Context: an optimization exercise on an open-source flow, tuned for small area, a short achievable clock period and few clock cycles per item. The choices shown serve that exercise and are no tape-out recipe. At most, simulation tests tie the RTL to the original design; equivalence was not proved. Some runs may be left out. An edit can pass the tests and still lose a function that they never use. Only the layout flow was run in runs 2 and 7 to 13; the RTL was not checked for function there. Power figures rest on the tool's default switching activity, not on a simulated workload.

**Run 1: wires after detailed routing**

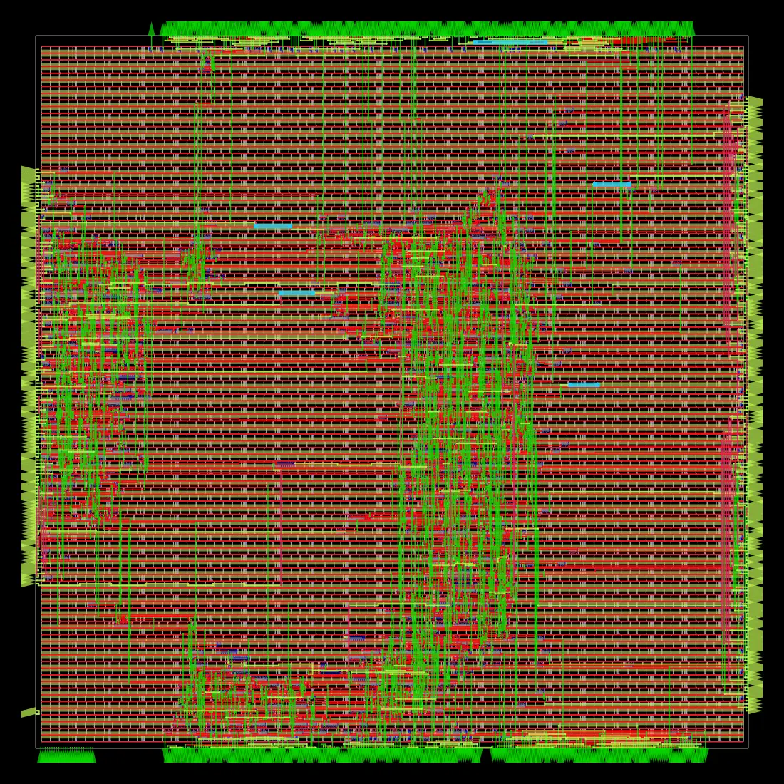
**Run 1: I/O nets highlighted**

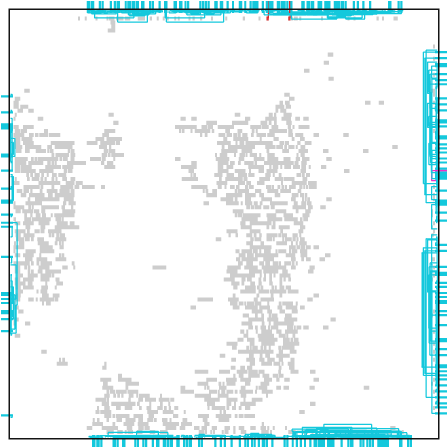
**Run 1: a small window of the routed layout**

The bar under the picture is 20 um long. Window x 48 to 98, y 192 to 242 um. Cells in gray, sequential cells in the stronger gray; small squares are vias.
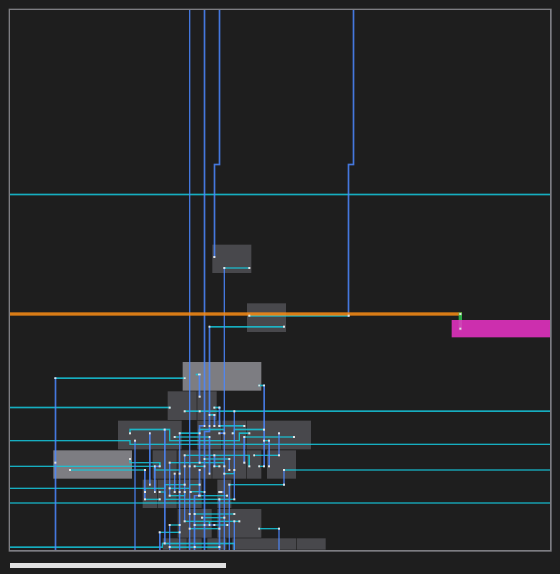
==> design/flow/design.v <==
module DMAC_FIFO #(
    parameter       DEPTH_LG2           = 4,
    parameter       DATA_WIDTH          = 32
    )
(
    input   wire                        clk,
    input   wire                        rst_n,
    output  wire                        full_o,
    input   wire                        wren_i,
    input   wire    [DATA_WIDTH-1:0]    wdata_i,
    output  wire                        empty_o,
    input   wire                        rden_i,
    output  wire    [DATA_WIDTH-1:0]    rdata_o
);
    localparam  FIFO_DEPTH              = (1<<DEPTH_LG2);
    reg     [DATA_WIDTH-1:0]            mem[FIFO_DEPTH];
    reg                                 full,       full_n,
                                        empty,      empty_n;
    reg     [DEPTH_LG2:0]               wrptr,      wrptr_n,
                                        rdptr,      rdptr_n;
    always_ff @(posedge clk)
        if (!rst_n) begin
            for (int i=0; i<FIFO_DEPTH; i++) begin
                mem[i]                      <= {DATA_WIDTH{1'b0}};
            end
        end
        else begin
            if (wren_i) begin
                mem[wrptr[DEPTH_LG2-1:0]]   <= wdata_i;
            end
        end
    always_ff @(posedge clk)
        if (!rst_n) begin
            full                        <= 1'b0;
            empty                       <= 1'b1;     
            wrptr                       <= {(DEPTH_LG2+1){1'b0}};
            rdptr                       <= {(DEPTH_LG2+1){1'b0}};
        end
        else begin
            full                        <= full_n;
            empty                       <= empty_n;
            wrptr                       <= wrptr_n;
            rdptr                       <= rdptr_n;
        end
    always_comb begin
        wrptr_n                     = wrptr;
        rdptr_n                     = rdptr;
        if (wren_i) begin
            wrptr_n                     = wrptr + 'd1;
        end
        if (rden_i) begin
            rdptr_n                     = rdptr + 'd1;
        end
        empty_n                     = (wrptr_n == rdptr_n);
        full_n                      = (wrptr_n[DEPTH_LG2]!=rdptr_n[DEPTH_LG2])
                                     &(wrptr_n[DEPTH_LG2-1:0]==rdptr_n[DEPTH_LG2-1:0]);
    end
    assign  full_o                      = full;
    assign  empty_o                     = empty;
    assign  rdata_o                     = mem[rdptr[DEPTH_LG2-1:0]];
endmodule
`timescale 1ns/1ps
module s_axi_control
#(parameter
    C_S_AXI_ADDR_WIDTH = 6,
    C_S_AXI_DATA_WIDTH = 32
)(
    input  wire                          ACLK,
    input  wire                          ARESET,
    input  wire                          ACLK_EN,
    input  wire [C_S_AXI_ADDR_WIDTH-1:0] AWADDR,
    input  wire                          AWVALID,
    output wire                          AWREADY,
    input  wire [C_S_AXI_DATA_WIDTH-1:0] WDATA,
    input  wire [C_S_AXI_DATA_WIDTH/8-1:0] WSTRB,
    input  wire                          WVALID,
    output wire                          WREADY,
    output wire [1:0]                    BRESP,
    output wire                          BVALID,
    input  wire                          BREADY,
    input  wire [C_S_AXI_ADDR_WIDTH-1:0] ARADDR,
    input  wire                          ARVALID,
    output wire                          ARREADY,
    output wire [C_S_AXI_DATA_WIDTH-1:0] RDATA,
    output wire [1:0]                    RRESP,
    output wire                          RVALID,
    input  wire                          RREADY,
    output wire                          user_start,    
    input  wire                          user_done,     
    output wire                          user_busy,
    output wire [31:0]                   byte_len,
    output wire [31:0]                   src_addr,
    output wire [31:0]                   dst_addr
);
localparam
    ADDR_USER_CTRL       = 6'h10,
    ADDR_BYTE_LEN_DATA   = 6'h14,
    ADDR_SRC_DATA        = 6'h18,
    ADDR_DST_DATA        = 6'h1c;
reg         aw_held;                     
reg         bvalid;
reg  [3:0]  wsel_q;                      
wire [3:0]  wsel_in;
wire [3:0]  wsel;
wire        w_hs;
wire [31:0] wmask;
assign wsel_in = { AWADDR[5:0] == ADDR_DST_DATA,
                   AWADDR[5:0] == ADDR_SRC_DATA,
                   AWADDR[5:0] == ADDR_BYTE_LEN_DATA,
                   AWADDR[5:0] == ADDR_USER_CTRL };
assign wsel    = aw_held ? wsel_q : wsel_in;
assign AWREADY = !aw_held & !bvalid;
assign WREADY  = aw_held | (AWVALID & !bvalid);
assign BVALID  = bvalid;
assign BRESP   = 2'b00;
assign w_hs    = WVALID & WREADY;
assign wmask   = { {8{WSTRB[3]}}, {8{WSTRB[2]}}, {8{WSTRB[1]}}, {8{WSTRB[0]}} };
always @(posedge ACLK) begin
    if (ARESET) begin
        aw_held <= 1'b0;
        bvalid  <= 1'b0;
        wsel_q  <= 4'd0;
    end else begin
        if (AWVALID & AWREADY & !WVALID) begin
            aw_held <= 1'b1;
            wsel_q  <= wsel_in;
        end
        if (w_hs) begin
            aw_held <= 1'b0;
            bvalid  <= 1'b1;
        end else if (BREADY) begin
            bvalid  <= 1'b0;
        end
    end
end
reg  [31:0] byte_len_reg;
reg  [31:0] src_addr_reg;
reg  [31:0] dst_addr_reg;
reg         start_f;
reg         done_f;
reg         idle_f;
always @(posedge ACLK) begin
    if (ARESET) begin
        byte_len_reg <= 32'd0;
        src_addr_reg <= 32'd0;
        dst_addr_reg <= 32'd0;
    end else if (w_hs) begin
        if (wsel[1]) byte_len_reg <= (WDATA & wmask) | (byte_len_reg & ~wmask);
        if (wsel[2]) src_addr_reg <= (WDATA & wmask) | (src_addr_reg & ~wmask);
        if (wsel[3]) dst_addr_reg <= (WDATA & wmask) | (dst_addr_reg & ~wmask);
    end
end
assign user_start = w_hs & wsel[0] & WSTRB[0] & WDATA[0] & !start_f;
assign user_busy  = start_f;
assign byte_len   = byte_len_reg;
assign src_addr   = src_addr_reg;
assign dst_addr   = dst_addr_reg;
reg         rvalid;
reg  [31:0] rdata;
wire        ar_hs;
wire [5:0]  raddr;
wire        rd_ctrl;
assign ARREADY = !rvalid;
assign RVALID  = rvalid;
assign RDATA   = rdata;
assign RRESP   = 2'b00;
assign ar_hs   = ARVALID & !rvalid;
assign raddr   = ARADDR[5:0];
assign rd_ctrl = ar_hs & (raddr == ADDR_USER_CTRL);
always @(posedge ACLK) begin
    if (ARESET) begin
        rvalid <= 1'b0;
        rdata  <= 32'd0;
    end else begin
        if (ar_hs)
            rvalid <= 1'b1;
        else if (RREADY)
            rvalid <= 1'b0;
        if (ar_hs) begin
            case (raddr)
                ADDR_USER_CTRL:     rdata[2:0] <= { idle_f, done_f | user_done, start_f & !user_done };
                ADDR_BYTE_LEN_DATA: rdata      <= byte_len_reg;
                ADDR_SRC_DATA:      rdata      <= src_addr_reg;
                ADDR_DST_DATA:      rdata      <= dst_addr_reg;
                default: ;
            endcase
        end
    end
end
always @(posedge ACLK) begin
    if (ARESET) begin
        start_f <= 1'b0;
        done_f  <= 1'b0;
        idle_f  <= 1'b0;
    end else begin
        if (user_start)
            start_f <= 1'b1;
        else if (user_done)
            start_f <= 1'b0;
        done_f  <= (done_f | user_done) & !rd_ctrl;
        idle_f  <= !start_f;
    end
end
endmodule
`timescale 1ns/1ps
module DMAC_ENGINE
(
    input   wire                clk,
    input   wire                rst_n,   
    input   wire    [31:0]      src_addr_i,
    input   wire    [31:0]      dst_addr_i,
    input   wire    [31:0]      byte_len_i,
    input   wire                start_i,     
    input   wire                busy_i,
    output  wire                done_o,      
    output  wire    [31:0]      awaddr_o,
    output  wire    [7:0]       awlen_o,
    output  wire                awvalid_o,
    input   wire                awready_i,
    output  wire    [255:0]     wdata_o,
    output  wire                wlast_o,
    output  wire                wvalid_o,
    input   wire                wready_i,
    input   wire                bvalid_i,
    output  wire    [31:0]      araddr_o,
    output  wire    [7:0]       arlen_o,
    output  wire                arvalid_o,
    input   wire                arready_i,
    input   wire    [255:0]     rdata_i,
    input   wire                rlast_i,
    input   wire                rvalid_i,
    output  wire                rready_o
);
    reg     [18:0]      bcnt;        
    reg                 arvalid,
                        awvalid,
                        issued;      
    reg     [1:0]       wout;        
    wire    [18:0]      nfull   = byte_len_i[31:13];     
    wire    [7:0]       nlast   = byte_len_i[12:5];      
    wire                at_last = (bcnt == nfull);
    wire                no_more = issued | (at_last & (nlast == 8'd0));
    wire                ar_fin  = !arvalid | arready_i;
    wire                aw_fin  = !awvalid | awready_i;
    wire                sent    = (arvalid | awvalid) & ar_fin & aw_fin;
    wire                aw_hs   = awvalid & awready_i;
    always @(posedge clk) begin
        if (!rst_n) begin
            bcnt    <= 19'd0;
            arvalid <= 1'b0;
            awvalid <= 1'b0;
            issued  <= 1'b0;
            wout    <= 2'd0;
        end else begin
            if (start_i) begin
                bcnt    <= 19'd0;
                issued  <= 1'b0;
                arvalid <= 1'b1;
                awvalid <= 1'b1;
            end else if (sent) begin
                arvalid <= 1'b0;
                awvalid <= 1'b0;
                if (at_last) issued <= 1'b1;
                else         bcnt   <= bcnt + 19'd1;
            end else begin
                if (arvalid & arready_i) arvalid <= 1'b0;
                if (awvalid & awready_i) awvalid <= 1'b0;
                if (busy_i & !arvalid & !awvalid & !no_more & (wout != 2'd3)) begin
                    arvalid <= 1'b1;
                    awvalid <= 1'b1;
                end
            end
            wout <= wout + {1'b0, aw_hs} - {1'b0, bvalid_i};
        end
    end
    assign done_o    = busy_i & !arvalid & !awvalid & no_more
                     & ((wout == 2'd0) | ((wout == 2'd1) & bvalid_i));
    assign araddr_o  = { src_addr_i[31:13] + bcnt, src_addr_i[12:5], 5'd0 };
    assign awaddr_o  = { dst_addr_i[31:13] + bcnt, dst_addr_i[12:5], 5'd0 };
    assign arlen_o   = at_last ? nlast - 8'd1 : 8'hFF;
    assign awlen_o   = arlen_o;
    assign arvalid_o = arvalid;
    assign awvalid_o = awvalid;
    assign wdata_o   = rdata_i;
    assign wlast_o   = rlast_i;
    assign wvalid_o  = rvalid_i;
    assign rready_o  = wready_i;
endmodule
`timescale 1ns / 1ps
module DMAC_TOP #(
  parameter integer C_S_AXI_CONTROL_ADDR_WIDTH = 12 ,
  parameter integer C_S_AXI_CONTROL_DATA_WIDTH = 32
)(
    input  wire                                    ap_clk,
    input  wire                                    ap_rstn,
    input  wire                                    s_axi_control_awvalid,
    output wire                                    s_axi_control_awready,
    input  wire [C_S_AXI_CONTROL_ADDR_WIDTH-1:0]   s_axi_control_awaddr ,
    input  wire                                    s_axi_control_wvalid ,
    output wire                                    s_axi_control_wready ,
    input  wire [C_S_AXI_CONTROL_DATA_WIDTH-1:0]   s_axi_control_wdata  ,
    input  wire [C_S_AXI_CONTROL_DATA_WIDTH/8-1:0] s_axi_control_wstrb  ,
    input  wire                                    s_axi_control_arvalid,
    output wire                                    s_axi_control_arready,
    input  wire [C_S_AXI_CONTROL_ADDR_WIDTH-1:0]   s_axi_control_araddr ,
    output wire                                    s_axi_control_rvalid ,
    input  wire                                    s_axi_control_rready ,
    output wire [C_S_AXI_CONTROL_DATA_WIDTH-1:0]   s_axi_control_rdata  ,
    output wire [2-1:0]                            s_axi_control_rresp  ,
    output wire                                    s_axi_control_bvalid ,
    input  wire                                    s_axi_control_bready ,
    output wire [2-1:0]                            s_axi_control_bresp  ,
    output  wire    [3:0]       m_axi_awid,
    output  wire    [31:0]      m_axi_awaddr,
    output  wire    [7:0]       m_axi_awlen,
    output  wire    [2:0]       m_axi_awsize,
    output  wire    [1:0]       m_axi_awburst,
    output  wire                m_axi_awvalid,
    input   wire                m_axi_awready,
    output  wire                m_axi_awlock,
    output  wire    [3:0]       m_axi_awcache,
    output  wire    [2:0]       m_axi_awprot,
    output  wire    [3:0]       m_axi_awqos,
    output  wire    [3:0]       m_axi_awregion,
    output  wire    [255:0]      m_axi_wdata,
    output  wire    [31:0]       m_axi_wstrb,
    output  wire                m_axi_wlast,
    output  wire                m_axi_wvalid,
    input   wire                m_axi_wready,
    input   wire    [3:0]       m_axi_bid,
    input   wire    [1:0]       m_axi_bresp,
    input   wire                m_axi_bvalid,
    output  wire                m_axi_bready,
    output  wire    [3:0]       m_axi_arid,
    output  wire    [31:0]      m_axi_araddr,
    output  wire    [7:0]       m_axi_arlen,
    output  wire    [2:0]       m_axi_arsize,
    output  wire    [1:0]       m_axi_arburst,
    output  wire                m_axi_arvalid,
    input   wire                m_axi_arready,
    output  wire                m_axi_arlock,
    output  wire    [3:0]       m_axi_arcache,
    output  wire    [2:0]       m_axi_arprot,
    output  wire    [3:0]       m_axi_arqos,
    output  wire    [3:0]       m_axi_arregion,
    input   wire    [3:0]       m_axi_rid,
    input   wire    [255:0]      m_axi_rdata,
    input   wire    [1:0]       m_axi_rresp,
    input   wire                m_axi_rlast,
    input   wire                m_axi_rvalid,
    output  wire                m_axi_rready
);
    wire                        user_start,
                                user_done,
                                user_busy;
    wire    [31:0]              src_addr,
                                dst_addr;
    wire    [31:0]              byte_len;
    assign m_axi_awlock    = 1'b0;
    assign m_axi_awcache   = 4'd0;
    assign m_axi_awprot    = 3'd0;
    assign m_axi_awqos     = 4'd0;
    assign m_axi_awregion  = 4'd0;
    assign m_axi_arlock    = 1'b0;
    assign m_axi_arcache   = 4'd0;
    assign m_axi_arprot    = 3'd0;
    assign m_axi_arqos     = 4'd0;
    assign m_axi_arregion  = 4'd0;
    assign m_axi_awid      = 4'd0;
    assign m_axi_arid      = 4'd0;
    assign m_axi_awsize    = 3'b101;         
    assign m_axi_awburst   = 2'b01;          
    assign m_axi_arsize    = 3'b101;
    assign m_axi_arburst   = 2'b01;
    assign m_axi_wstrb     = 32'hFFFF_FFFF;
    assign m_axi_bready    = 1'b1;
    s_axi_control #(
        .C_S_AXI_ADDR_WIDTH ( C_S_AXI_CONTROL_ADDR_WIDTH ),
        .C_S_AXI_DATA_WIDTH ( C_S_AXI_CONTROL_DATA_WIDTH )
    ) inst_control_s_axi (
        .ACLK      ( ap_clk                ),
        .ARESET    ( !ap_rstn              ),
        .ACLK_EN   ( 1'b1                  ),
        .AWVALID   ( s_axi_control_awvalid ),
        .AWREADY   ( s_axi_control_awready ),
        .AWADDR    ( s_axi_control_awaddr  ),
        .WVALID    ( s_axi_control_wvalid  ),
        .WREADY    ( s_axi_control_wready  ),
        .WDATA     ( s_axi_control_wdata   ),
        .WSTRB     ( s_axi_control_wstrb   ),
        .ARVALID   ( s_axi_control_arvalid ),
        .ARREADY   ( s_axi_control_arready ),
        .ARADDR    ( s_axi_control_araddr  ),
        .RVALID    ( s_axi_control_rvalid  ),
        .RREADY    ( s_axi_control_rready  ),
        .RDATA     ( s_axi_control_rdata   ),
        .RRESP     ( s_axi_control_rresp   ),
        .BVALID    ( s_axi_control_bvalid  ),
        .BREADY    ( s_axi_control_bready  ),
        .BRESP     ( s_axi_control_bresp   ),
        .user_start( user_start            ),
        .user_done ( user_done             ),
        .user_busy ( user_busy             ),
        .byte_len  ( byte_len              ),
        .src_addr  ( src_addr              ),
        .dst_addr  ( dst_addr              )
    );
    DMAC_ENGINE u_engine (
        .clk        ( ap_clk        ),
        .rst_n      ( ap_rstn       ),
        .src_addr_i ( src_addr      ),
        .dst_addr_i ( dst_addr      ),
        .byte_len_i ( byte_len      ),
        .start_i    ( user_start    ),
        .busy_i     ( user_busy     ),
        .done_o     ( user_done     ),
        .awaddr_o   ( m_axi_awaddr  ),
        .awlen_o    ( m_axi_awlen   ),
        .awvalid_o  ( m_axi_awvalid ),
        .awready_i  ( m_axi_awready ),
        .wdata_o    ( m_axi_wdata   ),
        .wlast_o    ( m_axi_wlast   ),
        .wvalid_o   ( m_axi_wvalid  ),
        .wready_i   ( m_axi_wready  ),
        .bvalid_i   ( m_axi_bvalid  ),
        .araddr_o   ( m_axi_araddr  ),
        .arlen_o    ( m_axi_arlen   ),
        .arvalid_o  ( m_axi_arvalid ),
        .arready_i  ( m_axi_arready ),
        .rdata_i    ( m_axi_rdata   ),
        .rlast_i    ( m_axi_rlast   ),
        .rvalid_i   ( m_axi_rvalid  ),
        .rready_o   ( m_axi_rready  )
    );
endmodule
==> design/flow/run.sh <==
#!/bin/bash
# synth_recipe.tcl (not shown) runs the flow's synth.tcl, then flattens the netlist and writes it again
# the make line also repeats each setting of config.mk as NAME=value (left out here)
make -C /OpenROAD-flow-scripts/flow DESIGN_CONFIG=/design/flow/config.mk WORK_HOME=/design/flow/orfs CLKGATE_MAP_FILE= SYNTH_SCRIPT=/design/flow/synth_recipe.tcl finish
==> design/flow/config.mk <==
export PLATFORM = sky130hd
export DESIGN_NAME = DMAC_TOP
export DESIGN_NICKNAME = DMAC_TOP
export VERILOG_FILES = /design/flow/design.v
export SDC_FILE = /design/flow/constraint.sdc
export NUM_CORES = 4
export LEC_CHECK = 0
export CAP_MARGIN = 20
export CORE_AREA = 2 2 288 288
export DIE_AREA = 0 0 290 290
export PLACE_DENSITY = 0.6
export SLEW_MARGIN = 20
==> design/flow/constraint.sdc <==
create_clock -name core_clock -period 10.0 [get_ports {ap_clk}]
set_input_delay 2.0000 -clock core_clock [delete_from_list [all_inputs] [get_ports {ap_clk}]]
set_output_delay 2.0000 -clock core_clock [all_outputs]
set_load 0.01 [all_outputs]
==> results.yml, run 1 <==
worst_setup_path:
  worstRegToRegCells: 5
  cp_slowest_cell: "clkdlybuf4s50_1"
  crit_arrival_ps: 4050
  path_common_cell: "o21ai_0"
  reg2reg_setup_slack_ps: 7340
  worstSetupEndpoint: "m_axi_araddr[29]"
  r2r-end: "u_engine.bcnt[18]"
power:
  power_w: 0.00147
  p_clk_w: 0.000719
  seq_cell_power_w: 0.000650
  p_per_area_nw_per_um2: 115
  power-top-group: "the clock network"
synthesis:
  synth.most_common_cell: "buf_4"
  synth_area_leader_cell: "dfxtp_1"
  synth.area.mux_share: 0.0288
  synth_top_family_by_area: "buffers and inverters"
  synth_commonest_cells: "buf_4, a21oi_1, dfxtp_1"
  yosysWarnings: 2
  syn_area_um2: 11800
  synth_cell_type_count: 63
  yosys.area_share.simple: 0.181
  synth_compound_area_frac: 0.152
  synthTopCellsByArea: "dfxtp_1, buf_4, a21oi_1"
placed_design:
  placed_area_um2: 12200
  place_congestion: 0.799
cells_and_area:
  layout.cells.most_common_list: "a21oi_1, clkdlybuf4s50_1, dfxtp_1"
  regArea_um2: 3240
  nClkBuffers: 22
  sh_seq_area: 0.254
  area_growth_pct: 8.25
  inv_count: 28
  num-nonclk-buffers: 178
  drive_above_1_share: 0.0411
global_routing:
  use_met1: 0.116
  grt_usage: 0.100
  busiest_layer: "met2"
detailed_routing:
  drt_iter0_drc: 515
  via_per_inst: 3.86
  wire_per_inst_um: 18.0
floorplanning:
  io_pins: 806
  rows: 104
  die_area_um2: 84100
  die_y_um: 290
clock_tree:
  cts_max_path_buffers: 2
  ctsHoldBuffers: 0
  clkTransAtPathRegs_ps: 70
  htree_num_levels: 4
outcome:
  status: "complete, no violations"
min_path:
  hold_depth: 2
sta:
  fmaxAchievable_ghz: 0.165
Testbench counts for the RTL of run 1, summed over its fixed seeds: cycles 8,784, beats 6,955.
## Picture notes: 'wires after detailed routing'
met3 wire len: 4.66 mm
final WL: 44.1 mm

## Picture notes: 'I/O nets highlighted'
m_axi_wdata: shown in cyan, direction output, edge 88 top, 84 bottom, 60 right, 24 left, end cells 0, buffers 0, wire 6020 um. m_axi_wvalid: shown in magenta, direction output, edge right, end cells 0, buffers 0, wire 14.2 um. s_axi_control_rresp: shown in red, direction output, edge top, end cells 2, buffers 0, wire 10.7 um.

## Picture notes: 'a small window of the routed layout'
metal 5: shown in magenta. metal 1: shown in cyan. metal 3: shown in orange. metal 4: shown in green. metal 2: shown in blue.
21 logic cells have their middle in the window. Netlist names of flops here include inst_control_s_axi.wsel_q (2). Sequential cells in the window: 2.

--- run 2 (diff from run 1) ---
--- a/design/flow/design.v
+++ b/design/flow/design.v
@@ -99,31 +99,27 @@
     ADDR_DST_DATA        = 6'h1c;
 reg         aw_held;                     
 reg         bvalid;
-reg  [3:0]  wsel_q;                      
-wire [3:0]  wsel_in;
-wire [3:0]  wsel;
+reg  [3:0]  wsel;                        
 wire        w_hs;
 wire [31:0] wmask;
-assign wsel_in = { AWADDR[5:0] == ADDR_DST_DATA,
-                   AWADDR[5:0] == ADDR_SRC_DATA,
-                   AWADDR[5:0] == ADDR_BYTE_LEN_DATA,
-                   AWADDR[5:0] == ADDR_USER_CTRL };
-assign wsel    = aw_held ? wsel_q : wsel_in;
 assign AWREADY = !aw_held & !bvalid;
-assign WREADY  = aw_held | (AWVALID & !bvalid);
+assign WREADY  = aw_held;
 assign BVALID  = bvalid;
 assign BRESP   = 2'b00;
-assign w_hs    = WVALID & WREADY;
+assign w_hs    = WVALID & aw_held;
 assign wmask   = { {8{WSTRB[3]}}, {8{WSTRB[2]}}, {8{WSTRB[1]}}, {8{WSTRB[0]}} };
 always @(posedge ACLK) begin
     if (ARESET) begin
         aw_held <= 1'b0;
         bvalid  <= 1'b0;
-        wsel_q  <= 4'd0;
+        wsel    <= 4'd0;
     end else begin
-        if (AWVALID & AWREADY & !WVALID) begin
+        if (AWVALID & AWREADY) begin
             aw_held <= 1'b1;
-            wsel_q  <= wsel_in;
+            wsel    <= { AWADDR[5:0] == ADDR_DST_DATA,
+                         AWADDR[5:0] == ADDR_SRC_DATA,
+                         AWADDR[5:0] == ADDR_BYTE_LEN_DATA,
+                         AWADDR[5:0] == ADDR_USER_CTRL };
         end
         if (w_hs) begin
             aw_held <= 1'b0;
@@ -211,7 +207,6 @@
     input   wire    [31:0]      dst_addr_i,
     input   wire    [31:0]      byte_len_i,
     input   wire                start_i,     
-    input   wire                busy_i,
     output  wire                done_o,      
     output  wire    [31:0]      awaddr_o,
     output  wire    [7:0]       awlen_o,
@@ -231,56 +226,74 @@
     input   wire                rvalid_i,
     output  wire                rready_o
 );
+    reg                 s_ar,        
+                        s_aw,        
+                        s_nx,        
+                        s_wb;        
     reg     [18:0]      bcnt;        
-    reg                 arvalid,
-                        awvalid,
-                        issued;      
+    reg     [18:0]      hi;          
+    reg                 last;        
     reg     [1:0]       wout;        
     wire    [18:0]      nfull   = byte_len_i[31:13];     
     wire    [7:0]       nlast   = byte_len_i[12:5];      
     wire                at_last = (bcnt == nfull);
-    wire                no_more = issued | (at_last & (nlast == 8'd0));
-    wire                ar_fin  = !arvalid | arready_i;
-    wire                aw_fin  = !awvalid | awready_i;
-    wire                sent    = (arvalid | awvalid) & ar_fin & aw_fin;
-    wire                aw_hs   = awvalid & awready_i;
+    wire                ar_hs   = s_ar & arready_i;
+    wire                aw_hs   = s_aw & awready_i;
+    wire    [18:0]      hi_sum  = (s_ar ? dst_addr_i[31:13] : src_addr_i[31:13]) + bcnt;
+    wire                fin     = (wout == 2'd0) | ((wout == 2'd1) & bvalid_i);
     always @(posedge clk) begin
         if (!rst_n) begin
+            s_ar    <= 1'b0;
+            s_aw    <= 1'b0;
+            s_nx    <= 1'b0;
+            s_wb    <= 1'b0;
             bcnt    <= 19'd0;
-            arvalid <= 1'b0;
-            awvalid <= 1'b0;
-            issued  <= 1'b0;
+            hi      <= 19'd0;
+            last    <= 1'b0;
             wout    <= 2'd0;
         end else begin
-            if (start_i) begin
-                bcnt    <= 19'd0;
-                issued  <= 1'b0;
-                arvalid <= 1'b1;
-                awvalid <= 1'b1;
-            end else if (sent) begin
-                arvalid <= 1'b0;
-                awvalid <= 1'b0;
-                if (at_last) issued <= 1'b1;
-                else         bcnt   <= bcnt + 19'd1;
-            end else begin
-                if (arvalid & arready_i) arvalid <= 1'b0;
-                if (awvalid & awready_i) awvalid <= 1'b0;
-                if (busy_i & !arvalid & !awvalid & !no_more & (wout != 2'd3)) begin
-                    arvalid <= 1'b1;
-                    awvalid <= 1'b1;
+            if (start_i | ar_hs | s_nx)
+                hi      <= hi_sum;
+            if (start_i | s_nx)
+                last    <= at_last;
+            if (start_i)
+                s_ar    <= 1'b1;
+            if (ar_hs) begin
+                s_ar    <= 1'b0;
+                s_aw    <= 1'b1;
+            end
+            if (aw_hs) begin
+                s_aw    <= 1'b0;
+                if (last) begin
+                    s_wb    <= 1'b1;
+                end else begin
+                    s_nx    <= 1'b1;
+                    bcnt    <= bcnt + 19'd1;
+                end
+            end
+            if (s_nx) begin
+                if (at_last & (nlast == 8'd0)) begin
+                    s_nx    <= 1'b0;
+                    s_wb    <= 1'b1;
+                end else if (wout != 2'd3) begin
+                    s_nx    <= 1'b0;
+                    s_ar    <= 1'b1;
                 end
             end
+            if (s_wb & fin) begin
+                s_wb    <= 1'b0;
+                bcnt    <= 19'd0;
+            end
             wout <= wout + {1'b0, aw_hs} - {1'b0, bvalid_i};
         end
     end
-    assign done_o    = busy_i & !arvalid & !awvalid & no_more
-                     & ((wout == 2'd0) | ((wout == 2'd1) & bvalid_i));
-    assign araddr_o  = { src_addr_i[31:13] + bcnt, src_addr_i[12:5], 5'd0 };
-    assign awaddr_o  = { dst_addr_i[31:13] + bcnt, dst_addr_i[12:5], 5'd0 };
-    assign arlen_o   = at_last ? nlast - 8'd1 : 8'hFF;
+    assign done_o    = s_wb & fin;
+    assign araddr_o  = { hi, src_addr_i[12:5], 5'd0 };
+    assign awaddr_o  = { hi, dst_addr_i[12:5], 5'd0 };
+    assign arlen_o   = last ? nlast - 8'd1 : 8'hFF;
     assign awlen_o   = arlen_o;
-    assign arvalid_o = arvalid;
-    assign awvalid_o = awvalid;
+    assign arvalid_o = s_ar;
+    assign awvalid_o = s_aw;
     assign wdata_o   = rdata_i;
     assign wlast_o   = rlast_i;
     assign wvalid_o  = rvalid_i;
@@ -412,7 +425,6 @@
         .dst_addr_i ( dst_addr      ),
         .byte_len_i ( byte_len      ),
         .start_i    ( user_start    ),
-        .busy_i     ( user_busy     ),
         .done_o     ( user_done     ),
         .awaddr_o   ( m_axi_awaddr  ),
         .awlen_o    ( m_axi_awlen   ),
==> results.yml, run 2 <==
outcome:
  status: "complete, no violations"
cells_and_area:
  multiInputGateArea_um2: 5380
  num-nonclk-buffers: 178
  nClkBuffers: 18
  area_growth_pct: 6.24
  sh_seq_area: 0.287
  buffer_area_frac: 0.137
  layout_commonest_cell: "nand2_1"
  largestClassByArea: "multi-input combinational cells"
  multi_input_area_share: 0.422
  layout.cells.most_common_list: "nand2_1, dfxtp_1, clkdlybuf4s50_1"
  nMultiInputCombCells: 956
  inv_count: 14
  drive_above_1_share: 0.0668
  regArea_um2: 3660
  clock_area_frac: 0.0451
sta:
  period_needed_ps: 4580
  worst_slew_pin_slew_ps: 1010
  slew_headroom: 0.328
  fmaxAchievable_ghz: 0.218
  tns_ps: 0
  finalClockSkew_ps: 15.8
  report.final.setup_viol: 0
  maxSlewViolCount: 0
  hold_slack_ps: 455
synthesis:
  synth.most_common_cell: "buf_4"
  async_reset_ff_frac: 0
  synth_area_leader_cell: "dfxtp_1"
  ys_ff_latch: 183
  syn_inst: 1509
  synth.area.mux_share: 0.0521
  yosysWarnings: 2
  synthTopCellsByArea: "dfxtp_1, buf_4, nand2_1"
  synth_cell_type_count: 78
  synth_top_family_by_area: "buffers and inverters"
  syn_area_um2: 12000
  synth_commonest_cells: "buf_4, nand2_1, dfxtp_1"
  synthAdderAreaFrac: 0.0246
  syn_avg_cell_area_um2: 7.95
  yosys.area_share.simple: 0.177
  synth_compound_area_frac: 0.125
placed_design:
  port_buffers: 166
  dp.cells: 2391
  post-dp-hpwl_mm: 34.8
  placed_area_um2: 12200
  place_congestion: 0.793
power:
  power_w: 0.00151
  p_sw_w: 0.000409
  p_per_area_nw_per_um2: 118
  p_clk_w: 0.000680
  p_int_w: 0.00110
  seq_cell_power_w: 0.000732
  power-top-group: "sequential cells"
  swShare: 0.271
  p_comb_frac: 0.063
clock_tree:
  clkTransAtPathRegs_ps: 80
  htree_num_levels: 4
  ctsHoldBuffers: 0
  post_cts_resized: 0
  cts_max_path_buffers: 2
  worstSkewPairLatency_ps: 470
worst_setup_path:
  crit_arrival_ps: 2580
  cp-start-kind: "register"
  r2r-end: "u_engine.hi[10]"
  crit_family: "simple AND/OR/NAND/NOR gates"
  worstRegToRegCells: 10
  worstSetupEndpoint: "m_axi_awlen[7]"
  reg2reg_setup_slack_ps: 6630
  cp_slowest_cell: "clkdlybuf4s50_1"
  cp-end-kind: "output pin"
  slowest_delay_ps: 530
  cp.depth: 6
global_routing:
  use_met1: 0.129
  grt_pass1_wl_mm: 62.6
  gr-usage-met3: 0.0492
  grt_usage: 0.103
  grt_max_degree: 82
  busiest_layer: "met2"
  grt_pass1_vias: 8565
detailed_routing:
  first_pass_iters: 5
  finalWirelength_mm: 44.5
  wire_per_inst_um: 18.4
  num_vias: 8957
  antenna_left: 0
  m1WireLength_mm: 20.0
  highest_layer: "met5"
  drt_iter0_drc: 567
  wl_met3_mm: 4.60
  via_per_inst: 3.69
floorplanning:
  rows: 104
  die_x_um: 290
  taps: 1060
min_path:
  hold_class: "reg -> reg"
  hold_depth: 2
  min-delay-start: "inst_control_s_axi.rdata[22]"
  min_to: "inst_control_s_axi.rdata[22]"
**Run 2: I/O nets highlighted**

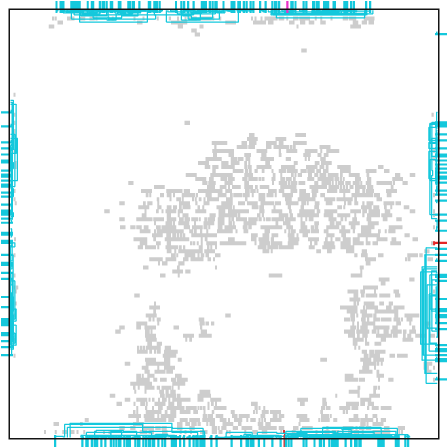
m_axi_wvalid: shown in magenta, direction output, edge top, end cells 0, buffers 0, wire 1.40 um. s_axi_control_rresp: shown in red, direction output, edge 1 right, 1 bottom, end cells 2, buffers 0, wire 6.40 um. m_axi_wdata: shown in cyan, direction output, edge 89 bottom, 84 top, 42 right, 41 left, end cells 0, buffers 0, wire 5050 um.

**Run 2: register map, names as in the netlist**

Other sequential cells in the stronger gray, the rest of the logic in the fainter gray.
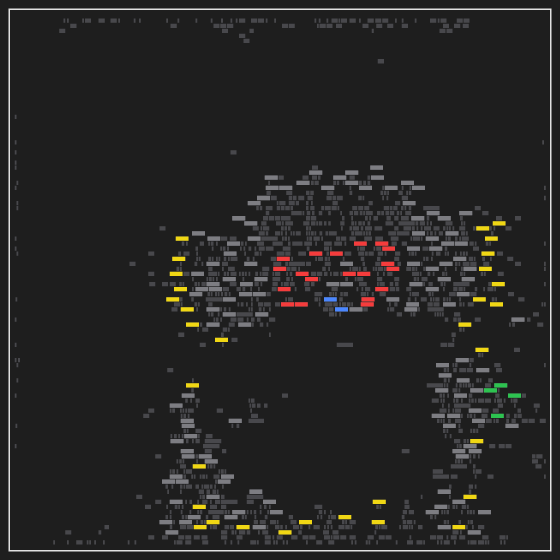
inst_control_s_axi.wsel: shown in green, placed flops 4. u_engine.bcnt: shown in red, placed flops 19. u_engine.wout: shown in blue, placed flops 2. inst_control_s_axi.rdata: shown in yellow, placed flops 32.
Another 126 sequential cells are not colored.

**Run 2: full-chip view from the flow's report step**

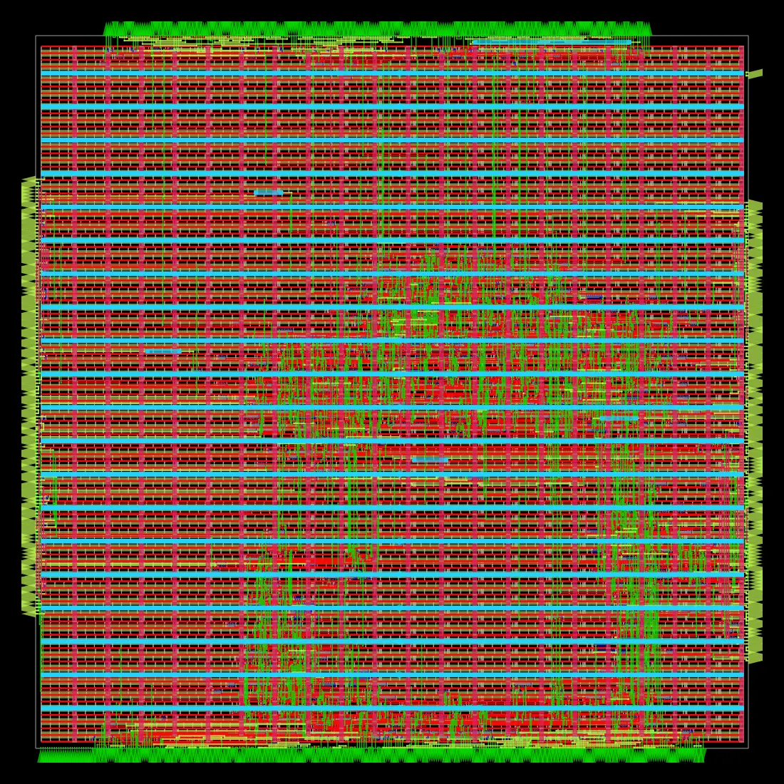
die area: 84100 um2
Post-Layout Cell Count: 2425
top-level port count: 806
Final Instance Area: 12800 um2
Die Height: 290 um

**Run 2: wires after detailed routing**

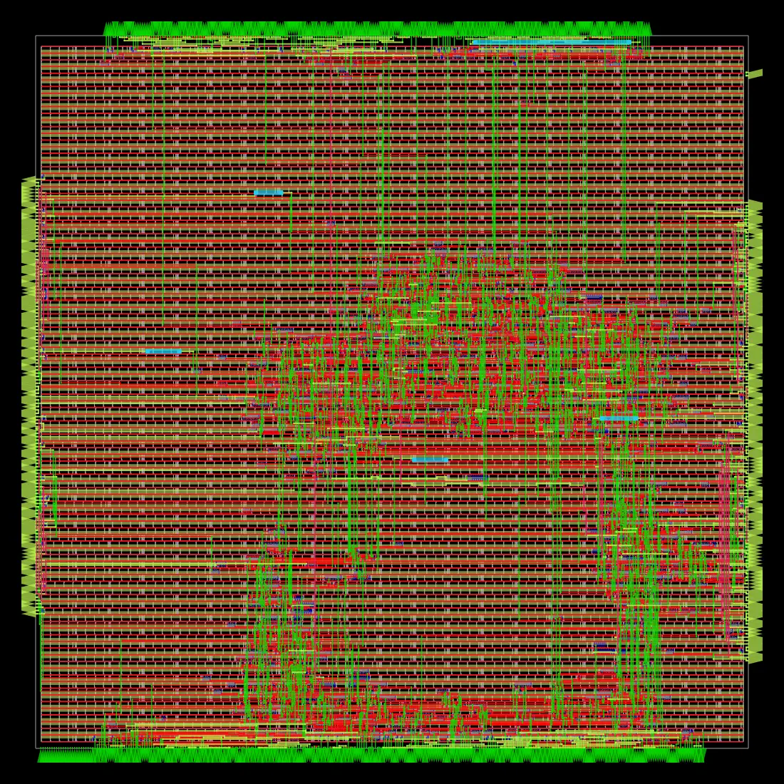

--- run 3 (diff from run 2) ---
--- a/design/flow/design.v
+++ b/design/flow/design.v
@@ -233,6 +233,7 @@
     reg     [18:0]      bcnt;        
     reg     [18:0]      hi;          
     reg                 last;        
+    reg     [7:0]       len;         
     reg     [1:0]       wout;        
     wire    [18:0]      nfull   = byte_len_i[31:13];     
     wire    [7:0]       nlast   = byte_len_i[12:5];      
@@ -241,6 +242,7 @@
     wire                aw_hs   = s_aw & awready_i;
     wire    [18:0]      hi_sum  = (s_ar ? dst_addr_i[31:13] : src_addr_i[31:13]) + bcnt;
     wire                fin     = (wout == 2'd0) | ((wout == 2'd1) & bvalid_i);
+    wire                idle    = !(s_ar | s_aw | s_nx | s_wb);
     always @(posedge clk) begin
         if (!rst_n) begin
             s_ar    <= 1'b0;
@@ -250,12 +252,15 @@
             bcnt    <= 19'd0;
             hi      <= 19'd0;
             last    <= 1'b0;
+            len     <= 8'd0;
             wout    <= 2'd0;
         end else begin
-            if (start_i | ar_hs | s_nx)
+            if (idle | ar_hs | s_nx)
                 hi      <= hi_sum;
-            if (start_i | s_nx)
+            if (idle | s_nx) begin
                 last    <= at_last;
+                len     <= at_last ? nlast - 8'd1 : 8'hFF;
+            end
             if (start_i)
                 s_ar    <= 1'b1;
             if (ar_hs) begin
@@ -290,7 +295,7 @@
     assign done_o    = s_wb & fin;
     assign araddr_o  = { hi, src_addr_i[12:5], 5'd0 };
     assign awaddr_o  = { hi, dst_addr_i[12:5], 5'd0 };
-    assign arlen_o   = last ? nlast - 8'd1 : 8'hFF;
+    assign arlen_o   = len;
     assign awlen_o   = arlen_o;
     assign arvalid_o = s_ar;
     assign awvalid_o = s_aw;
**Run 3: wires after detailed routing**

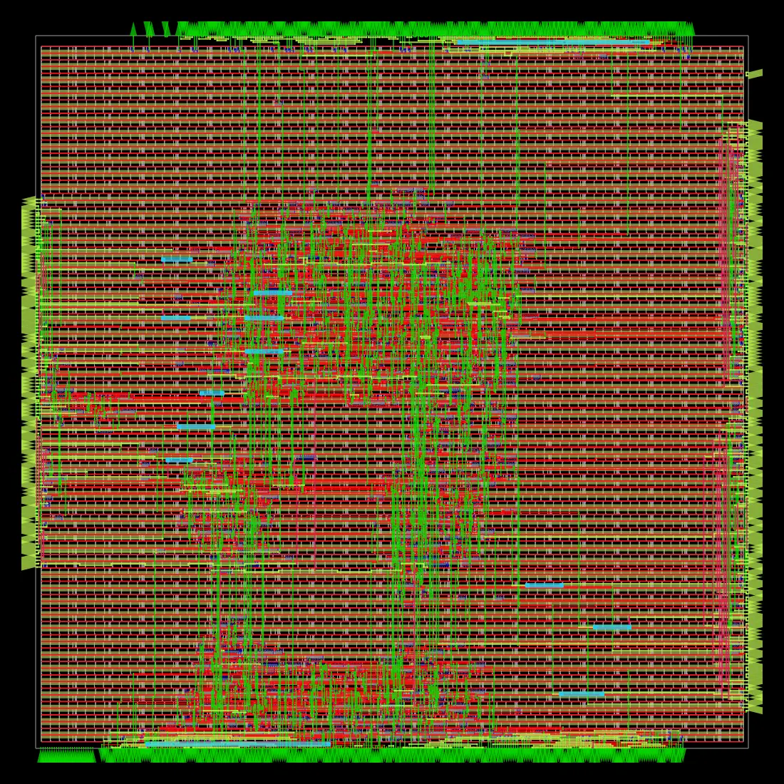
metal2 WL: 18.4 mm
final WL: 44.7 mm
wire per inst: 18.5 um
met3 wire len: 5.22 mm

**Run 3: register map, names as in the netlist**

Other sequential cells in the stronger gray, the rest of the logic in the fainter gray.
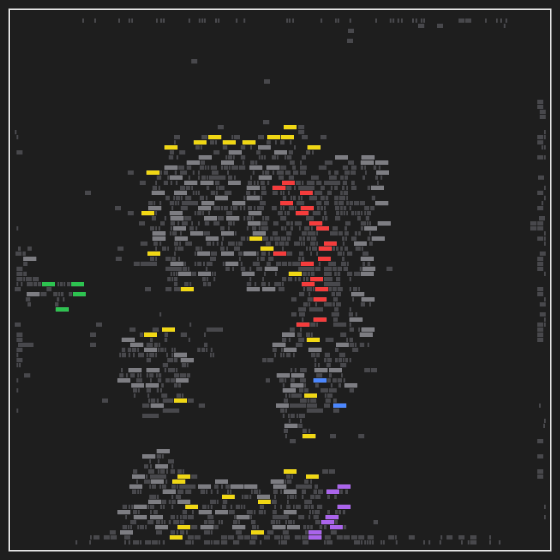
u_engine.wout: shown in blue, placed flops 2. u_engine.bcnt: shown in red, placed flops 19, where middle. u_engine.len: shown in purple, placed flops 8, where bottom middle. inst_control_s_axi.rdata: shown in yellow, placed flops 32. inst_control_s_axi.wsel: shown in green, placed flops 4, where left middle.

==> results.yml, run 3 <==
global_routing:
  grt_usage: 0.102
  gr-usage-met3: 0.0614
synthesis:
  yosysWarnings: 2
  synth_top_family_by_area: "buffers and inverters"
  syn_inst: 1512
  async_reset_ff_frac: 0
  yosys.area_share.simple: 0.161
  synthTopCellsByArea: "dfxtp_1, buf_4, nand2_1"
  synth_cell_type_count: 68
  syn_avg_cell_area_um2: 8.15
  synth.area.mux_share: 0.0457
  synth_compound_area_frac: 0.152
  synth_area_leader_cell: "dfxtp_1"
  syn_area_um2: 12300
clock_tree:
  worstSkewPairLatency_ps: 470
  clkTransAtPathRegs_ps: 80
  ctsHoldBuffers: 0
  post_cts_resized: 0
  htree_num_levels: 4
cells_and_area:
  fin_cells: 2419
  clock_area_frac: 0.0447
  multi_input_area_share: 0.427
  nClkBuffers: 18
  num-nonclk-buffers: 172
  nMultiInputCombCells: 949
  layout_commonest_cell: "nand2_1"
  sh_seq_area: 0.292
  final_cell_area_um2: 13100
  drive_above_1_share: 0.0538
  inv_count: 14
  largestClassByArea: "multi-input combinational cells"
  layout.cells.most_common_list: "nand2_1, dfxtp_1, clkdlybuf4s50_1"
detailed_routing:
  first_pass_iters: 5
  num_vias: 8976
  m1WireLength_mm: 19.0
  highest_layer: "met5"
  antenna_left: 0
  via_per_inst: 3.71
  drt_iter0_drc: 451
min_path:
  min_to: "inst_control_s_axi.idle_f"
  min-delay-start: "inst_control_s_axi.start_f"
  hold_depth: 1
sta:
  fmaxAchievable_ghz: 0.238
  maxSlewViolCount: 0
  worst_slew_pin_slew_ps: 1010
  tns_ps: 0
  period_needed_ps: 4210
  hold_slack_ps: 442
  report.final.setup_viol: 0
  slew_headroom: 0.330
worst_setup_path:
  worstRegToRegCells: 10
  crit_arrival_ps: 4600
  r2r-end: "u_engine.hi[12]"
  slowest_delay_ps: 800
  cp.depth: 6
  cp_slowest_cell: "nor2_4"
  worstSetupEndpoint: "inst_control_s_axi.rdata[24]"
power:
  p_per_area_nw_per_um2: 120
  power-top-group: "sequential cells"
  seq_cell_power_w: 0.000770
  swShare: 0.267
  p_sw_w: 0.000418
  p_comb_frac: 0.066
floorplanning:
  io_pins: 806
  die_x_um: 290
  taps: 1060
  die_area_um2: 84100
placed_design:
  port_buffers: 166
  dp.cells: 2386
  placed_area_um2: 12500
outcome:
  status: "complete, no violations"
Testbench counts for the RTL of run 3, summed over its fixed seeds: cycles 9,168, beats 6,955.
**Run 3: I/O nets highlighted**

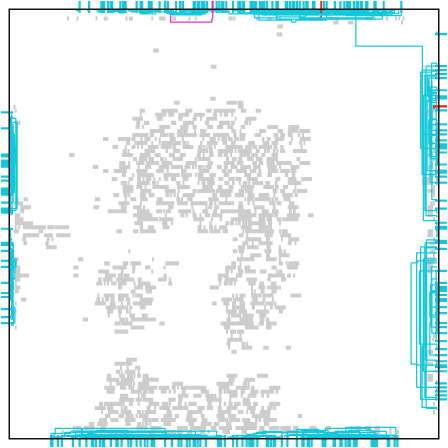
m_axi_wvalid: shown in magenta, direction output, edge top, end cells 0, buffers 0, wire 44.3 um. s_axi_control_rresp: shown in red, direction output, edge 1 right, 1 top, end cells 2, buffers 0, wire 7.10 um. m_axi_wdata: shown in cyan, direction output, edge 86 top, 85 bottom, 55 right, 30 left, end cells 0, buffers 0, wire 7320 um.

--- run 4 (diff from run 3) ---
==> design/flow/flow/run.sh (new file) <==
#!/bin/bash
# The standard layout (standard.sh, unchanged synthesis, floorplan, power grid and
# routing), with two settings changed:
#  - the port buffers that global placement inserts are buf_2 cells, not the
#    slow delay-buffer cell buffer_ports picks by default;
#  - timing repair aims for 5.9 ns of setup slack instead of 0, so it sizes and
#    buffers paths down toward the 4 ns that the port delays leave.
# The clock, its period and the I/O constraints are the standard flow's, untouched.
set -euo pipefail
export BUFFER_PORTS_ARGS="-buffer_cell sky130_fd_sc_hd__buf_2"
export SETUP_SLACK_MARGIN=5.9
bash standard.sh finish > standard.log 2>&1
==> design/flow/standard.sh (new file) <==
#!/bin/bash
# synth_recipe.tcl (not shown) runs the flow's synth.tcl, then flattens the netlist and writes it again
# the make line also repeats each setting of config.mk as NAME=value (left out here)
make -C /OpenROAD-flow-scripts/flow DESIGN_CONFIG=/design/flow/config.mk WORK_HOME=/design/flow/orfs CLKGATE_MAP_FILE= SYNTH_SCRIPT=/design/flow/synth_recipe.tcl "${@:-finish}"
removed: design/flow/run.sh
**Run 4: a small window of the routed layout**

The bar under the picture is 20 um long. Window x 48 to 98, y 192 to 242 um. Cells in gray, sequential cells in the stronger gray; small squares are vias.
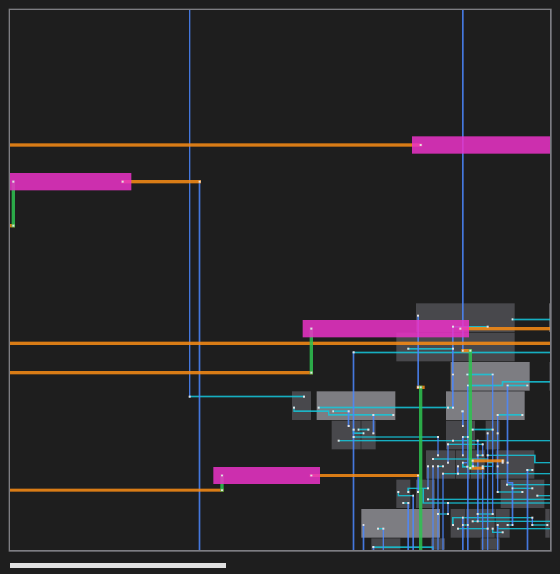
metal 5: shown in magenta. metal 4: shown in green. metal 2: shown in blue. metal 1: shown in cyan. metal 3: shown in orange.
Most frequent: nand2_1 (7), dfxtp_1 (4), a21boi_0 (3). 21 logic cells have their middle in the window. Netlist names of flops here include inst_control_s_axi.rdata (1). Sequential cells in the window: 4.

**Run 4: full-chip view from the flow's report step**

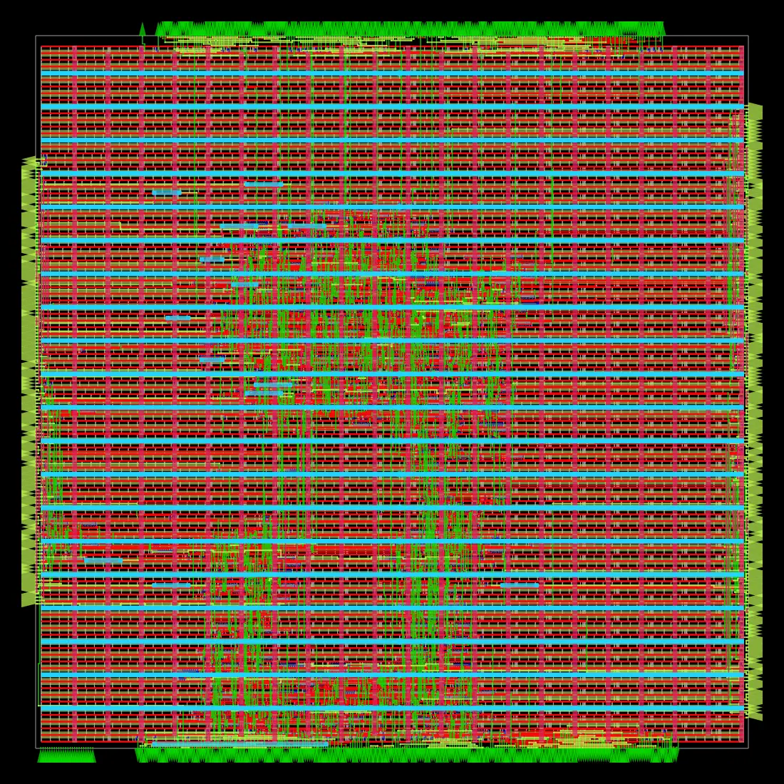
width of the die: 290 um
Layout Utilization: 0.154
# rows: 104

**Run 4: selected gate families**

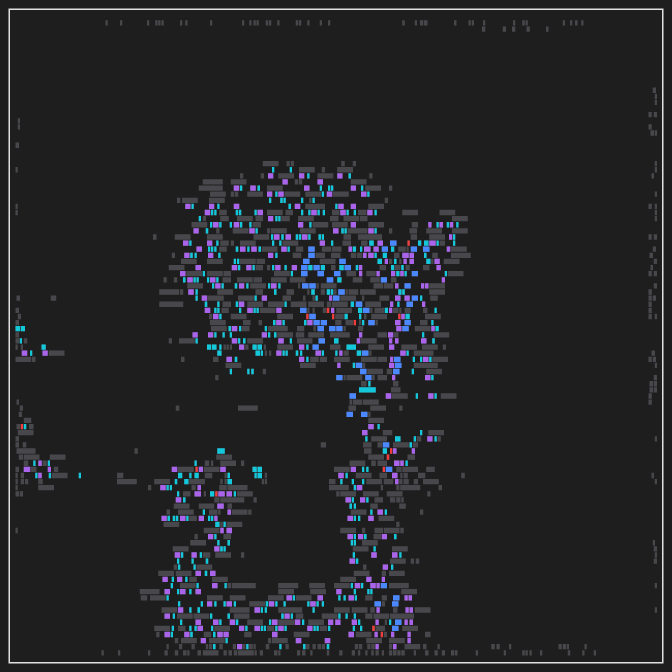
XOR/XNOR gates: shown in blue, cells 57, most used xnor2_1, where middle. NAND gates: shown in cyan, cells 358, most used nand2_1. inverters: shown in red, cells 14, most used inv_1. inverting AOI/OAI gates: shown in purple, cells 248, most used a21boi_0.

==> results.yml, run 4 <==
outcome:
  status: "complete, no violations"
cells_and_area:
  drive_above_1_share: 0.175
  regArea_um2: 3820
  nClkBuffers: 19
  num-nonclk-buffers: 172
  final_cell_area_um2: 12400
  multi_input_area_share: 0.451
  inv_count: 14
  layout.cells.most_common_list: "nand2_1, dfxtp_1, buf_2"
  nMultiInputCombCells: 949
detailed_routing:
  via_per_inst: 3.73
  m1WireLength_mm: 18.1
  first_pass_iters: 5
  wl_met3_mm: 5.55
  finalWirelength_mm: 43.7
sta:
  slew_headroom: 0.340
  fmaxAchievable_ghz: 0.250
  report.final.setup_viol: 0
  worst_slew_pin_slew_ps: 989
  tns_ps: 0
  period_needed_ps: 4000
worst_setup_path:
  worstRegToRegCells: 10
  cp-end-kind: "output pin"
  reg2reg_setup_slack_ps: 6580
  worstSetupEndpoint: "m_axi_wdata[192]"
clock_tree:
  cts_max_path_buffers: 2
  post_cts_resized: 0
  clkTransAtPathRegs_ps: 70
power:
  p_sw_w: 0.000395
  power-top-group: "the clock network"
  power_w: 0.00172
  p_int_w: 0.00132
global_routing:
  grt_max_degree: 94
  use_met1: 0.117
  gr-usage-met3: 0.0632
synthesis:
  synth_compound_area_frac: 0.152
  yosys.area_share.simple: 0.161
  syn_avg_cell_area_um2: 8.15
  synthAdderAreaFrac: 0.0240
  syn_inst: 1512
  yosysWarnings: 2
  synth.most_common_cell: "buf_4"
placed_design:
  post-dp-hpwl_mm: 34.5
  port_buffers: 166
  dp.cells: 2386
floorplanning:
  taps: 1060
  die_area_um2: 84100
  io_pins: 806
**Run 4: register map, names as in the netlist**

Other sequential cells in the stronger gray, the rest of the logic in the fainter gray.
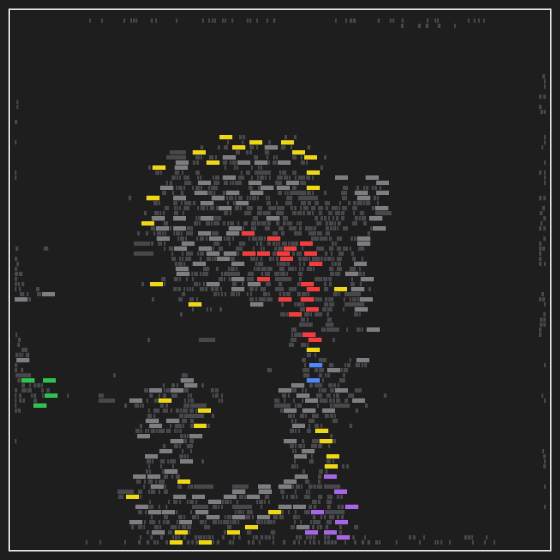

--- run 5 (diff from run 4) ---
==> design/flow/flow/run.sh (replaced) <==
#!/bin/bash
# The standard layout (standard.sh: unchanged synthesis, floorplan, power grid and
# routing), with these settings changed:
#  - the port buffers that global placement inserts are buf_1 cells, not the
#    slow delay-buffer cell buffer_ports picks by default;
#  - clock tree synthesis uses clkbuf_4/clkbuf_8 and adds no dummy loads;
#  - timing repair aims for 5.9 ns of setup slack instead of 0, so it sizes and
#    buffers paths down toward the 4 ns that the port delays leave.
# The clock, its period and the I/O constraints are the standard flow's, untouched.
set -euo pipefail
export BUFFER_PORTS_ARGS="-buffer_cell sky130_fd_sc_hd__buf_1"
export CTS_ARGS="-sink_clustering_enable -repair_clock_nets -dont_use_dummy_load -buf_list {sky130_fd_sc_hd__clkbuf_4 sky130_fd_sc_hd__clkbuf_8}"
export SETUP_SLACK_MARGIN=5.9
bash standard.sh finish > standard.log 2>&1
--- a/design/flow/config.mk
+++ b/design/flow/config.mk
@@ -5,6 +5,7 @@
 export SDC_FILE = /design/flow/constraint.sdc
 export NUM_CORES = 4
 export LEC_CHECK = 0
+export ABC_AREA = 1
 export CAP_MARGIN = 20
 export CORE_AREA = 2 2 288 288
 export DIE_AREA = 0 0 290 290
**Run 5: register map, names as in the netlist**

Other sequential cells in the stronger gray, the rest of the logic in the fainter gray.
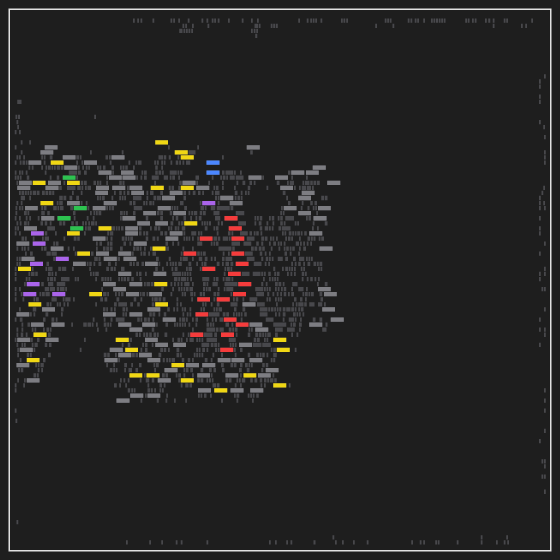
u_engine.wout: shown in blue, placed flops 2. inst_control_s_axi.wsel: shown in green, placed flops 4. u_engine.len: shown in purple, placed flops 8, where left middle. u_engine.bcnt: shown in red, placed flops 19, where middle. inst_control_s_axi.rdata: shown in yellow, placed flops 32.

**Run 5: a small window of the routed layout**

The bar under the picture is 20 um long. Window x 48 to 98, y 192 to 242 um. Cells in gray, sequential cells in the stronger gray; small squares are vias.
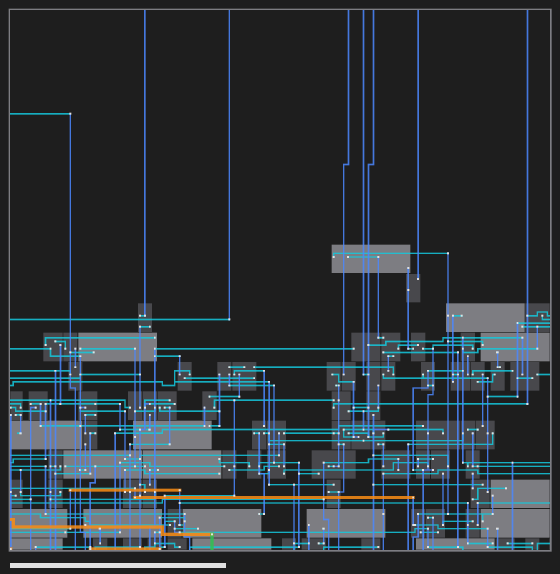
metal 1: shown in cyan. metal 3: shown in orange. metal 4: shown in green. metal 2: shown in blue.
Netlist names of flops here include inst_control_s_axi.rdata (5). Sequential cells in the window: 14. Most frequent: nand2_1 (15), dfxtp_1 (14), nor2_1 (12). 73 logic cells have their middle in the window.

==> results.yml, run 5 <==
cells_and_area:
  inv_count: 176
  layout_commonest_cell: "nand2_1"
  largestClassByArea: "multi-input combinational cells"
  num-nonclk-buffers: 169
  final_util: 0.147
  sh_seq_area: 0.322
  multiInputGateArea_um2: 5150
  fin_cells: 2684
  clock_area_frac: 0.0197
  nClkBuffers: 17
  multi_input_area_share: 0.434
  final_cell_area_um2: 11900
  drive_above_1_share: 0.0358
  buffer_area_frac: 0.0547
synthesis:
  synthAdderAreaFrac: 0.0237
  async_reset_ff_frac: 0
  synth_cell_type_count: 41
  synth_compound_area_frac: 0.151
  syn_avg_cell_area_um2: 6.99
  ys_ff_latch: 191
  synthTopCellsByArea: "dfxtp_1, buf_4, nand2_1"
  synth.area.mux_share: 0
  yosysWarnings: 2
  synth_area_leader_cell: "dfxtp_1"
  synth.most_common_cell: "buf_4"
  synth_top_family_by_area: "buffers and inverters"
  yosys.area_share.simple: 0.194
  syn_inst: 1782
  syn_area_um2: 12500
worst_setup_path:
  cp.depth: 0
  cp-end-kind: "output pin"
  worstSetupEndpoint: "m_axi_wdata[54]"
  r2r-end: "u_engine.hi[16]"
  crit_arrival_ps: 2000
  worstRegToRegCells: 14
  cp-start-kind: "primary input"
floorplanning:
  rows: 104
  die_area_um2: 84100
  io_pins: 806
  die_y_um: 290
global_routing:
  gr-usage-met3: 0.0552
  grt_pass1_vias: 9230
  use_met1: 0.132
power:
  p_sw_w: 0.000357
  p_comb_frac: 0.093
  swShare: 0.272
  p_clk_w: 0.000404
  p_per_area_nw_per_um2: 111
  power-top-group: "sequential cells"
min_path:
  hold_class: "reg -> reg"
  hold_depth: 2
placed_design:
  placed_area_um2: 11600
  dp.cells: 2662
  place_congestion: 0.804
sta:
  maxSlewViolCount: 0
  period_needed_ps: 4000
  fmaxAchievable_ghz: 0.250
  slew_headroom: 0.326
  tns_ps: 0
  worst_slew_pin_slew_ps: 1010
detailed_routing:
  drt_iter0_drc: 667
  first_pass_iters: 5
  via_per_inst: 3.80
  wl_met2_mm: 19.6
  antenna_left: 0
  m1WireLength_mm: 19.7
clock_tree:
  post_cts_resized: 0
  ctsHoldBuffers: 0
  htree_num_levels: 4
outcome:
  status: "complete, no violations"
**Run 5: wires after detailed routing**

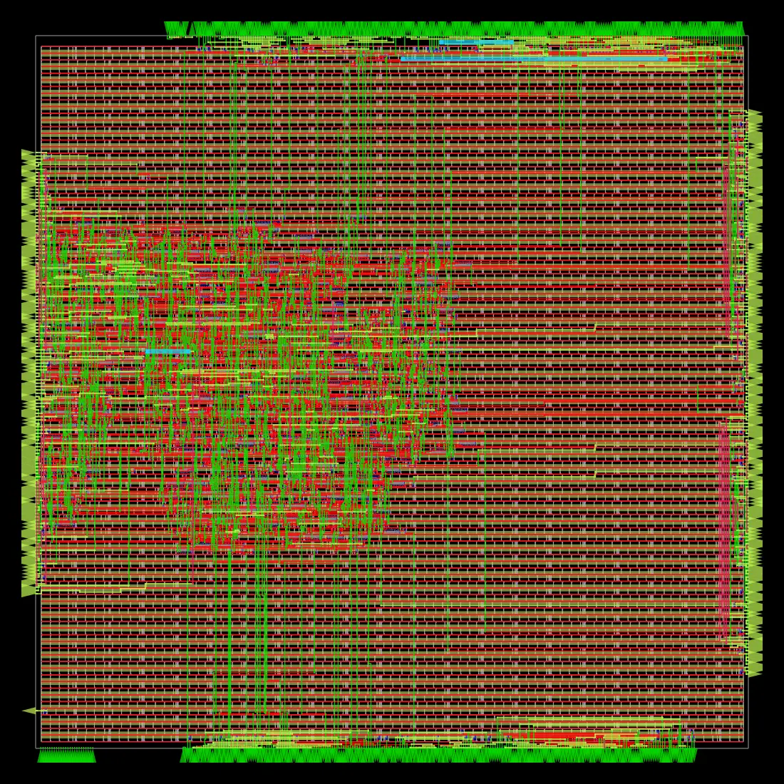
met3 wire len: 6.09 mm
Tot GR Track Use: 0.107
final WL: 47.1 mm
detailed-route via count: 10200

--- run 6 (diff from run 5) ---
--- a/design/flow/config.mk
+++ b/design/flow/config.mk
@@ -5,7 +5,6 @@
 export SDC_FILE = /design/flow/constraint.sdc
 export NUM_CORES = 4
 export LEC_CHECK = 0
-export ABC_AREA = 1
 export CAP_MARGIN = 20
 export CORE_AREA = 2 2 288 288
 export DIE_AREA = 0 0 290 290
**Run 6: selected gate families**

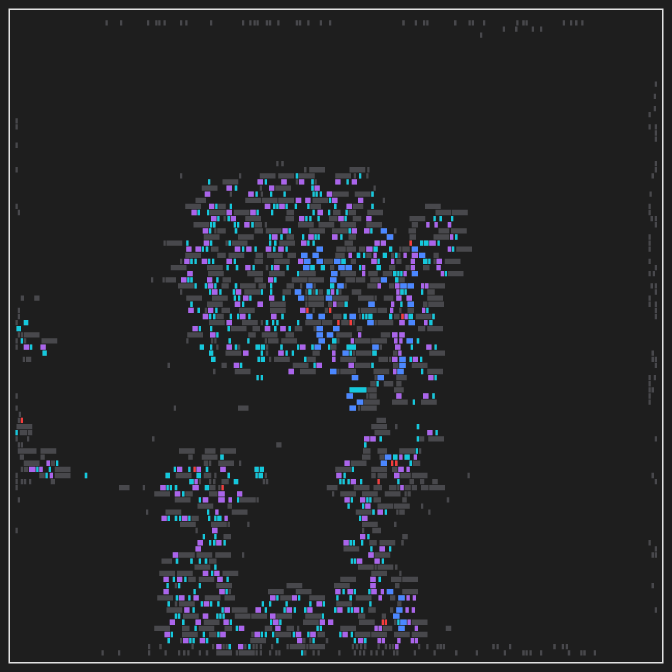
XOR/XNOR gates: shown in blue, cells 57, most used xnor2_1, where middle. inverters: shown in red, cells 14, most used inv_1. inverting AOI/OAI gates: shown in purple, cells 248, most used a21boi_0. NAND gates: shown in cyan, cells 358, most used nand2_1.

**Run 6: I/O nets highlighted**

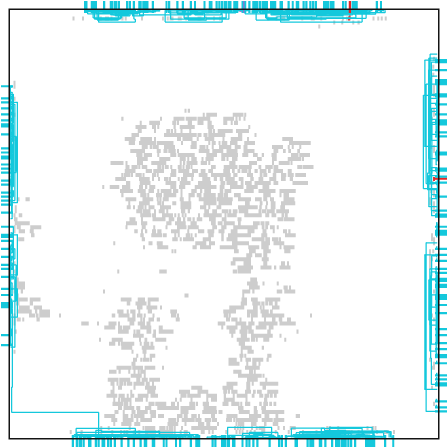
m_axi_wvalid: shown in magenta, direction output, edge top, end cells 0, buffers 0, wire 3.90 um. m_axi_wdata: shown in cyan, direction output, edge 83 top, 77 bottom, 57 right, 39 left, end cells 0, buffers 0, wire 6540 um. s_axi_control_rresp: shown in red, direction output, edge 1 right, 1 top, end cells 2, buffers 0, wire 7.50 um.

**Run 6: register map, names as in the netlist**

Other sequential cells in the stronger gray, the rest of the logic in the fainter gray.
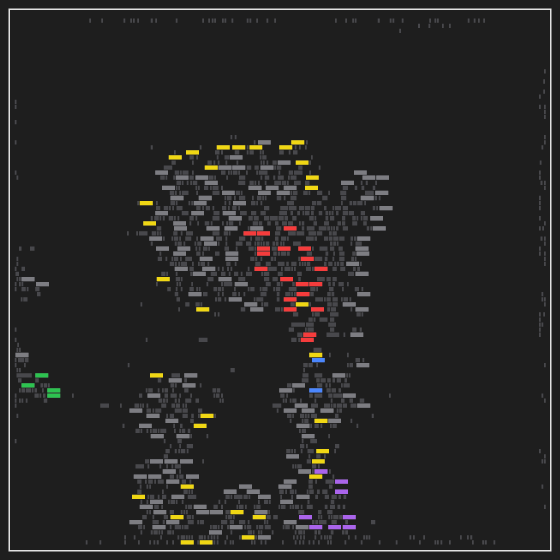
u_engine.len: shown in purple, placed flops 8, where bottom middle. u_engine.bcnt: shown in red, placed flops 19, where middle. u_engine.wout: shown in blue, placed flops 2. inst_control_s_axi.rdata: shown in yellow, placed flops 32. inst_control_s_axi.wsel: shown in green, placed flops 4.
Another 126 sequential cells are not colored.

==> results.yml, run 6 <==
outcome:
  status: "complete, no violations"
cells_and_area:
  final_util: 0.145
  final_cell_area_um2: 11700
  layout.cells.most_common_list: "nand2_1, dfxtp_1, buf_1"
  area_growth_pct: -4.99
  multiInputGateArea_um2: 5590
  num-nonclk-buffers: 173
  sh_seq_area: 0.326
  buffer_area_frac: 0.0581
  inv_count: 14
  regArea_um2: 3820
  multi_input_area_share: 0.477
  largestClassByArea: "multi-input combinational cells"
  clock_area_frac: 0.0200
  fin_cells: 2406
  nClkBuffers: 17
  nMultiInputCombCells: 949
  layout_commonest_cell: "nand2_1"
detailed_routing:
  m1WireLength_mm: 17.9
  first_pass_iters: 5
  drt_iter0_drc: 440
  wire_per_inst_um: 18.2
  num_vias: 8938
  via_per_inst: 3.71
  wl_met3_mm: 5.79
  highest_layer: "met5"
  wl_met2_mm: 18.1
global_routing:
  grt_max_degree: 96
  use_met1: 0.117
  busiest_layer: "met2"
  grt_pass1_vias: 8220
  gr-usage-met3: 0.0636
synthesis:
  yosysWarnings: 2
  synthAdderAreaFrac: 0.0240
  synth_compound_area_frac: 0.152
  synth_commonest_cells: "buf_4, nand2_1, dfxtp_1"
  synth.most_common_cell: "buf_4"
  synth_area_leader_cell: "dfxtp_1"
  synth_cell_type_count: 68
  synth.area.mux_share: 0.0457
  syn_avg_cell_area_um2: 8.15
  async_reset_ff_frac: 0
  syn_inst: 1512
  synthTopCellsByArea: "dfxtp_1, buf_4, nand2_1"
  ys_ff_latch: 191
  yosys.area_share.simple: 0.161
floorplanning:
  die_area_um2: 84100
  io_pins: 806
  die_x_um: 290
  rows: 104
  die_y_um: 290
  taps: 1060
sta:
  worst_slew_pin_slew_ps: 1020
  slew_headroom: 0.319
  report.final.setup_viol: 0
  tns_ps: 0
  finalClockSkew_ps: 30.9
  hold_slack_ps: 462
  maxSlewViolCount: 0
worst_setup_path:
  crit_arrival_ps: 2000
  cp.depth: 0
  worstSetupEndpoint: "m_axi_wdata[192]"
  cp-end-kind: "output pin"
  cp-start-kind: "primary input"
power:
  power_w: 0.00127
  p_clk_w: 0.000413
  seq_cell_power_w: 0.000771
  power-top-group: "sequential cells"
  p_comb_frac: 0.066
  p_sw_w: 0.000329
clock_tree:
  ctsHoldBuffers: 0
  post_cts_resized: 0
placed_design:
  placed_area_um2: 11500
  dp.cells: 2387
  port_buffers: 166
min_path:
  min-delay-start: "inst_control_s_axi.start_f"
  min_to: "inst_control_s_axi.idle_f"
  hold_class: "reg -> reg"
--- run 7 (diff from run 6) ---
--- a/design/flow/design.v
+++ b/design/flow/design.v
@@ -233,7 +233,6 @@
     reg     [18:0]      bcnt;        
     reg     [18:0]      hi;          
     reg                 last;        
-    reg     [7:0]       len;         
     reg     [1:0]       wout;        
     wire    [18:0]      nfull   = byte_len_i[31:13];     
     wire    [7:0]       nlast   = byte_len_i[12:5];      
@@ -252,15 +251,12 @@
             bcnt    <= 19'd0;
             hi      <= 19'd0;
             last    <= 1'b0;
-            len     <= 8'd0;
             wout    <= 2'd0;
         end else begin
             if (idle | ar_hs | s_nx)
                 hi      <= hi_sum;
-            if (idle | s_nx) begin
+            if (idle | s_nx)
                 last    <= at_last;
-                len     <= at_last ? nlast - 8'd1 : 8'hFF;
-            end
             if (start_i)
                 s_ar    <= 1'b1;
             if (ar_hs) begin
@@ -295,7 +291,7 @@
     assign done_o    = s_wb & fin;
     assign araddr_o  = { hi, src_addr_i[12:5], 5'd0 };
     assign awaddr_o  = { hi, dst_addr_i[12:5], 5'd0 };
-    assign arlen_o   = len;
+    assign arlen_o   = last ? nlast - 8'd1 : 8'hFF;
     assign awlen_o   = arlen_o;
     assign arvalid_o = s_ar;
     assign awvalid_o = s_aw;
==> results.yml, run 7 <==
detailed_routing:
  highest_layer: "met5"
  m1WireLength_mm: 19.7
  wl_met3_mm: 5.63
  drt_iter0_drc: 759
  wire_per_inst_um: 20.0
  antenna_left: 0
  num_vias: 9298
min_path:
  min-delay-start: "inst_control_s_axi.start_f"
  hold_depth: 1
  hold_class: "reg -> reg"
floorplanning:
  rows: 104
  taps: 1060
  die_y_um: 290
  io_pins: 806
sta:
  hold_slack_ps: 440
  report.final.setup_viol: 0
  maxSlewViolCount: 0
synthesis:
  async_reset_ff_frac: 0
  synth_cell_type_count: 72
  syn_avg_cell_area_um2: 7.91
  synth.most_common_cell: "buf_4"
  yosysWarnings: 2
  synth_top_family_by_area: "buffers and inverters"
  syn_area_um2: 12000
  synth_commonest_cells: "buf_4, nand2_1, dfxtp_1"
  synth_area_leader_cell: "dfxtp_1"
  synth_compound_area_frac: 0.142
power:
  p_per_area_nw_per_um2: 108
  p_sw_w: 0.000328
  power-top-group: "sequential cells"
  p_int_w: 0.000900
  p_clk_w: 0.000407
worst_setup_path:
  crit_arrival_ps: 2000
  cp-end-kind: "output pin"
  reg2reg_setup_slack_ps: 6520
  worstRegToRegCells: 11
  r2r-end: "u_engine.hi[16]"
  cp.depth: 0
  cp-start-kind: "primary input"
outcome:
  status: "complete, no violations"
cells_and_area:
  num-nonclk-buffers: 176
  drive_above_1_share: 0.0512
  regArea_um2: 3660
  clock_area_frac: 0.0206
  sh_seq_area: 0.323
  buffer_area_frac: 0.0618
  largestClassByArea: "multi-input combinational cells"
  final_util: 0.140
global_routing:
  gr-usage-met3: 0.0528
  use_met1: 0.128
  grt_max_degree: 73
clock_tree:
  cts_max_path_buffers: 2
placed_design:
  place_congestion: 0.797
**Run 7: selected gate families**

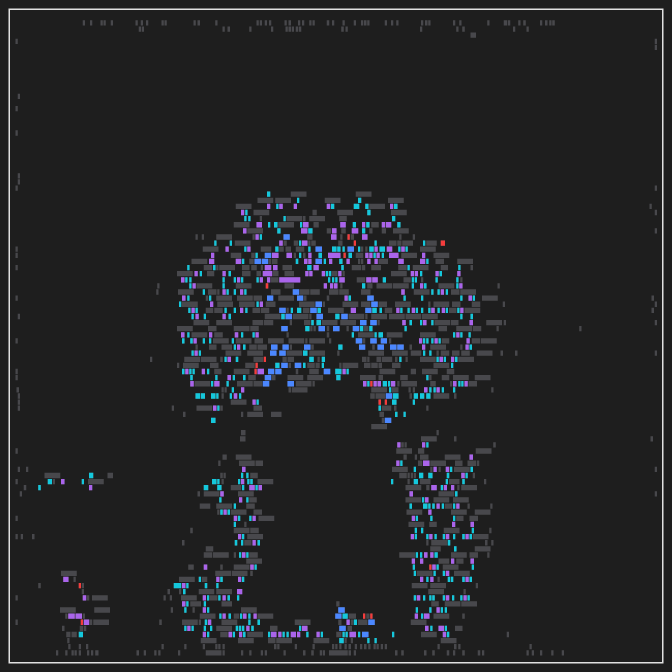
inverting AOI/OAI gates: shown in purple, cells 220, most used a21oi_1. inverters: shown in red, cells 16, most used inv_1. NAND gates: shown in cyan, cells 362, most used nand2_1. XOR/XNOR gates: shown in blue, cells 52, most used xnor2_1, where middle.

**Run 7: hierarchy map of the flops**

Other sequential cells in the stronger gray, the rest of the logic in the fainter gray.
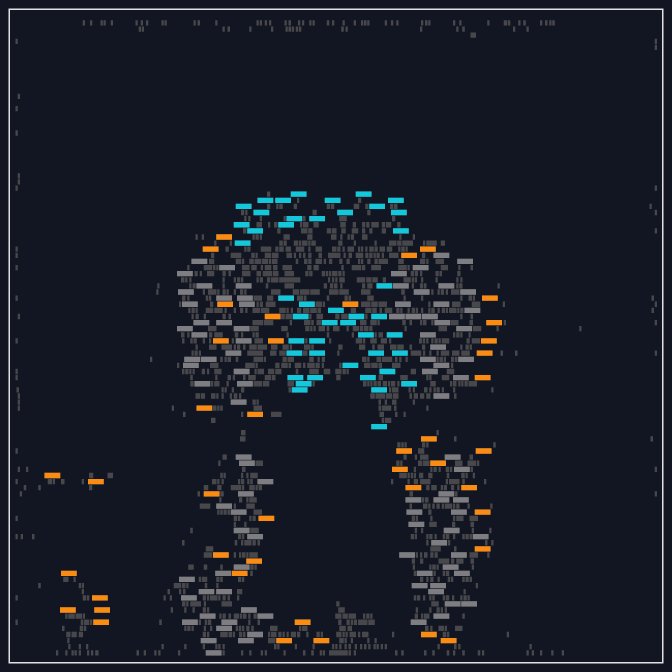
inst_control_s_axi: shown in orange, placed flops 42. u_engine: shown in cyan, placed flops 45, where middle.
Another 96 sequential cells are not colored.

**Run 7: I/O nets highlighted**

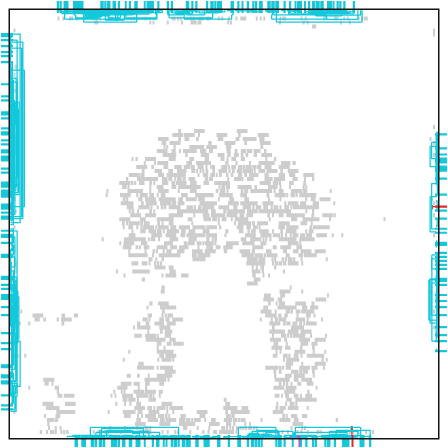
m_axi_wvalid: shown in magenta, direction output, edge bottom, end cells 0, buffers 0, wire 7.80 um. s_axi_control_rresp: shown in red, direction output, edge 1 bottom, 1 right, end cells 2, buffers 0, wire 9.70 um. m_axi_wdata: shown in cyan, direction output, edge 81 top, 77 bottom, 65 left, 33 right, end cells 0, buffers 0, wire 6290 um.

--- run 8 (diff from run 7) ---
==> design/flow/flow/run.sh (replaced) <==
#!/bin/bash
# The standard layout (standard.sh: unchanged synthesis, floorplan, power grid and
# routing), with these settings changed:
#  - the port buffers that global placement inserts are buf_1 cells, not the
#    slow delay-buffer cell buffer_ports picks by default;
#  - clock tree synthesis uses clkbuf_4/clkbuf_8 and adds no dummy loads;
#  - timing repair aims for 6.0 ns of setup slack instead of 0, so it sizes and
#    buffers paths down toward the 4 ns that the port delays leave.
# The clock, its period and the I/O constraints are the standard flow's, untouched.
set -euo pipefail
export BUFFER_PORTS_ARGS="-buffer_cell sky130_fd_sc_hd__buf_1"
export CTS_ARGS="-sink_clustering_enable -repair_clock_nets -dont_use_dummy_load -buf_list {sky130_fd_sc_hd__clkbuf_4 sky130_fd_sc_hd__clkbuf_8}"
export SETUP_SLACK_MARGIN=6.0
bash standard.sh finish > standard.log 2>&1
==> results.yml, run 8 <==
detailed_routing:
  highest_layer: "met5"
  antenna_left: 0
  m1WireLength_mm: 19.8
  wire_per_inst_um: 20.0
  via_per_inst: 3.85
  wl_met3_mm: 5.48
  first_pass_iters: 6
  wl_met2_mm: 20.8
synthesis:
  async_reset_ff_frac: 0
  synth_area_leader_cell: "dfxtp_1"
  synth_compound_area_frac: 0.142
  syn_avg_cell_area_um2: 7.91
  yosys.area_share.simple: 0.174
  yosysWarnings: 2
  synth_top_family_by_area: "buffers and inverters"
  synth.most_common_cell: "buf_4"
cells_and_area:
  layout.cells.most_common_list: "nand2_1, dfxtp_1, buf_1"
  num-nonclk-buffers: 176
  regArea_um2: 3670
  nMultiInputCombCells: 956
  area_growth_pct: -5.36
  inv_count: 16
  buffer_area_frac: 0.0617
  layout_commonest_cell: "nand2_1"
  final_util: 0.141
  largestClassByArea: "multi-input combinational cells"
  sh_seq_area: 0.323
sta:
  report.final.setup_viol: 0
  maxSlewViolCount: 0
  fmaxAchievable_ghz: 0.250
  period_needed_ps: 4000
  slew_headroom: 0.338
  hold_slack_ps: 441
  finalClockSkew_ps: 44.5
  tns_ps: 0
  worst_slew_pin_slew_ps: 994
outcome:
  status: "complete, no violations"
floorplanning:
  taps: 1060
  io_pins: 806
  die_y_um: 290
  rows: 104
  die_area_um2: 84100
  die_x_um: 290
worst_setup_path:
  cp-end-kind: "output pin"
  worstRegToRegCells: 11
  reg2reg_setup_slack_ps: 6520
  cp.depth: 0
  worstSetupEndpoint: "m_axi_wdata[214]"
  crit_arrival_ps: 2000
  r2r-end: "u_engine.hi[16]"
min_path:
  min-delay-start: "inst_control_s_axi.start_f"
  min_to: "inst_control_s_axi.idle_f"
power:
  p_clk_w: 0.000406
  power-top-group: "sequential cells"
  p_comb_frac: 0.070
  seq_cell_power_w: 0.000736
  p_int_w: 0.000900
  power_w: 0.00123
  swShare: 0.267
global_routing:
  grt_pass1_vias: 8453
  busiest_layer: "met2"
  grt_pass1_wl_mm: 65.6
  grt_max_degree: 73
  grt_usage: 0.110
  use_met1: 0.129
  gr-usage-met3: 0.0528
clock_tree:
  worstSkewPairLatency_ps: 530
  clkTransAtPathRegs_ps: 70
  htree_num_levels: 4
  post_cts_resized: 5
  ctsHoldBuffers: 0
  cts_max_path_buffers: 2
placed_design:
  place_congestion: 0.797
  post-dp-hpwl_mm: 37.8
  dp.cells: 2390
  placed_area_um2: 11100
**Run 8: full-chip view from the flow's report step**

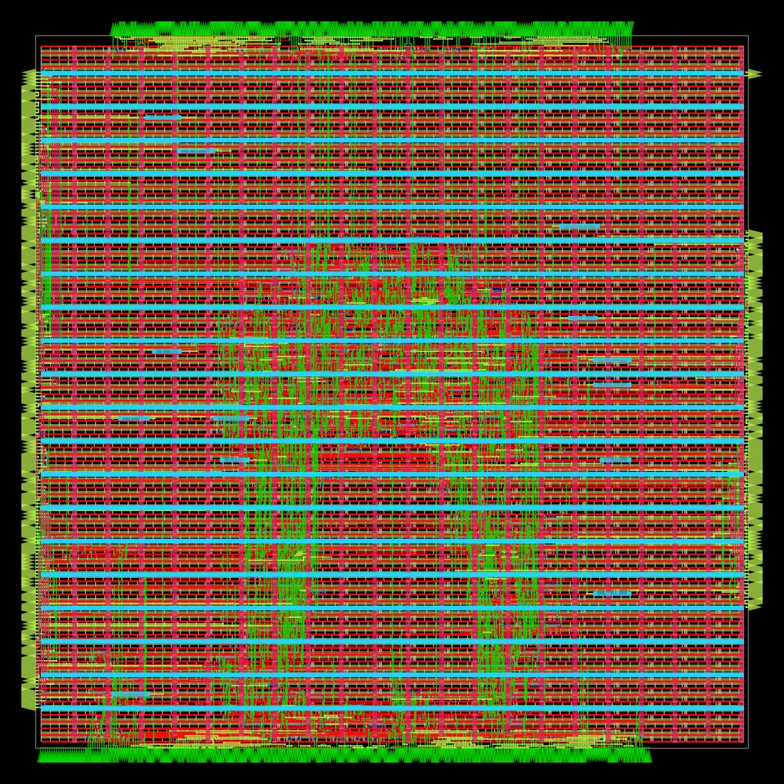
final WL: 48.3 mm
Post-Layout Cell Count: 2415
Final Instance Area: 11400 um2

**Run 8: I/O nets highlighted**

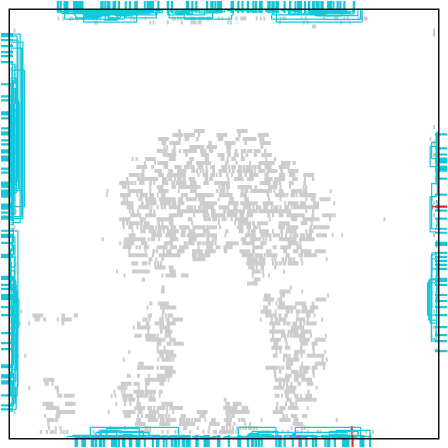
m_axi_wdata: shown in cyan, direction output, edge 81 top, 77 bottom, 65 left, 33 right, end cells 0, buffers 0, wire 6280 um. m_axi_wvalid: shown in magenta, direction output, edge bottom, end cells 0, buffers 0, wire 7.80 um. s_axi_control_rresp: shown in red, direction output, edge 1 bottom, 1 right, end cells 2, buffers 0, wire 9.70 um.

**Run 8: selected gate families**

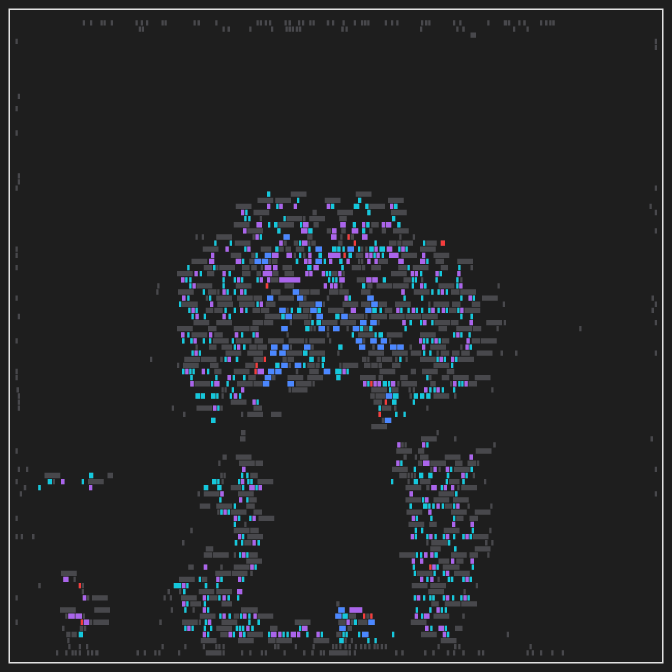
NAND gates: shown in cyan, cells 362, most used nand2_1. inverting AOI/OAI gates: shown in purple, cells 220, most used a21oi_1. inverters: shown in red, cells 16, most used inv_1. XOR/XNOR gates: shown in blue, cells 52, most used xnor2_1, where middle.

--- run 9 (diff from run 8) ---
--- a/design/flow/flow/run.sh
+++ b/design/flow/flow/run.sh
@@ -4,6 +4,7 @@
 #  - the port buffers that global placement inserts are buf_1 cells, not the
 #    slow delay-buffer cell buffer_ports picks by default;
 #  - clock tree synthesis uses clkbuf_4/clkbuf_8 and adds no dummy loads;
+#  - the constant outputs share one tie cell per value instead of one each;
 #  - timing repair aims for 6.0 ns of setup slack instead of 0, so it sizes and
 #    buffers paths down toward the 4 ns that the port delays leave.
 # The clock, its period and the I/O constraints are the standard flow's, untouched.
@@ -11,4 +12,5 @@
 export BUFFER_PORTS_ARGS="-buffer_cell sky130_fd_sc_hd__buf_1"
 export CTS_ARGS="-sink_clustering_enable -repair_clock_nets -dont_use_dummy_load -buf_list {sky130_fd_sc_hd__clkbuf_4 sky130_fd_sc_hd__clkbuf_8}"
 export SETUP_SLACK_MARGIN=6.0
+export SKIP_REPAIR_TIE_FANOUT=1
 bash standard.sh finish > standard.log 2>&1
**Run 9: hierarchy map of the flops**

Other sequential cells in the stronger gray, the rest of the logic in the fainter gray.
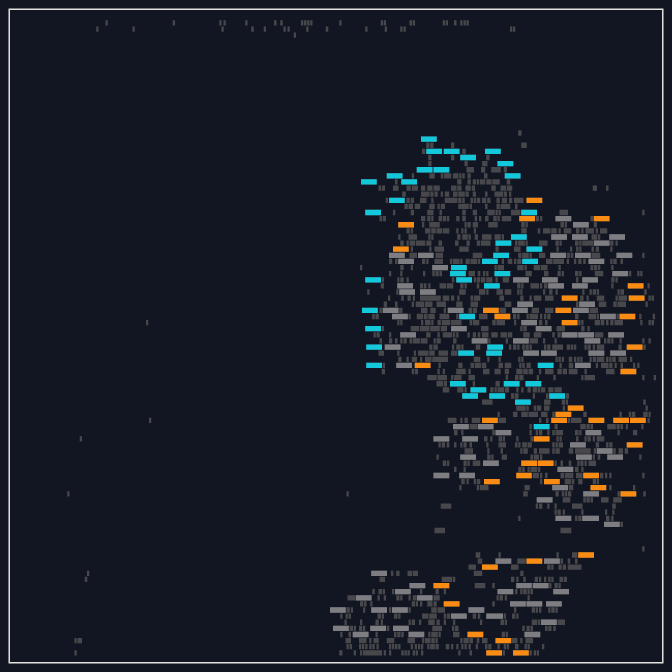
u_engine: shown in cyan, placed flops 45. inst_control_s_axi: shown in orange, placed flops 42.
Another 96 sequential cells are not colored.

**Run 9: wires after detailed routing**

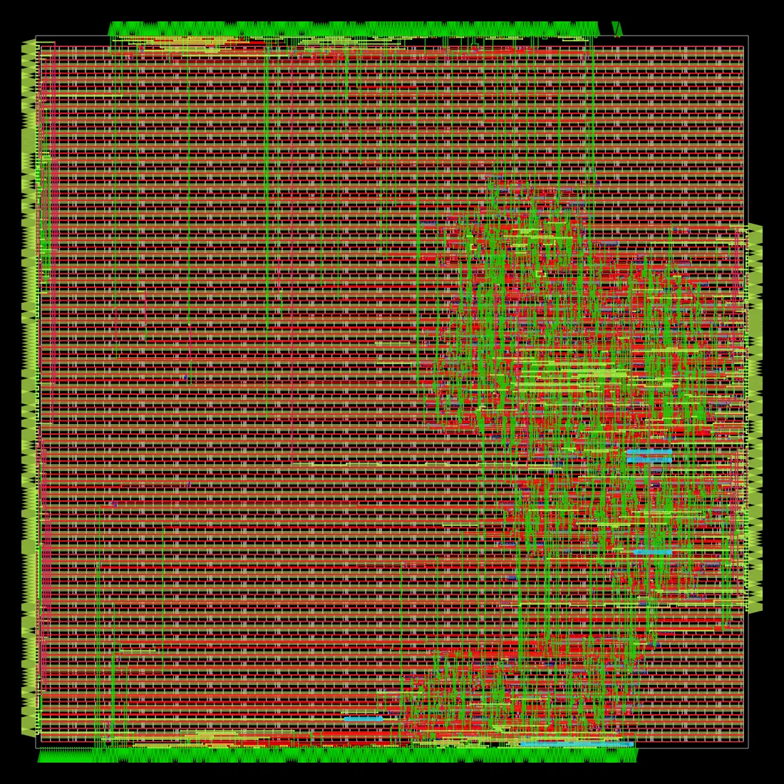
Tot GR Track Use: 0.105
final WL: 45.5 mm

**Run 9: register map, names as in the netlist**

Other sequential cells in the stronger gray, the rest of the logic in the fainter gray.
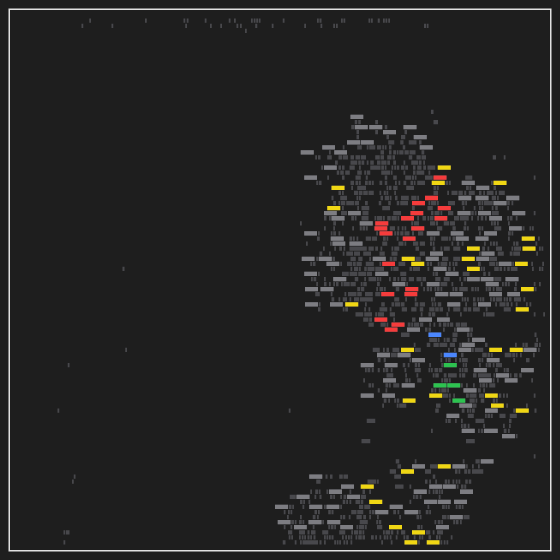
inst_control_s_axi.wsel: shown in green, placed flops 4. inst_control_s_axi.rdata: shown in yellow, placed flops 32. u_engine.wout: shown in blue, placed flops 2. u_engine.bcnt: shown in red, placed flops 19, where right middle.
Another 126 sequential cells are not colored.

==> results.yml, run 9 <==
outcome:
  status: "complete, no violations"
clock_tree:
  post_cts_resized: 5
  cts_setup_buffers: 1
  cts_max_path_buffers: 2
  ctsHoldBuffers: 0
  htree_num_levels: 4
  clkTransAtPathRegs_ps: 80
synthesis:
  synth_xor_area_frac: 0.0379
  ys_ff_latch: 183
  synth_area_leader_cell: "dfxtp_1"
  synthAdderAreaFrac: 0.0246
  syn_inst: 1519
  synth_commonest_cells: "buf_4, nand2_1, dfxtp_1"
  synth_compound_area_frac: 0.142
  syn_avg_cell_area_um2: 7.91
  synth_top_family_by_area: "buffers and inverters"
  async_reset_ff_frac: 0
  synth_cell_type_count: 72
  syn_area_um2: 12000
  synth.most_common_cell: "buf_4"
  yosys.area_share.simple: 0.174
  yosysWarnings: 2
  synthTopCellsByArea: "dfxtp_1, buf_4, nand2_1"
  synth.area.mux_share: 0.0336
sta:
  hold_slack_ps: 451
  tns_ps: 0
  slew_headroom: 0.344
  worst_slew_pin_slew_ps: 985
  maxSlewViolCount: 0
  setup_ws_ps: 6000
  period_needed_ps: 4000
  finalClockSkew_ps: 34.8
  fmaxAchievable_ghz: 0.250
  report.final.setup_viol: 0
placed_design:
  place_congestion: 0.847
  placed_area_um2: 10700
  dp.cells: 2292
  port_buffers: 166
  post-dp-hpwl_mm: 35.2
detailed_routing:
  num_vias: 9119
  wl_met2_mm: 19.6
  wl_met3_mm: 4.30
  drt_iter0_drc: 755
  via_per_inst: 3.94
  highest_layer: "met5"
  antenna_left: 0
  first_pass_iters: 5
  m1WireLength_mm: 19.6
  wire_per_inst_um: 19.7
cells_and_area:
  area_growth_pct: -8.44
  multi_input_area_share: 0.455
  layout_commonest_cell: "nand2_1"
  nMultiInputCombCells: 861
  final_util: 0.136
  buffer_area_frac: 0.0635
  clock_area_frac: 0.0213
  num-nonclk-buffers: 174
  sh_seq_area: 0.333
  largestClassByArea: "multi-input combinational cells"
  regArea_um2: 3670
  final_cell_area_um2: 11000
  multiInputGateArea_um2: 5000
  drive_above_1_share: 0.0552
  inv_count: 16
min_path:
  min_to: "inst_control_s_axi.idle_f"
  min-delay-start: "inst_control_s_axi.start_f"
  hold_depth: 1
  hold_class: "reg -> reg"
power:
  swShare: 0.269
  vdd_drop_max_v: 0.0000760
  p_clk_w: 0.000406
  p_per_area_nw_per_um2: 112
  p_int_w: 0.000900
  p_sw_w: 0.000331
  power_w: 0.00123
  power-top-group: "sequential cells"
global_routing:
  grt_max_degree: 84
  gr-usage-met3: 0.0372
  use_met2: 0.157
  busiest_layer: "met2"
  use_met1: 0.133
  grt_pass1_vias: 8386
  grt_pass1_wl_mm: 63.8
worst_setup_path:
  r2r-end: "u_engine.hi[18]"
  cp-end-kind: "output pin"
  cp.depth: 0
  crit_arrival_ps: 2000
  cp-start-kind: "primary input"
  worstRegToRegCells: 11
  worstSetupEndpoint: "m_axi_wdata[147]"
  reg2reg_setup_slack_ps: 6460
floorplanning:
  die_y_um: 290
  io_pins: 806
  taps: 1060
  die_area_um2: 84100
  rows: 104
  die_x_um: 290
--- run 10 (diff from run 9) ---
--- a/design/flow/design.v
+++ b/design/flow/design.v
@@ -232,7 +232,6 @@
                         s_wb;        
     reg     [18:0]      bcnt;        
     reg     [18:0]      hi;          
-    reg                 last;        
     reg     [1:0]       wout;        
     wire    [18:0]      nfull   = byte_len_i[31:13];     
     wire    [7:0]       nlast   = byte_len_i[12:5];      
@@ -250,13 +249,10 @@
             s_wb    <= 1'b0;
             bcnt    <= 19'd0;
             hi      <= 19'd0;
-            last    <= 1'b0;
             wout    <= 2'd0;
         end else begin
             if (idle | ar_hs | s_nx)
                 hi      <= hi_sum;
-            if (idle | s_nx)
-                last    <= at_last;
             if (start_i)
                 s_ar    <= 1'b1;
             if (ar_hs) begin
@@ -265,7 +261,7 @@
             end
             if (aw_hs) begin
                 s_aw    <= 1'b0;
-                if (last) begin
+                if (at_last) begin
                     s_wb    <= 1'b1;
                 end else begin
                     s_nx    <= 1'b1;
@@ -291,7 +287,7 @@
     assign done_o    = s_wb & fin;
     assign araddr_o  = { hi, src_addr_i[12:5], 5'd0 };
     assign awaddr_o  = { hi, dst_addr_i[12:5], 5'd0 };
-    assign arlen_o   = last ? nlast - 8'd1 : 8'hFF;
+    assign arlen_o   = at_last ? nlast - 8'd1 : 8'hFF;
     assign awlen_o   = arlen_o;
     assign arvalid_o = s_ar;
     assign awvalid_o = s_aw;
==> design/flow/flow/run.sh (replaced) <==
#!/bin/bash
# The standard layout (standard.sh: unchanged synthesis, floorplan, power grid and
# routing), with these settings changed:
#  - the port buffers that global placement inserts are buf_1 cells, not the
#    slow delay-buffer cell buffer_ports picks by default;
#  - clock tree synthesis uses clkbuf_4/clkbuf_8 and adds no dummy loads;
#  - timing repair aims for 5.9 ns of setup slack instead of 0, so it sizes and
#    buffers paths down toward the 4 ns that the port delays leave.
# The clock, its period and the I/O constraints are the standard flow's, untouched.
set -euo pipefail
export BUFFER_PORTS_ARGS="-buffer_cell sky130_fd_sc_hd__buf_1"
export CTS_ARGS="-sink_clustering_enable -repair_clock_nets -dont_use_dummy_load -buf_list {sky130_fd_sc_hd__clkbuf_4 sky130_fd_sc_hd__clkbuf_8}"
export SETUP_SLACK_MARGIN=5.9
bash standard.sh finish > standard.log 2>&1
**Run 10: hierarchy map of the flops**

Other sequential cells in the stronger gray, the rest of the logic in the fainter gray.
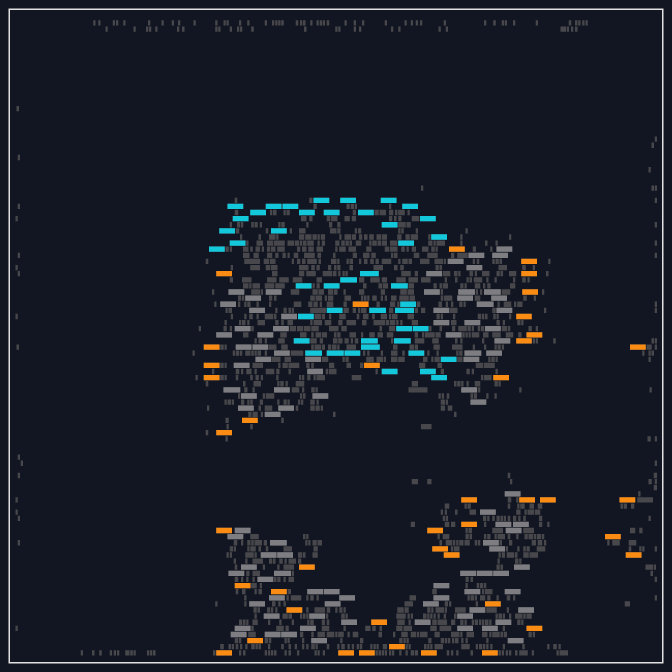
inst_control_s_axi: shown in orange, placed flops 42. u_engine: shown in cyan, placed flops 44, where middle.
Another 96 sequential cells are not colored.

**Run 10: register map, names as in the netlist**

Other sequential cells in the stronger gray, the rest of the logic in the fainter gray.
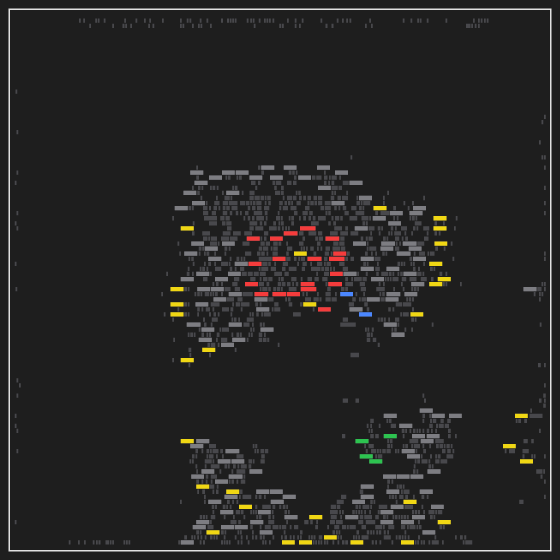
inst_control_s_axi.wsel: shown in green, placed flops 4. u_engine.wout: shown in blue, placed flops 2. inst_control_s_axi.rdata: shown in yellow, placed flops 32. u_engine.bcnt: shown in red, placed flops 19, where middle.
Another 125 sequential cells are not colored.

==> results.yml, run 10 <==
cells_and_area:
  inv_count: 14
  nMultiInputCombCells: 975
  regArea_um2: 3670
  multiInputGateArea_um2: 5450
  buffer_area_frac: 0.0700
  area_growth_pct: -3.12
  nClkBuffers: 17
  drive_above_1_share: 0.0810
  layout.cells.most_common_list: "nand2_1, a21oi_1, dfxtp_1"
  num-nonclk-buffers: 182
  largestClassByArea: "multi-input combinational cells"
  multi_input_area_share: 0.472
clock_tree:
  cts_setup_buffers: 9
  htree_num_levels: 4
  post_cts_resized: 43
  ctsHoldBuffers: 0
  cts_max_path_buffers: 2
  clkTransAtPathRegs_ps: 100
global_routing:
  grt_pass1_vias: 8461
  use_met2: 0.157
  grt_max_degree: 86
  gr-usage-met3: 0.0531
  grt_usage: 0.106
synthesis:
  synth.most_common_cell: "buf_4"
  synthAdderAreaFrac: 0.0247
  synth_compound_area_frac: 0.135
  yosys.area_share.simple: 0.175
  synth_cell_type_count: 65
  syn_avg_cell_area_um2: 7.81
  syn_area_um2: 11900
  synth.area.mux_share: 0.0498
  yosysWarnings: 2
  synthTopCellsByArea: "dfxtp_1, buf_4, nand2_1"
  async_reset_ff_frac: 0
placed_design:
  port_buffers: 166
sta:
  finalClockSkew_ps: 63.2
  fmaxAchievable_ghz: 0.232
  report.final.setup_viol: 0
  worst_slew_pin_slew_ps: 1170
  tns_ps: 0
  slew_headroom: 0.216
  period_needed_ps: 4310
  setup_ws_ps: 5690
detailed_routing:
  antenna_left: 0
  num_vias: 9329
  wl_met3_mm: 5.26
  highest_layer: "met5"
  m1WireLength_mm: 19.3
  drt_iter0_drc: 644
  via_per_inst: 3.83
  wl_met2_mm: 20.1
  first_pass_iters: 5
  wire_per_inst_um: 19.1
outcome:
  status: "complete, no violations"
power:
  swShare: 0.264
  p_comb_frac: 0.064
  power_w: 0.00121
  p_sw_w: 0.000320
  seq_cell_power_w: 0.000728
  power-top-group: "sequential cells"
  p_clk_w: 0.000405
  vdd_drop_max_v: 0.0000767
  p_int_w: 0.000891
floorplanning:
  rows: 104
  die_y_um: 290
worst_setup_path:
  cp.depth: 8
  crit_arrival_ps: 2310
  slowest_delay_ps: 380
  cp-start-kind: "register"
  cp-end-kind: "output pin"
  crit_family: "simple AND/OR/NAND/NOR gates"
  worstSetupEndpoint: "m_axi_awlen[0]"
  worstRegToRegCells: 9
min_path:
  hold_depth: 2
  min_to: "inst_control_s_axi.rdata[9]"
**Run 10: full-chip view from the flow's report step**

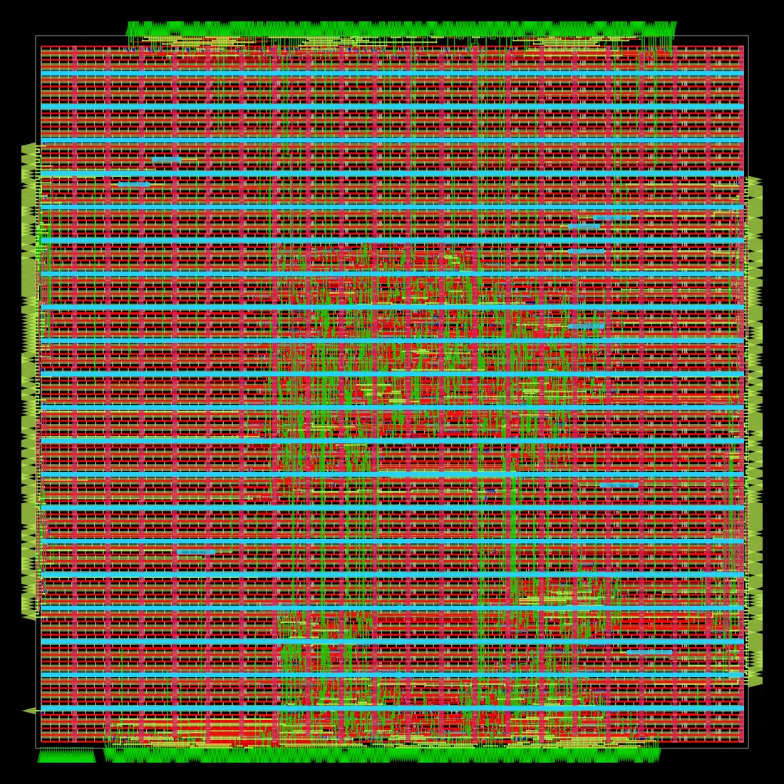
Final Instance Area: 11600 um2
Layout Utilization: 0.143
final WL: 46.4 mm
Post-Layout Cell Count: 2436

--- run 11 (diff from run 10) ---
--- a/design/flow/design.v
+++ b/design/flow/design.v
@@ -232,6 +232,7 @@
                         s_wb;        
     reg     [18:0]      bcnt;        
     reg     [18:0]      hi;          
+    reg     [7:0]       len;         
     reg     [1:0]       wout;        
     wire    [18:0]      nfull   = byte_len_i[31:13];     
     wire    [7:0]       nlast   = byte_len_i[12:5];      
@@ -249,10 +250,13 @@
             s_wb    <= 1'b0;
             bcnt    <= 19'd0;
             hi      <= 19'd0;
+            len     <= 8'd0;
             wout    <= 2'd0;
         end else begin
             if (idle | ar_hs | s_nx)
                 hi      <= hi_sum;
+            if (idle | s_nx)
+                len     <= at_last ? nlast - 8'd1 : 8'hFF;
             if (start_i)
                 s_ar    <= 1'b1;
             if (ar_hs) begin
@@ -287,7 +291,7 @@
     assign done_o    = s_wb & fin;
     assign araddr_o  = { hi, src_addr_i[12:5], 5'd0 };
     assign awaddr_o  = { hi, dst_addr_i[12:5], 5'd0 };
-    assign arlen_o   = at_last ? nlast - 8'd1 : 8'hFF;
+    assign arlen_o   = len;
     assign awlen_o   = arlen_o;
     assign arvalid_o = s_ar;
     assign awvalid_o = s_aw;
==> design/flow/flow/run.sh (replaced) <==
#!/bin/bash
# The standard layout (standard.sh: unchanged synthesis, floorplan, power grid and
# routing), with these settings changed:
#  - the port buffers that global placement inserts are buf_1 cells, not the
#    slow delay-buffer cell buffer_ports picks by default;
#  - clock tree synthesis uses clkbuf_4/clkbuf_8, clusters of at most 12 sinks within 40 um, and adds no dummy loads;
#  - timing repair aims for 5.9 ns of setup slack instead of 0, so it sizes and
#    buffers paths down toward the 4 ns that the port delays leave.
# The clock, its period and the I/O constraints are the standard flow's, untouched.
set -euo pipefail
export BUFFER_PORTS_ARGS="-buffer_cell sky130_fd_sc_hd__buf_1"
export CTS_ARGS="-sink_clustering_enable -sink_clustering_size 12 -sink_clustering_max_diameter 40 -repair_clock_nets -dont_use_dummy_load -buf_list {sky130_fd_sc_hd__clkbuf_4 sky130_fd_sc_hd__clkbuf_8}"
export SETUP_SLACK_MARGIN=5.9
bash standard.sh finish > standard.log 2>&1
**Run 11: I/O nets highlighted**

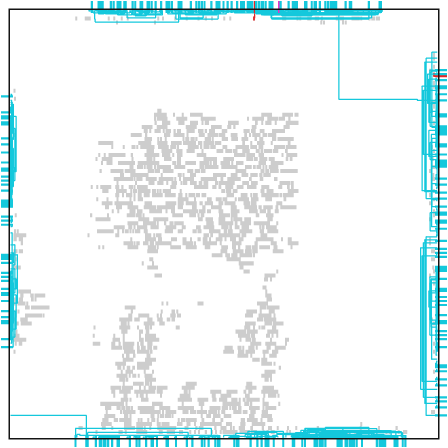
s_axi_control_rresp: shown in red, direction output, edge 1 top, 1 right, end cells 2, buffers 0, wire 7.10 um. m_axi_wdata: shown in cyan, direction output, edge 81 top, 75 bottom, 60 right, 40 left, end cells 0, buffers 0, wire 6380 um. m_axi_wvalid: shown in magenta, direction output, edge top, end cells 0, buffers 0, wire 2.30 um.

**Run 11: wires after detailed routing**

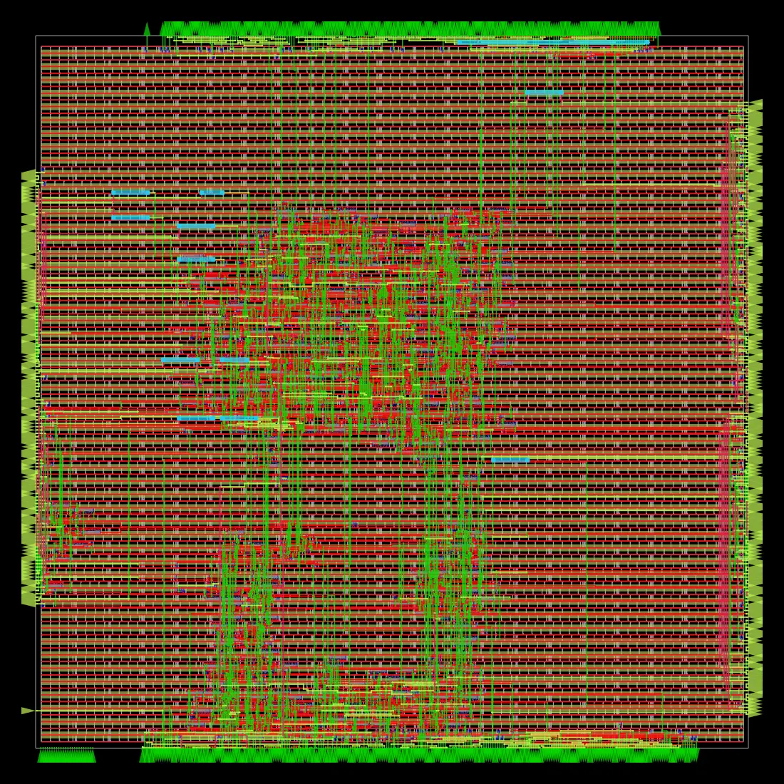
Metal-1 WL: 18.5 mm
Tot GR Track Use: 0.101
final WL: 45.0 mm

**Run 11: full-chip view from the flow's report step**

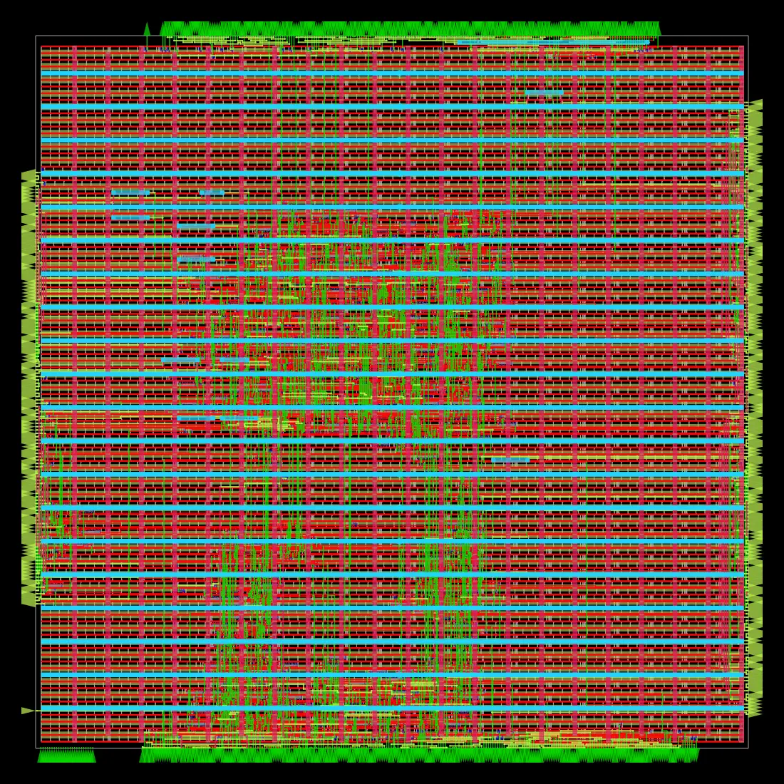
Final Instance Area: 11900 um2
Post-Layout Cell Count: 2433

==> results.yml, run 11 <==
power:
  swShare: 0.260
  power-top-group: "sequential cells"
  seq_cell_power_w: 0.000766
  p_sw_w: 0.000328
  p_clk_w: 0.000413
floorplanning:
  die_y_um: 290
  die_area_um2: 84100
  rows: 104
detailed_routing:
  wl_met3_mm: 5.89
  highest_layer: "met5"
  first_pass_iters: 5
  via_per_inst: 3.85
  wl_met2_mm: 18.4
cells_and_area:
  num-nonclk-buffers: 172
  largestClassByArea: "multi-input combinational cells"
  multi_input_area_share: 0.485
  layout.cells.most_common_list: "nand2_1, dfxtp_1, buf_1"
  layout_commonest_cell: "nand2_1"
  nClkBuffers: 17
  final_util: 0.147
min_path:
  min-delay-start: "inst_control_s_axi.start_f"
sta:
  worst_slew_pin_slew_ps: 973
  slew_headroom: 0.351
  maxSlewViolCount: 0
  report.final.setup_viol: 0
  tns_ps: 0
  hold_slack_ps: 447
synthesis:
  syn_area_um2: 12500
  async_reset_ff_frac: 0
  syn_avg_cell_area_um2: 8.13
  synth_cell_type_count: 67
  synth_compound_area_frac: 0.168
  ys_ff_latch: 190
  synth_top_family_by_area: "buffers and inverters"
  synth.area.mux_share: 0.0461
placed_design:
  placed_area_um2: 11600
  port_buffers: 166
  place_congestion: 0.777
global_routing:
  use_met2: 0.142
  grt_max_degree: 107
  grt_pass1_vias: 8397
worst_setup_path:
  r2r-end: "u_engine.hi[15]"
  crit_arrival_ps: 2000
clock_tree:
  post_cts_resized: 0
outcome:
  status: "complete, no violations"
--- run 12 (diff from run 11) ---
==> design/flow/flow/run.sh (replaced) <==
#!/bin/bash
# The standard layout (standard.sh: unchanged synthesis, floorplan, power grid and
# routing), with these settings changed:
#  - the port buffers that global placement inserts are buf_1 cells, not the
#    slow delay-buffer cell buffer_ports picks by default;
#  - clock tree synthesis uses clkbuf_8/clkbuf_16 and adds no dummy loads;
#  - timing repair aims for 5.9 ns of setup slack instead of 0, so it sizes and
#    buffers paths down toward the 4 ns that the port delays leave.
# The clock, its period and the I/O constraints are the standard flow's, untouched.
set -euo pipefail
export BUFFER_PORTS_ARGS="-buffer_cell sky130_fd_sc_hd__buf_1"
export CTS_ARGS="-sink_clustering_enable -repair_clock_nets -dont_use_dummy_load -buf_list {sky130_fd_sc_hd__clkbuf_8 sky130_fd_sc_hd__clkbuf_16}"
export SETUP_SLACK_MARGIN=5.9
bash standard.sh finish > standard.log 2>&1
**Run 12: full-chip view from the flow's report step**

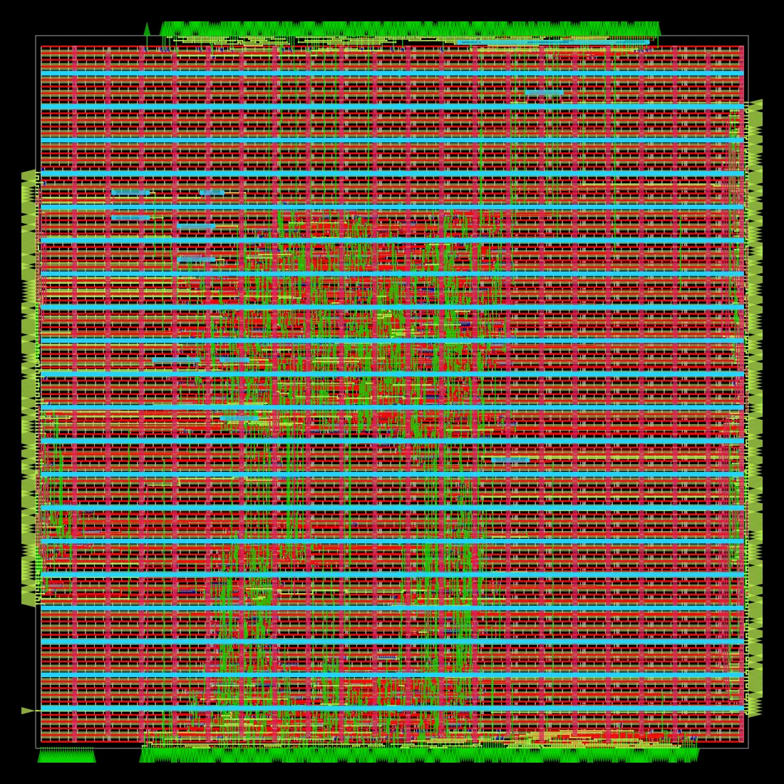
Layout Utilization: 0.150
Final Instance Area: 12100 um2

**Run 12: wires after detailed routing**

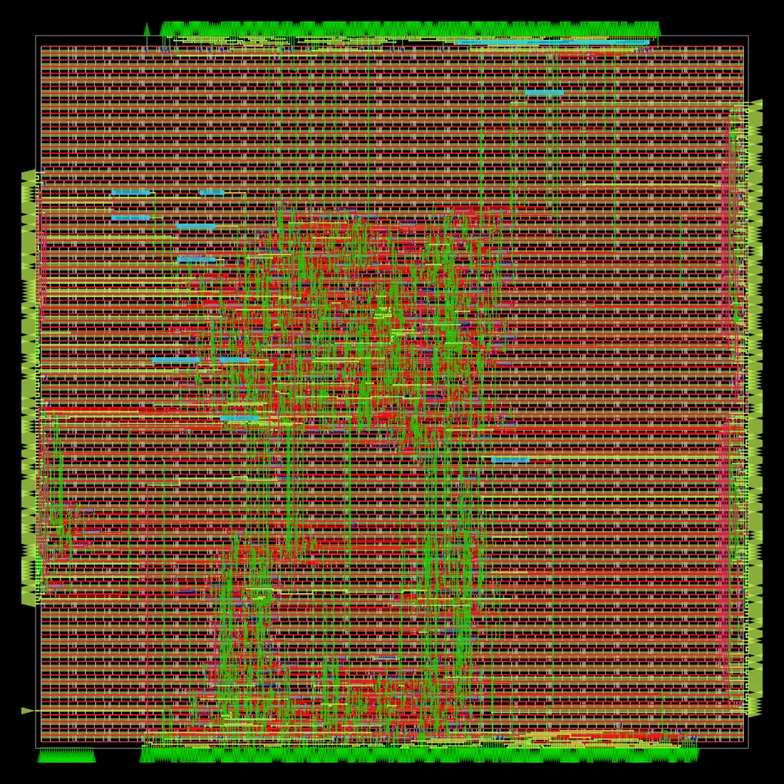
final WL: 44.9 mm
wire per inst: 18.5 um
Tot GR Track Use: 0.102
detailed-route via count: 9351

**Run 12: register map, names as in the netlist**

Other sequential cells in the stronger gray, the rest of the logic in the fainter gray.
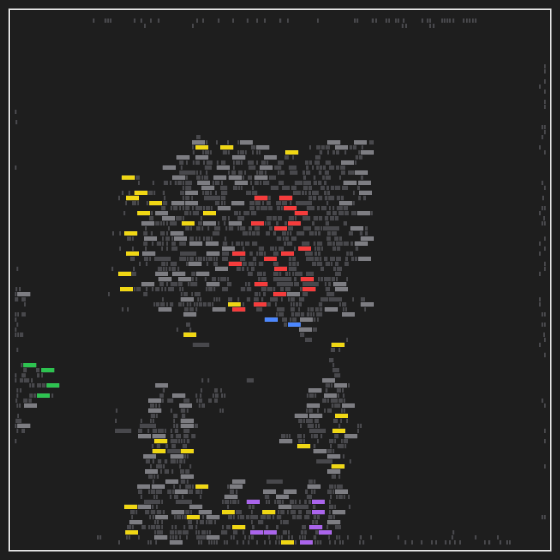
u_engine.len: shown in purple, placed flops 8, where bottom middle. u_engine.wout: shown in blue, placed flops 2. inst_control_s_axi.rdata: shown in yellow, placed flops 32. u_engine.bcnt: shown in red, placed flops 19, where middle. inst_control_s_axi.wsel: shown in green, placed flops 4.

==> results.yml, run 12 <==
min_path:
  hold_depth: 1
  hold_class: "reg -> reg"
  min-delay-start: "inst_control_s_axi.start_f"
  min_to: "inst_control_s_axi.idle_f"
cells_and_area:
  area_growth_pct: -2.97
  multi_input_area_share: 0.477
  inv_count: 19
  clock_area_frac: 0.0351
  drive_above_1_share: 0.0453
  regArea_um2: 3800
  nClkBuffers: 17
  layout_commonest_cell: "nand2_1"
  sh_seq_area: 0.314
synthesis:
  syn_area_um2: 12500
  synth_top_family_by_area: "buffers and inverters"
  syn_inst: 1535
  syn_avg_cell_area_um2: 8.13
  async_reset_ff_frac: 0
  synth_xor_area_frac: 0.0316
  synth_area_leader_cell: "dfxtp_1"
clock_tree:
  clkTransAtPathRegs_ps: 60
  htree_num_levels: 4
  post_cts_resized: 0
power:
  power-top-group: "sequential cells"
  power_w: 0.00143
  p_clk_w: 0.000578
  swShare: 0.243
  p_per_area_nw_per_um2: 118
  vdd_drop_max_v: 0.000116
sta:
  tns_ps: 0
  period_needed_ps: 4000
  worst_slew_pin_slew_ps: 966
  slew_headroom: 0.356
  maxSlewViolCount: 0
  finalClockSkew_ps: 22.4
  fmaxAchievable_ghz: 0.250
  setup_ws_ps: 6000
  hold_slack_ps: 444
floorplanning:
  die_x_um: 290
  io_pins: 806
placed_design:
  port_buffers: 166
global_routing:
  gr-usage-met3: 0.0582
  use_met1: 0.121
outcome:
  status: "complete, no violations"
detailed_routing:
  first_pass_iters: 5
  wl_met2_mm: 18.4
worst_setup_path:
  reg2reg_setup_slack_ps: 6740
--- run 13 (diff from run 12) ---
--- a/design/flow/design.v
+++ b/design/flow/design.v
@@ -232,7 +232,7 @@
                         s_wb;        
     reg     [18:0]      bcnt;        
     reg     [18:0]      hi;          
-    reg     [7:0]       len;         
+    reg                 last;        
     reg     [1:0]       wout;        
     wire    [18:0]      nfull   = byte_len_i[31:13];     
     wire    [7:0]       nlast   = byte_len_i[12:5];      
@@ -250,13 +250,13 @@
             s_wb    <= 1'b0;
             bcnt    <= 19'd0;
             hi      <= 19'd0;
-            len     <= 8'd0;
+            last    <= 1'b0;
             wout    <= 2'd0;
         end else begin
             if (idle | ar_hs | s_nx)
                 hi      <= hi_sum;
             if (idle | s_nx)
-                len     <= at_last ? nlast - 8'd1 : 8'hFF;
+                last    <= at_last;
             if (start_i)
                 s_ar    <= 1'b1;
             if (ar_hs) begin
@@ -265,7 +265,7 @@
             end
             if (aw_hs) begin
                 s_aw    <= 1'b0;
-                if (at_last) begin
+                if (last) begin
                     s_wb    <= 1'b1;
                 end else begin
                     s_nx    <= 1'b1;
@@ -291,7 +291,7 @@
     assign done_o    = s_wb & fin;
     assign araddr_o  = { hi, src_addr_i[12:5], 5'd0 };
     assign awaddr_o  = { hi, dst_addr_i[12:5], 5'd0 };
-    assign arlen_o   = len;
+    assign arlen_o   = last ? nlast - 8'd1 : 8'hFF;
     assign awlen_o   = arlen_o;
     assign arvalid_o = s_ar;
     assign awvalid_o = s_aw;
==> design/flow/flow/run.sh (replaced) <==
#!/bin/bash
# The standard layout (standard.sh: unchanged synthesis, floorplan, power grid and
# routing), with these settings changed:
#  - the port buffers that global placement inserts are buf_1 cells, not the
#    slow delay-buffer cell buffer_ports picks by default;
#  - clock tree synthesis uses clkbuf_4/clkbuf_8, clusters of at most 10 sinks within 50 um, and adds no dummy loads;
#  - timing repair aims for 6.0 ns of setup slack instead of 0, so it sizes and
#    buffers paths down toward the 4 ns that the port delays leave.
# The clock, its period and the I/O constraints are the standard flow's, untouched.
set -euo pipefail
export BUFFER_PORTS_ARGS="-buffer_cell sky130_fd_sc_hd__buf_1"
export CTS_ARGS="-sink_clustering_enable -sink_clustering_size 10 -sink_clustering_max_diameter 50 -repair_clock_nets -dont_use_dummy_load -buf_list {sky130_fd_sc_hd__clkbuf_4 sky130_fd_sc_hd__clkbuf_8}"
export SETUP_SLACK_MARGIN=6.0
bash standard.sh finish > standard.log 2>&1
**Run 13: hierarchy map of the flops**

Other sequential cells in the stronger gray, the rest of the logic in the fainter gray.
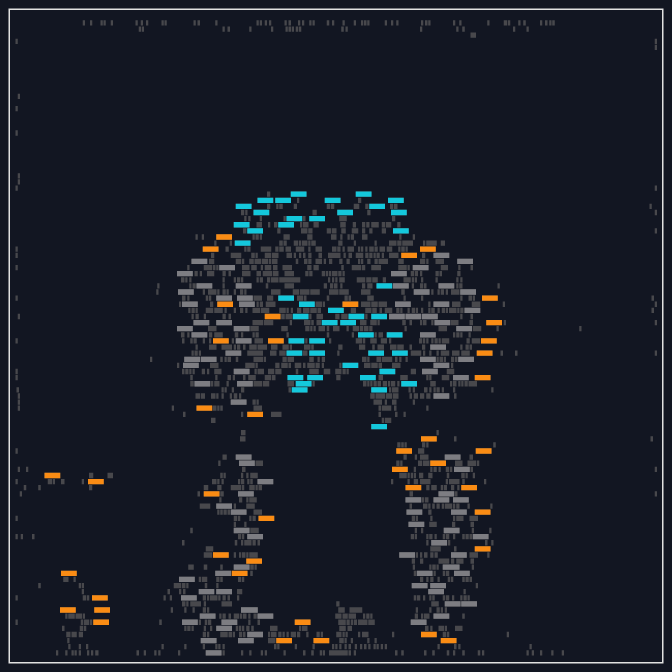
u_engine: shown in cyan, placed flops 45, where middle. inst_control_s_axi: shown in orange, placed flops 42.

**Run 13: register map, names as in the netlist**

Other sequential cells in the stronger gray, the rest of the logic in the fainter gray.
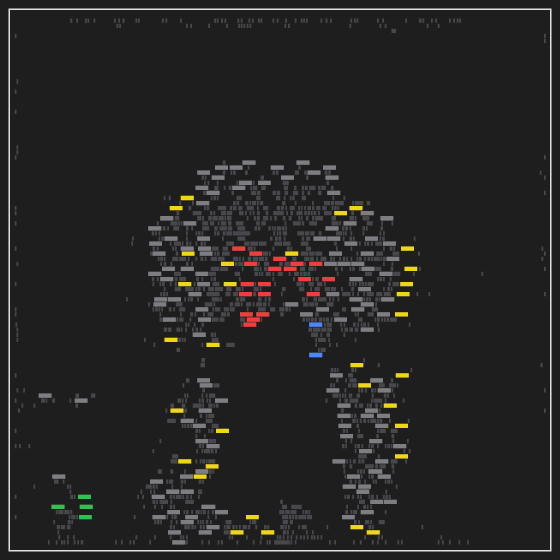
inst_control_s_axi.rdata: shown in yellow, placed flops 32. u_engine.bcnt: shown in red, placed flops 19, where middle. inst_control_s_axi.wsel: shown in green, placed flops 4, where bottom left. u_engine.wout: shown in blue, placed flops 2.
Another 126 sequential cells are not colored.

==> results.yml, run 13 <==
clock_tree:
  htree_num_levels: 4
  cts_max_path_buffers: 2
  post_cts_resized: 5
  ctsHoldBuffers: 0
  cts_setup_buffers: 0
  worstSkewPairLatency_ps: 530
synthesis:
  syn_area_um2: 12000
  synth_top_family_by_area: "buffers and inverters"
  synth.area.mux_share: 0.0336
  syn_inst: 1519
  synthAdderAreaFrac: 0.0246
  yosys.area_share.simple: 0.174
  synth_compound_area_frac: 0.142
  synth_cell_type_count: 72
  synth_xor_area_frac: 0.0379
power:
  vdd_drop_max_v: 0.0000755
  p_per_area_nw_per_um2: 108
  power-top-group: "sequential cells"
  p_int_w: 0.000900
  p_clk_w: 0.000406
sta:
  worst_slew_pin_slew_ps: 994
  report.final.setup_viol: 0
  hold_slack_ps: 441
  setup_ws_ps: 6000
  period_needed_ps: 4000
detailed_routing:
  first_pass_iters: 6
  num_vias: 9295
  via_per_inst: 3.85
  drt_iter0_drc: 736
cells_and_area:
  multiInputGateArea_um2: 5360
  largestClassByArea: "multi-input combinational cells"
  num-nonclk-buffers: 176
  final_cell_area_um2: 11400
  buffer_area_frac: 0.0617
  inv_count: 16
  sh_seq_area: 0.323
min_path:
  min-delay-start: "inst_control_s_axi.start_f"
  min_to: "inst_control_s_axi.idle_f"
  hold_depth: 1
global_routing:
  grt_pass1_vias: 8453
  busiest_layer: "met2"
  grt_max_degree: 73
  use_met2: 0.164
  grt_pass1_wl_mm: 65.6
  gr-usage-met3: 0.0528
placed_design:
  place_congestion: 0.797
floorplanning:
  rows: 104
  taps: 1060
worst_setup_path:
  r2r-end: "u_engine.hi[16]"
  cp-start-kind: "primary input"
  crit_arrival_ps: 2000
outcome:
  status: "complete, no violations"
**Run 13: wires after detailed routing**

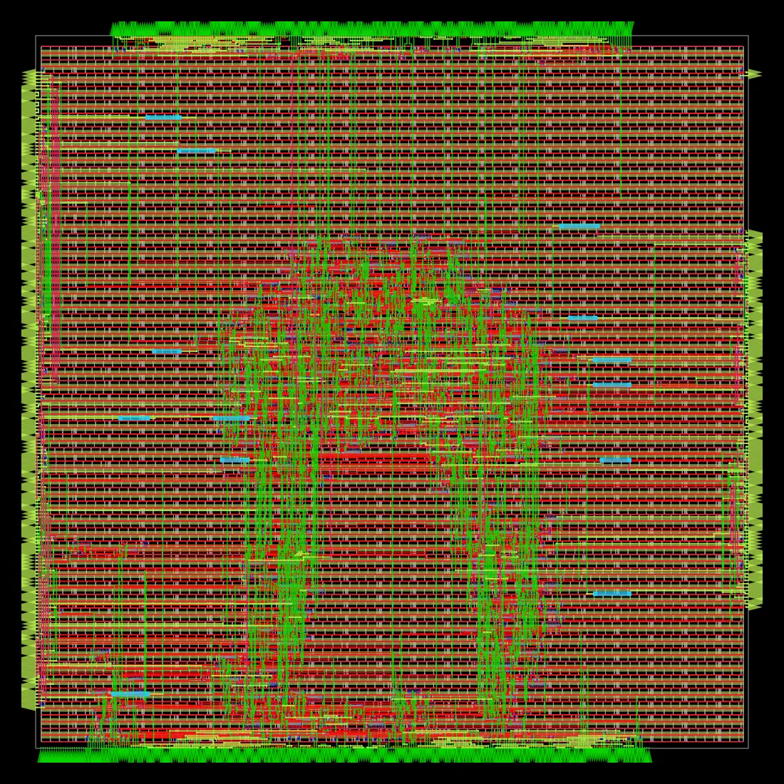
met3 wire len: 5.48 mm
wire per inst: 20.0 um
Tot GR Track Use: 0.110


==> layout pictures side by side <==
I/O nets highlighted.
shot_01.png
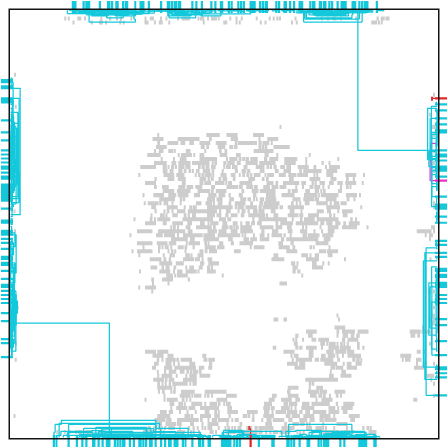
shot_02.png
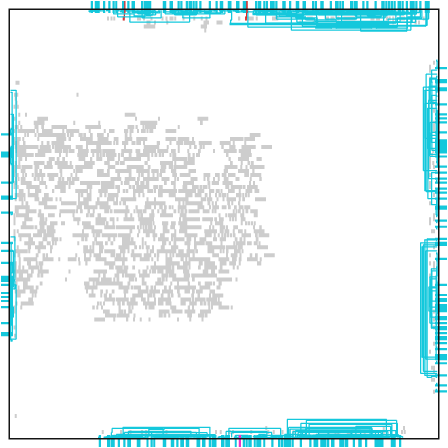
shot_03.png
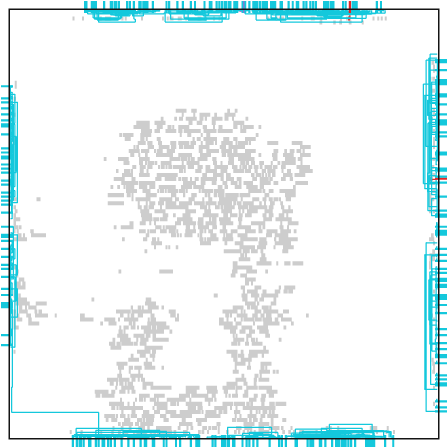
shot_04.png
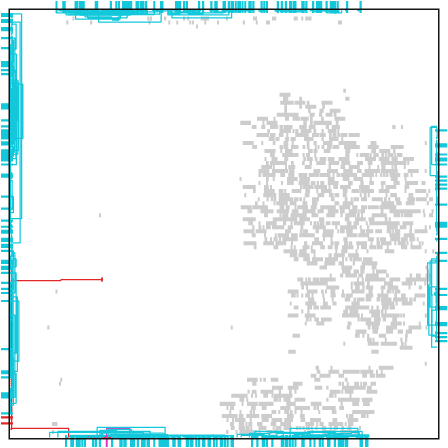
shot_01.png comes from run 10.
shot_04.png comes from run 9.
shot_02.png comes from run 5.
shot_03.png comes from run 4.

Key to shot_04.png:
s_axi_control_rresp: shown in red, direction output, edge left, end cells 1, buffers 0, wire 294 um. m_axi_wvalid: shown in magenta, direction output, edge bottom, end cells 0, buffers 0, wire 27.9 um. m_axi_wdata: shown in cyan, direction output, edge 87 bottom, 80 top, 62 left, 27 right, end cells 0, buffers 0, wire 5380 um.

-- afterwards: timing with drivers on the ports --
Ports are ideal in the flow. The routed layouts listed here were re-timed in OpenROAD.
Step 1, drivers: a clkbuf_16 drives ap_clk and a buf_2 each remaining input, both assumed.
Step 2 times the ports against the registers' clock, not the clock port: input delays grow and output delays shrink by t, the midpoint of the rising clock arrivals with the driver on.
a / b / c = ideal / step 1 / step 2; a / b = the first two.
| run | shift t [ns] | setup slack, ns | clock arrival spread, ns | worst slew at a driven data input, ns |
|---|---|---|---|---|
| run 1 | 0.494 | 3.950 / 3.907 / 4.401 | 0.011 / 0.012 | 0.15 |
| run 2 | 0.516 | 5.418 / 5.360 / 5.127 | 0.016 / 0.016 | 0.20 |
| run 3 | 0.506 | 5.795 / 5.817 / 5.311 | 0.018 / 0.017 | 0.17 |
| run 4 | 0.526 | 5.998 / 5.887 / 5.589 | 0.013 / 0.012 | 0.16 |
| run 5 | 0.513 | 5.997 / 5.858 / 5.649 | 0.044 / 0.044 | 0.20 |
| run 6 | 0.578 | 5.998 / 5.886 / 5.529 | 0.035 / 0.035 | 0.16 |
| run 7 | 0.559 | 5.998 / 5.878 / 5.506 | 0.046 / 0.045 | 0.17 |
| run 8 | 0.558 | 5.998 / 5.878 / 5.622 | 0.045 / 0.045 | 0.17 |
| run 9 | 0.547 | 5.997 / 5.867 / 5.703 | 0.035 / 0.035 | 0.19 |
| run 10 | 0.570 | 5.695 / 5.634 / 5.357 | 0.063 / 0.063 | 0.17 |
| run 11 | 0.552 | 5.999 / 5.878 / 5.539 | 0.037 / 0.037 | 0.17 |
| run 12 | 0.495 | 5.998 / 5.877 / 5.611 | 0.026 / 0.026 | 0.17 |
| run 13 | 0.558 | 5.998 / 5.878 / 5.622 | 0.045 / 0.045 | 0.17 |
After both steps every run listed still meets setup and hold. For run 7, which loses most, drivers alone change the setup slack by -0.120 ns; drivers and shift together by -0.492 ns.
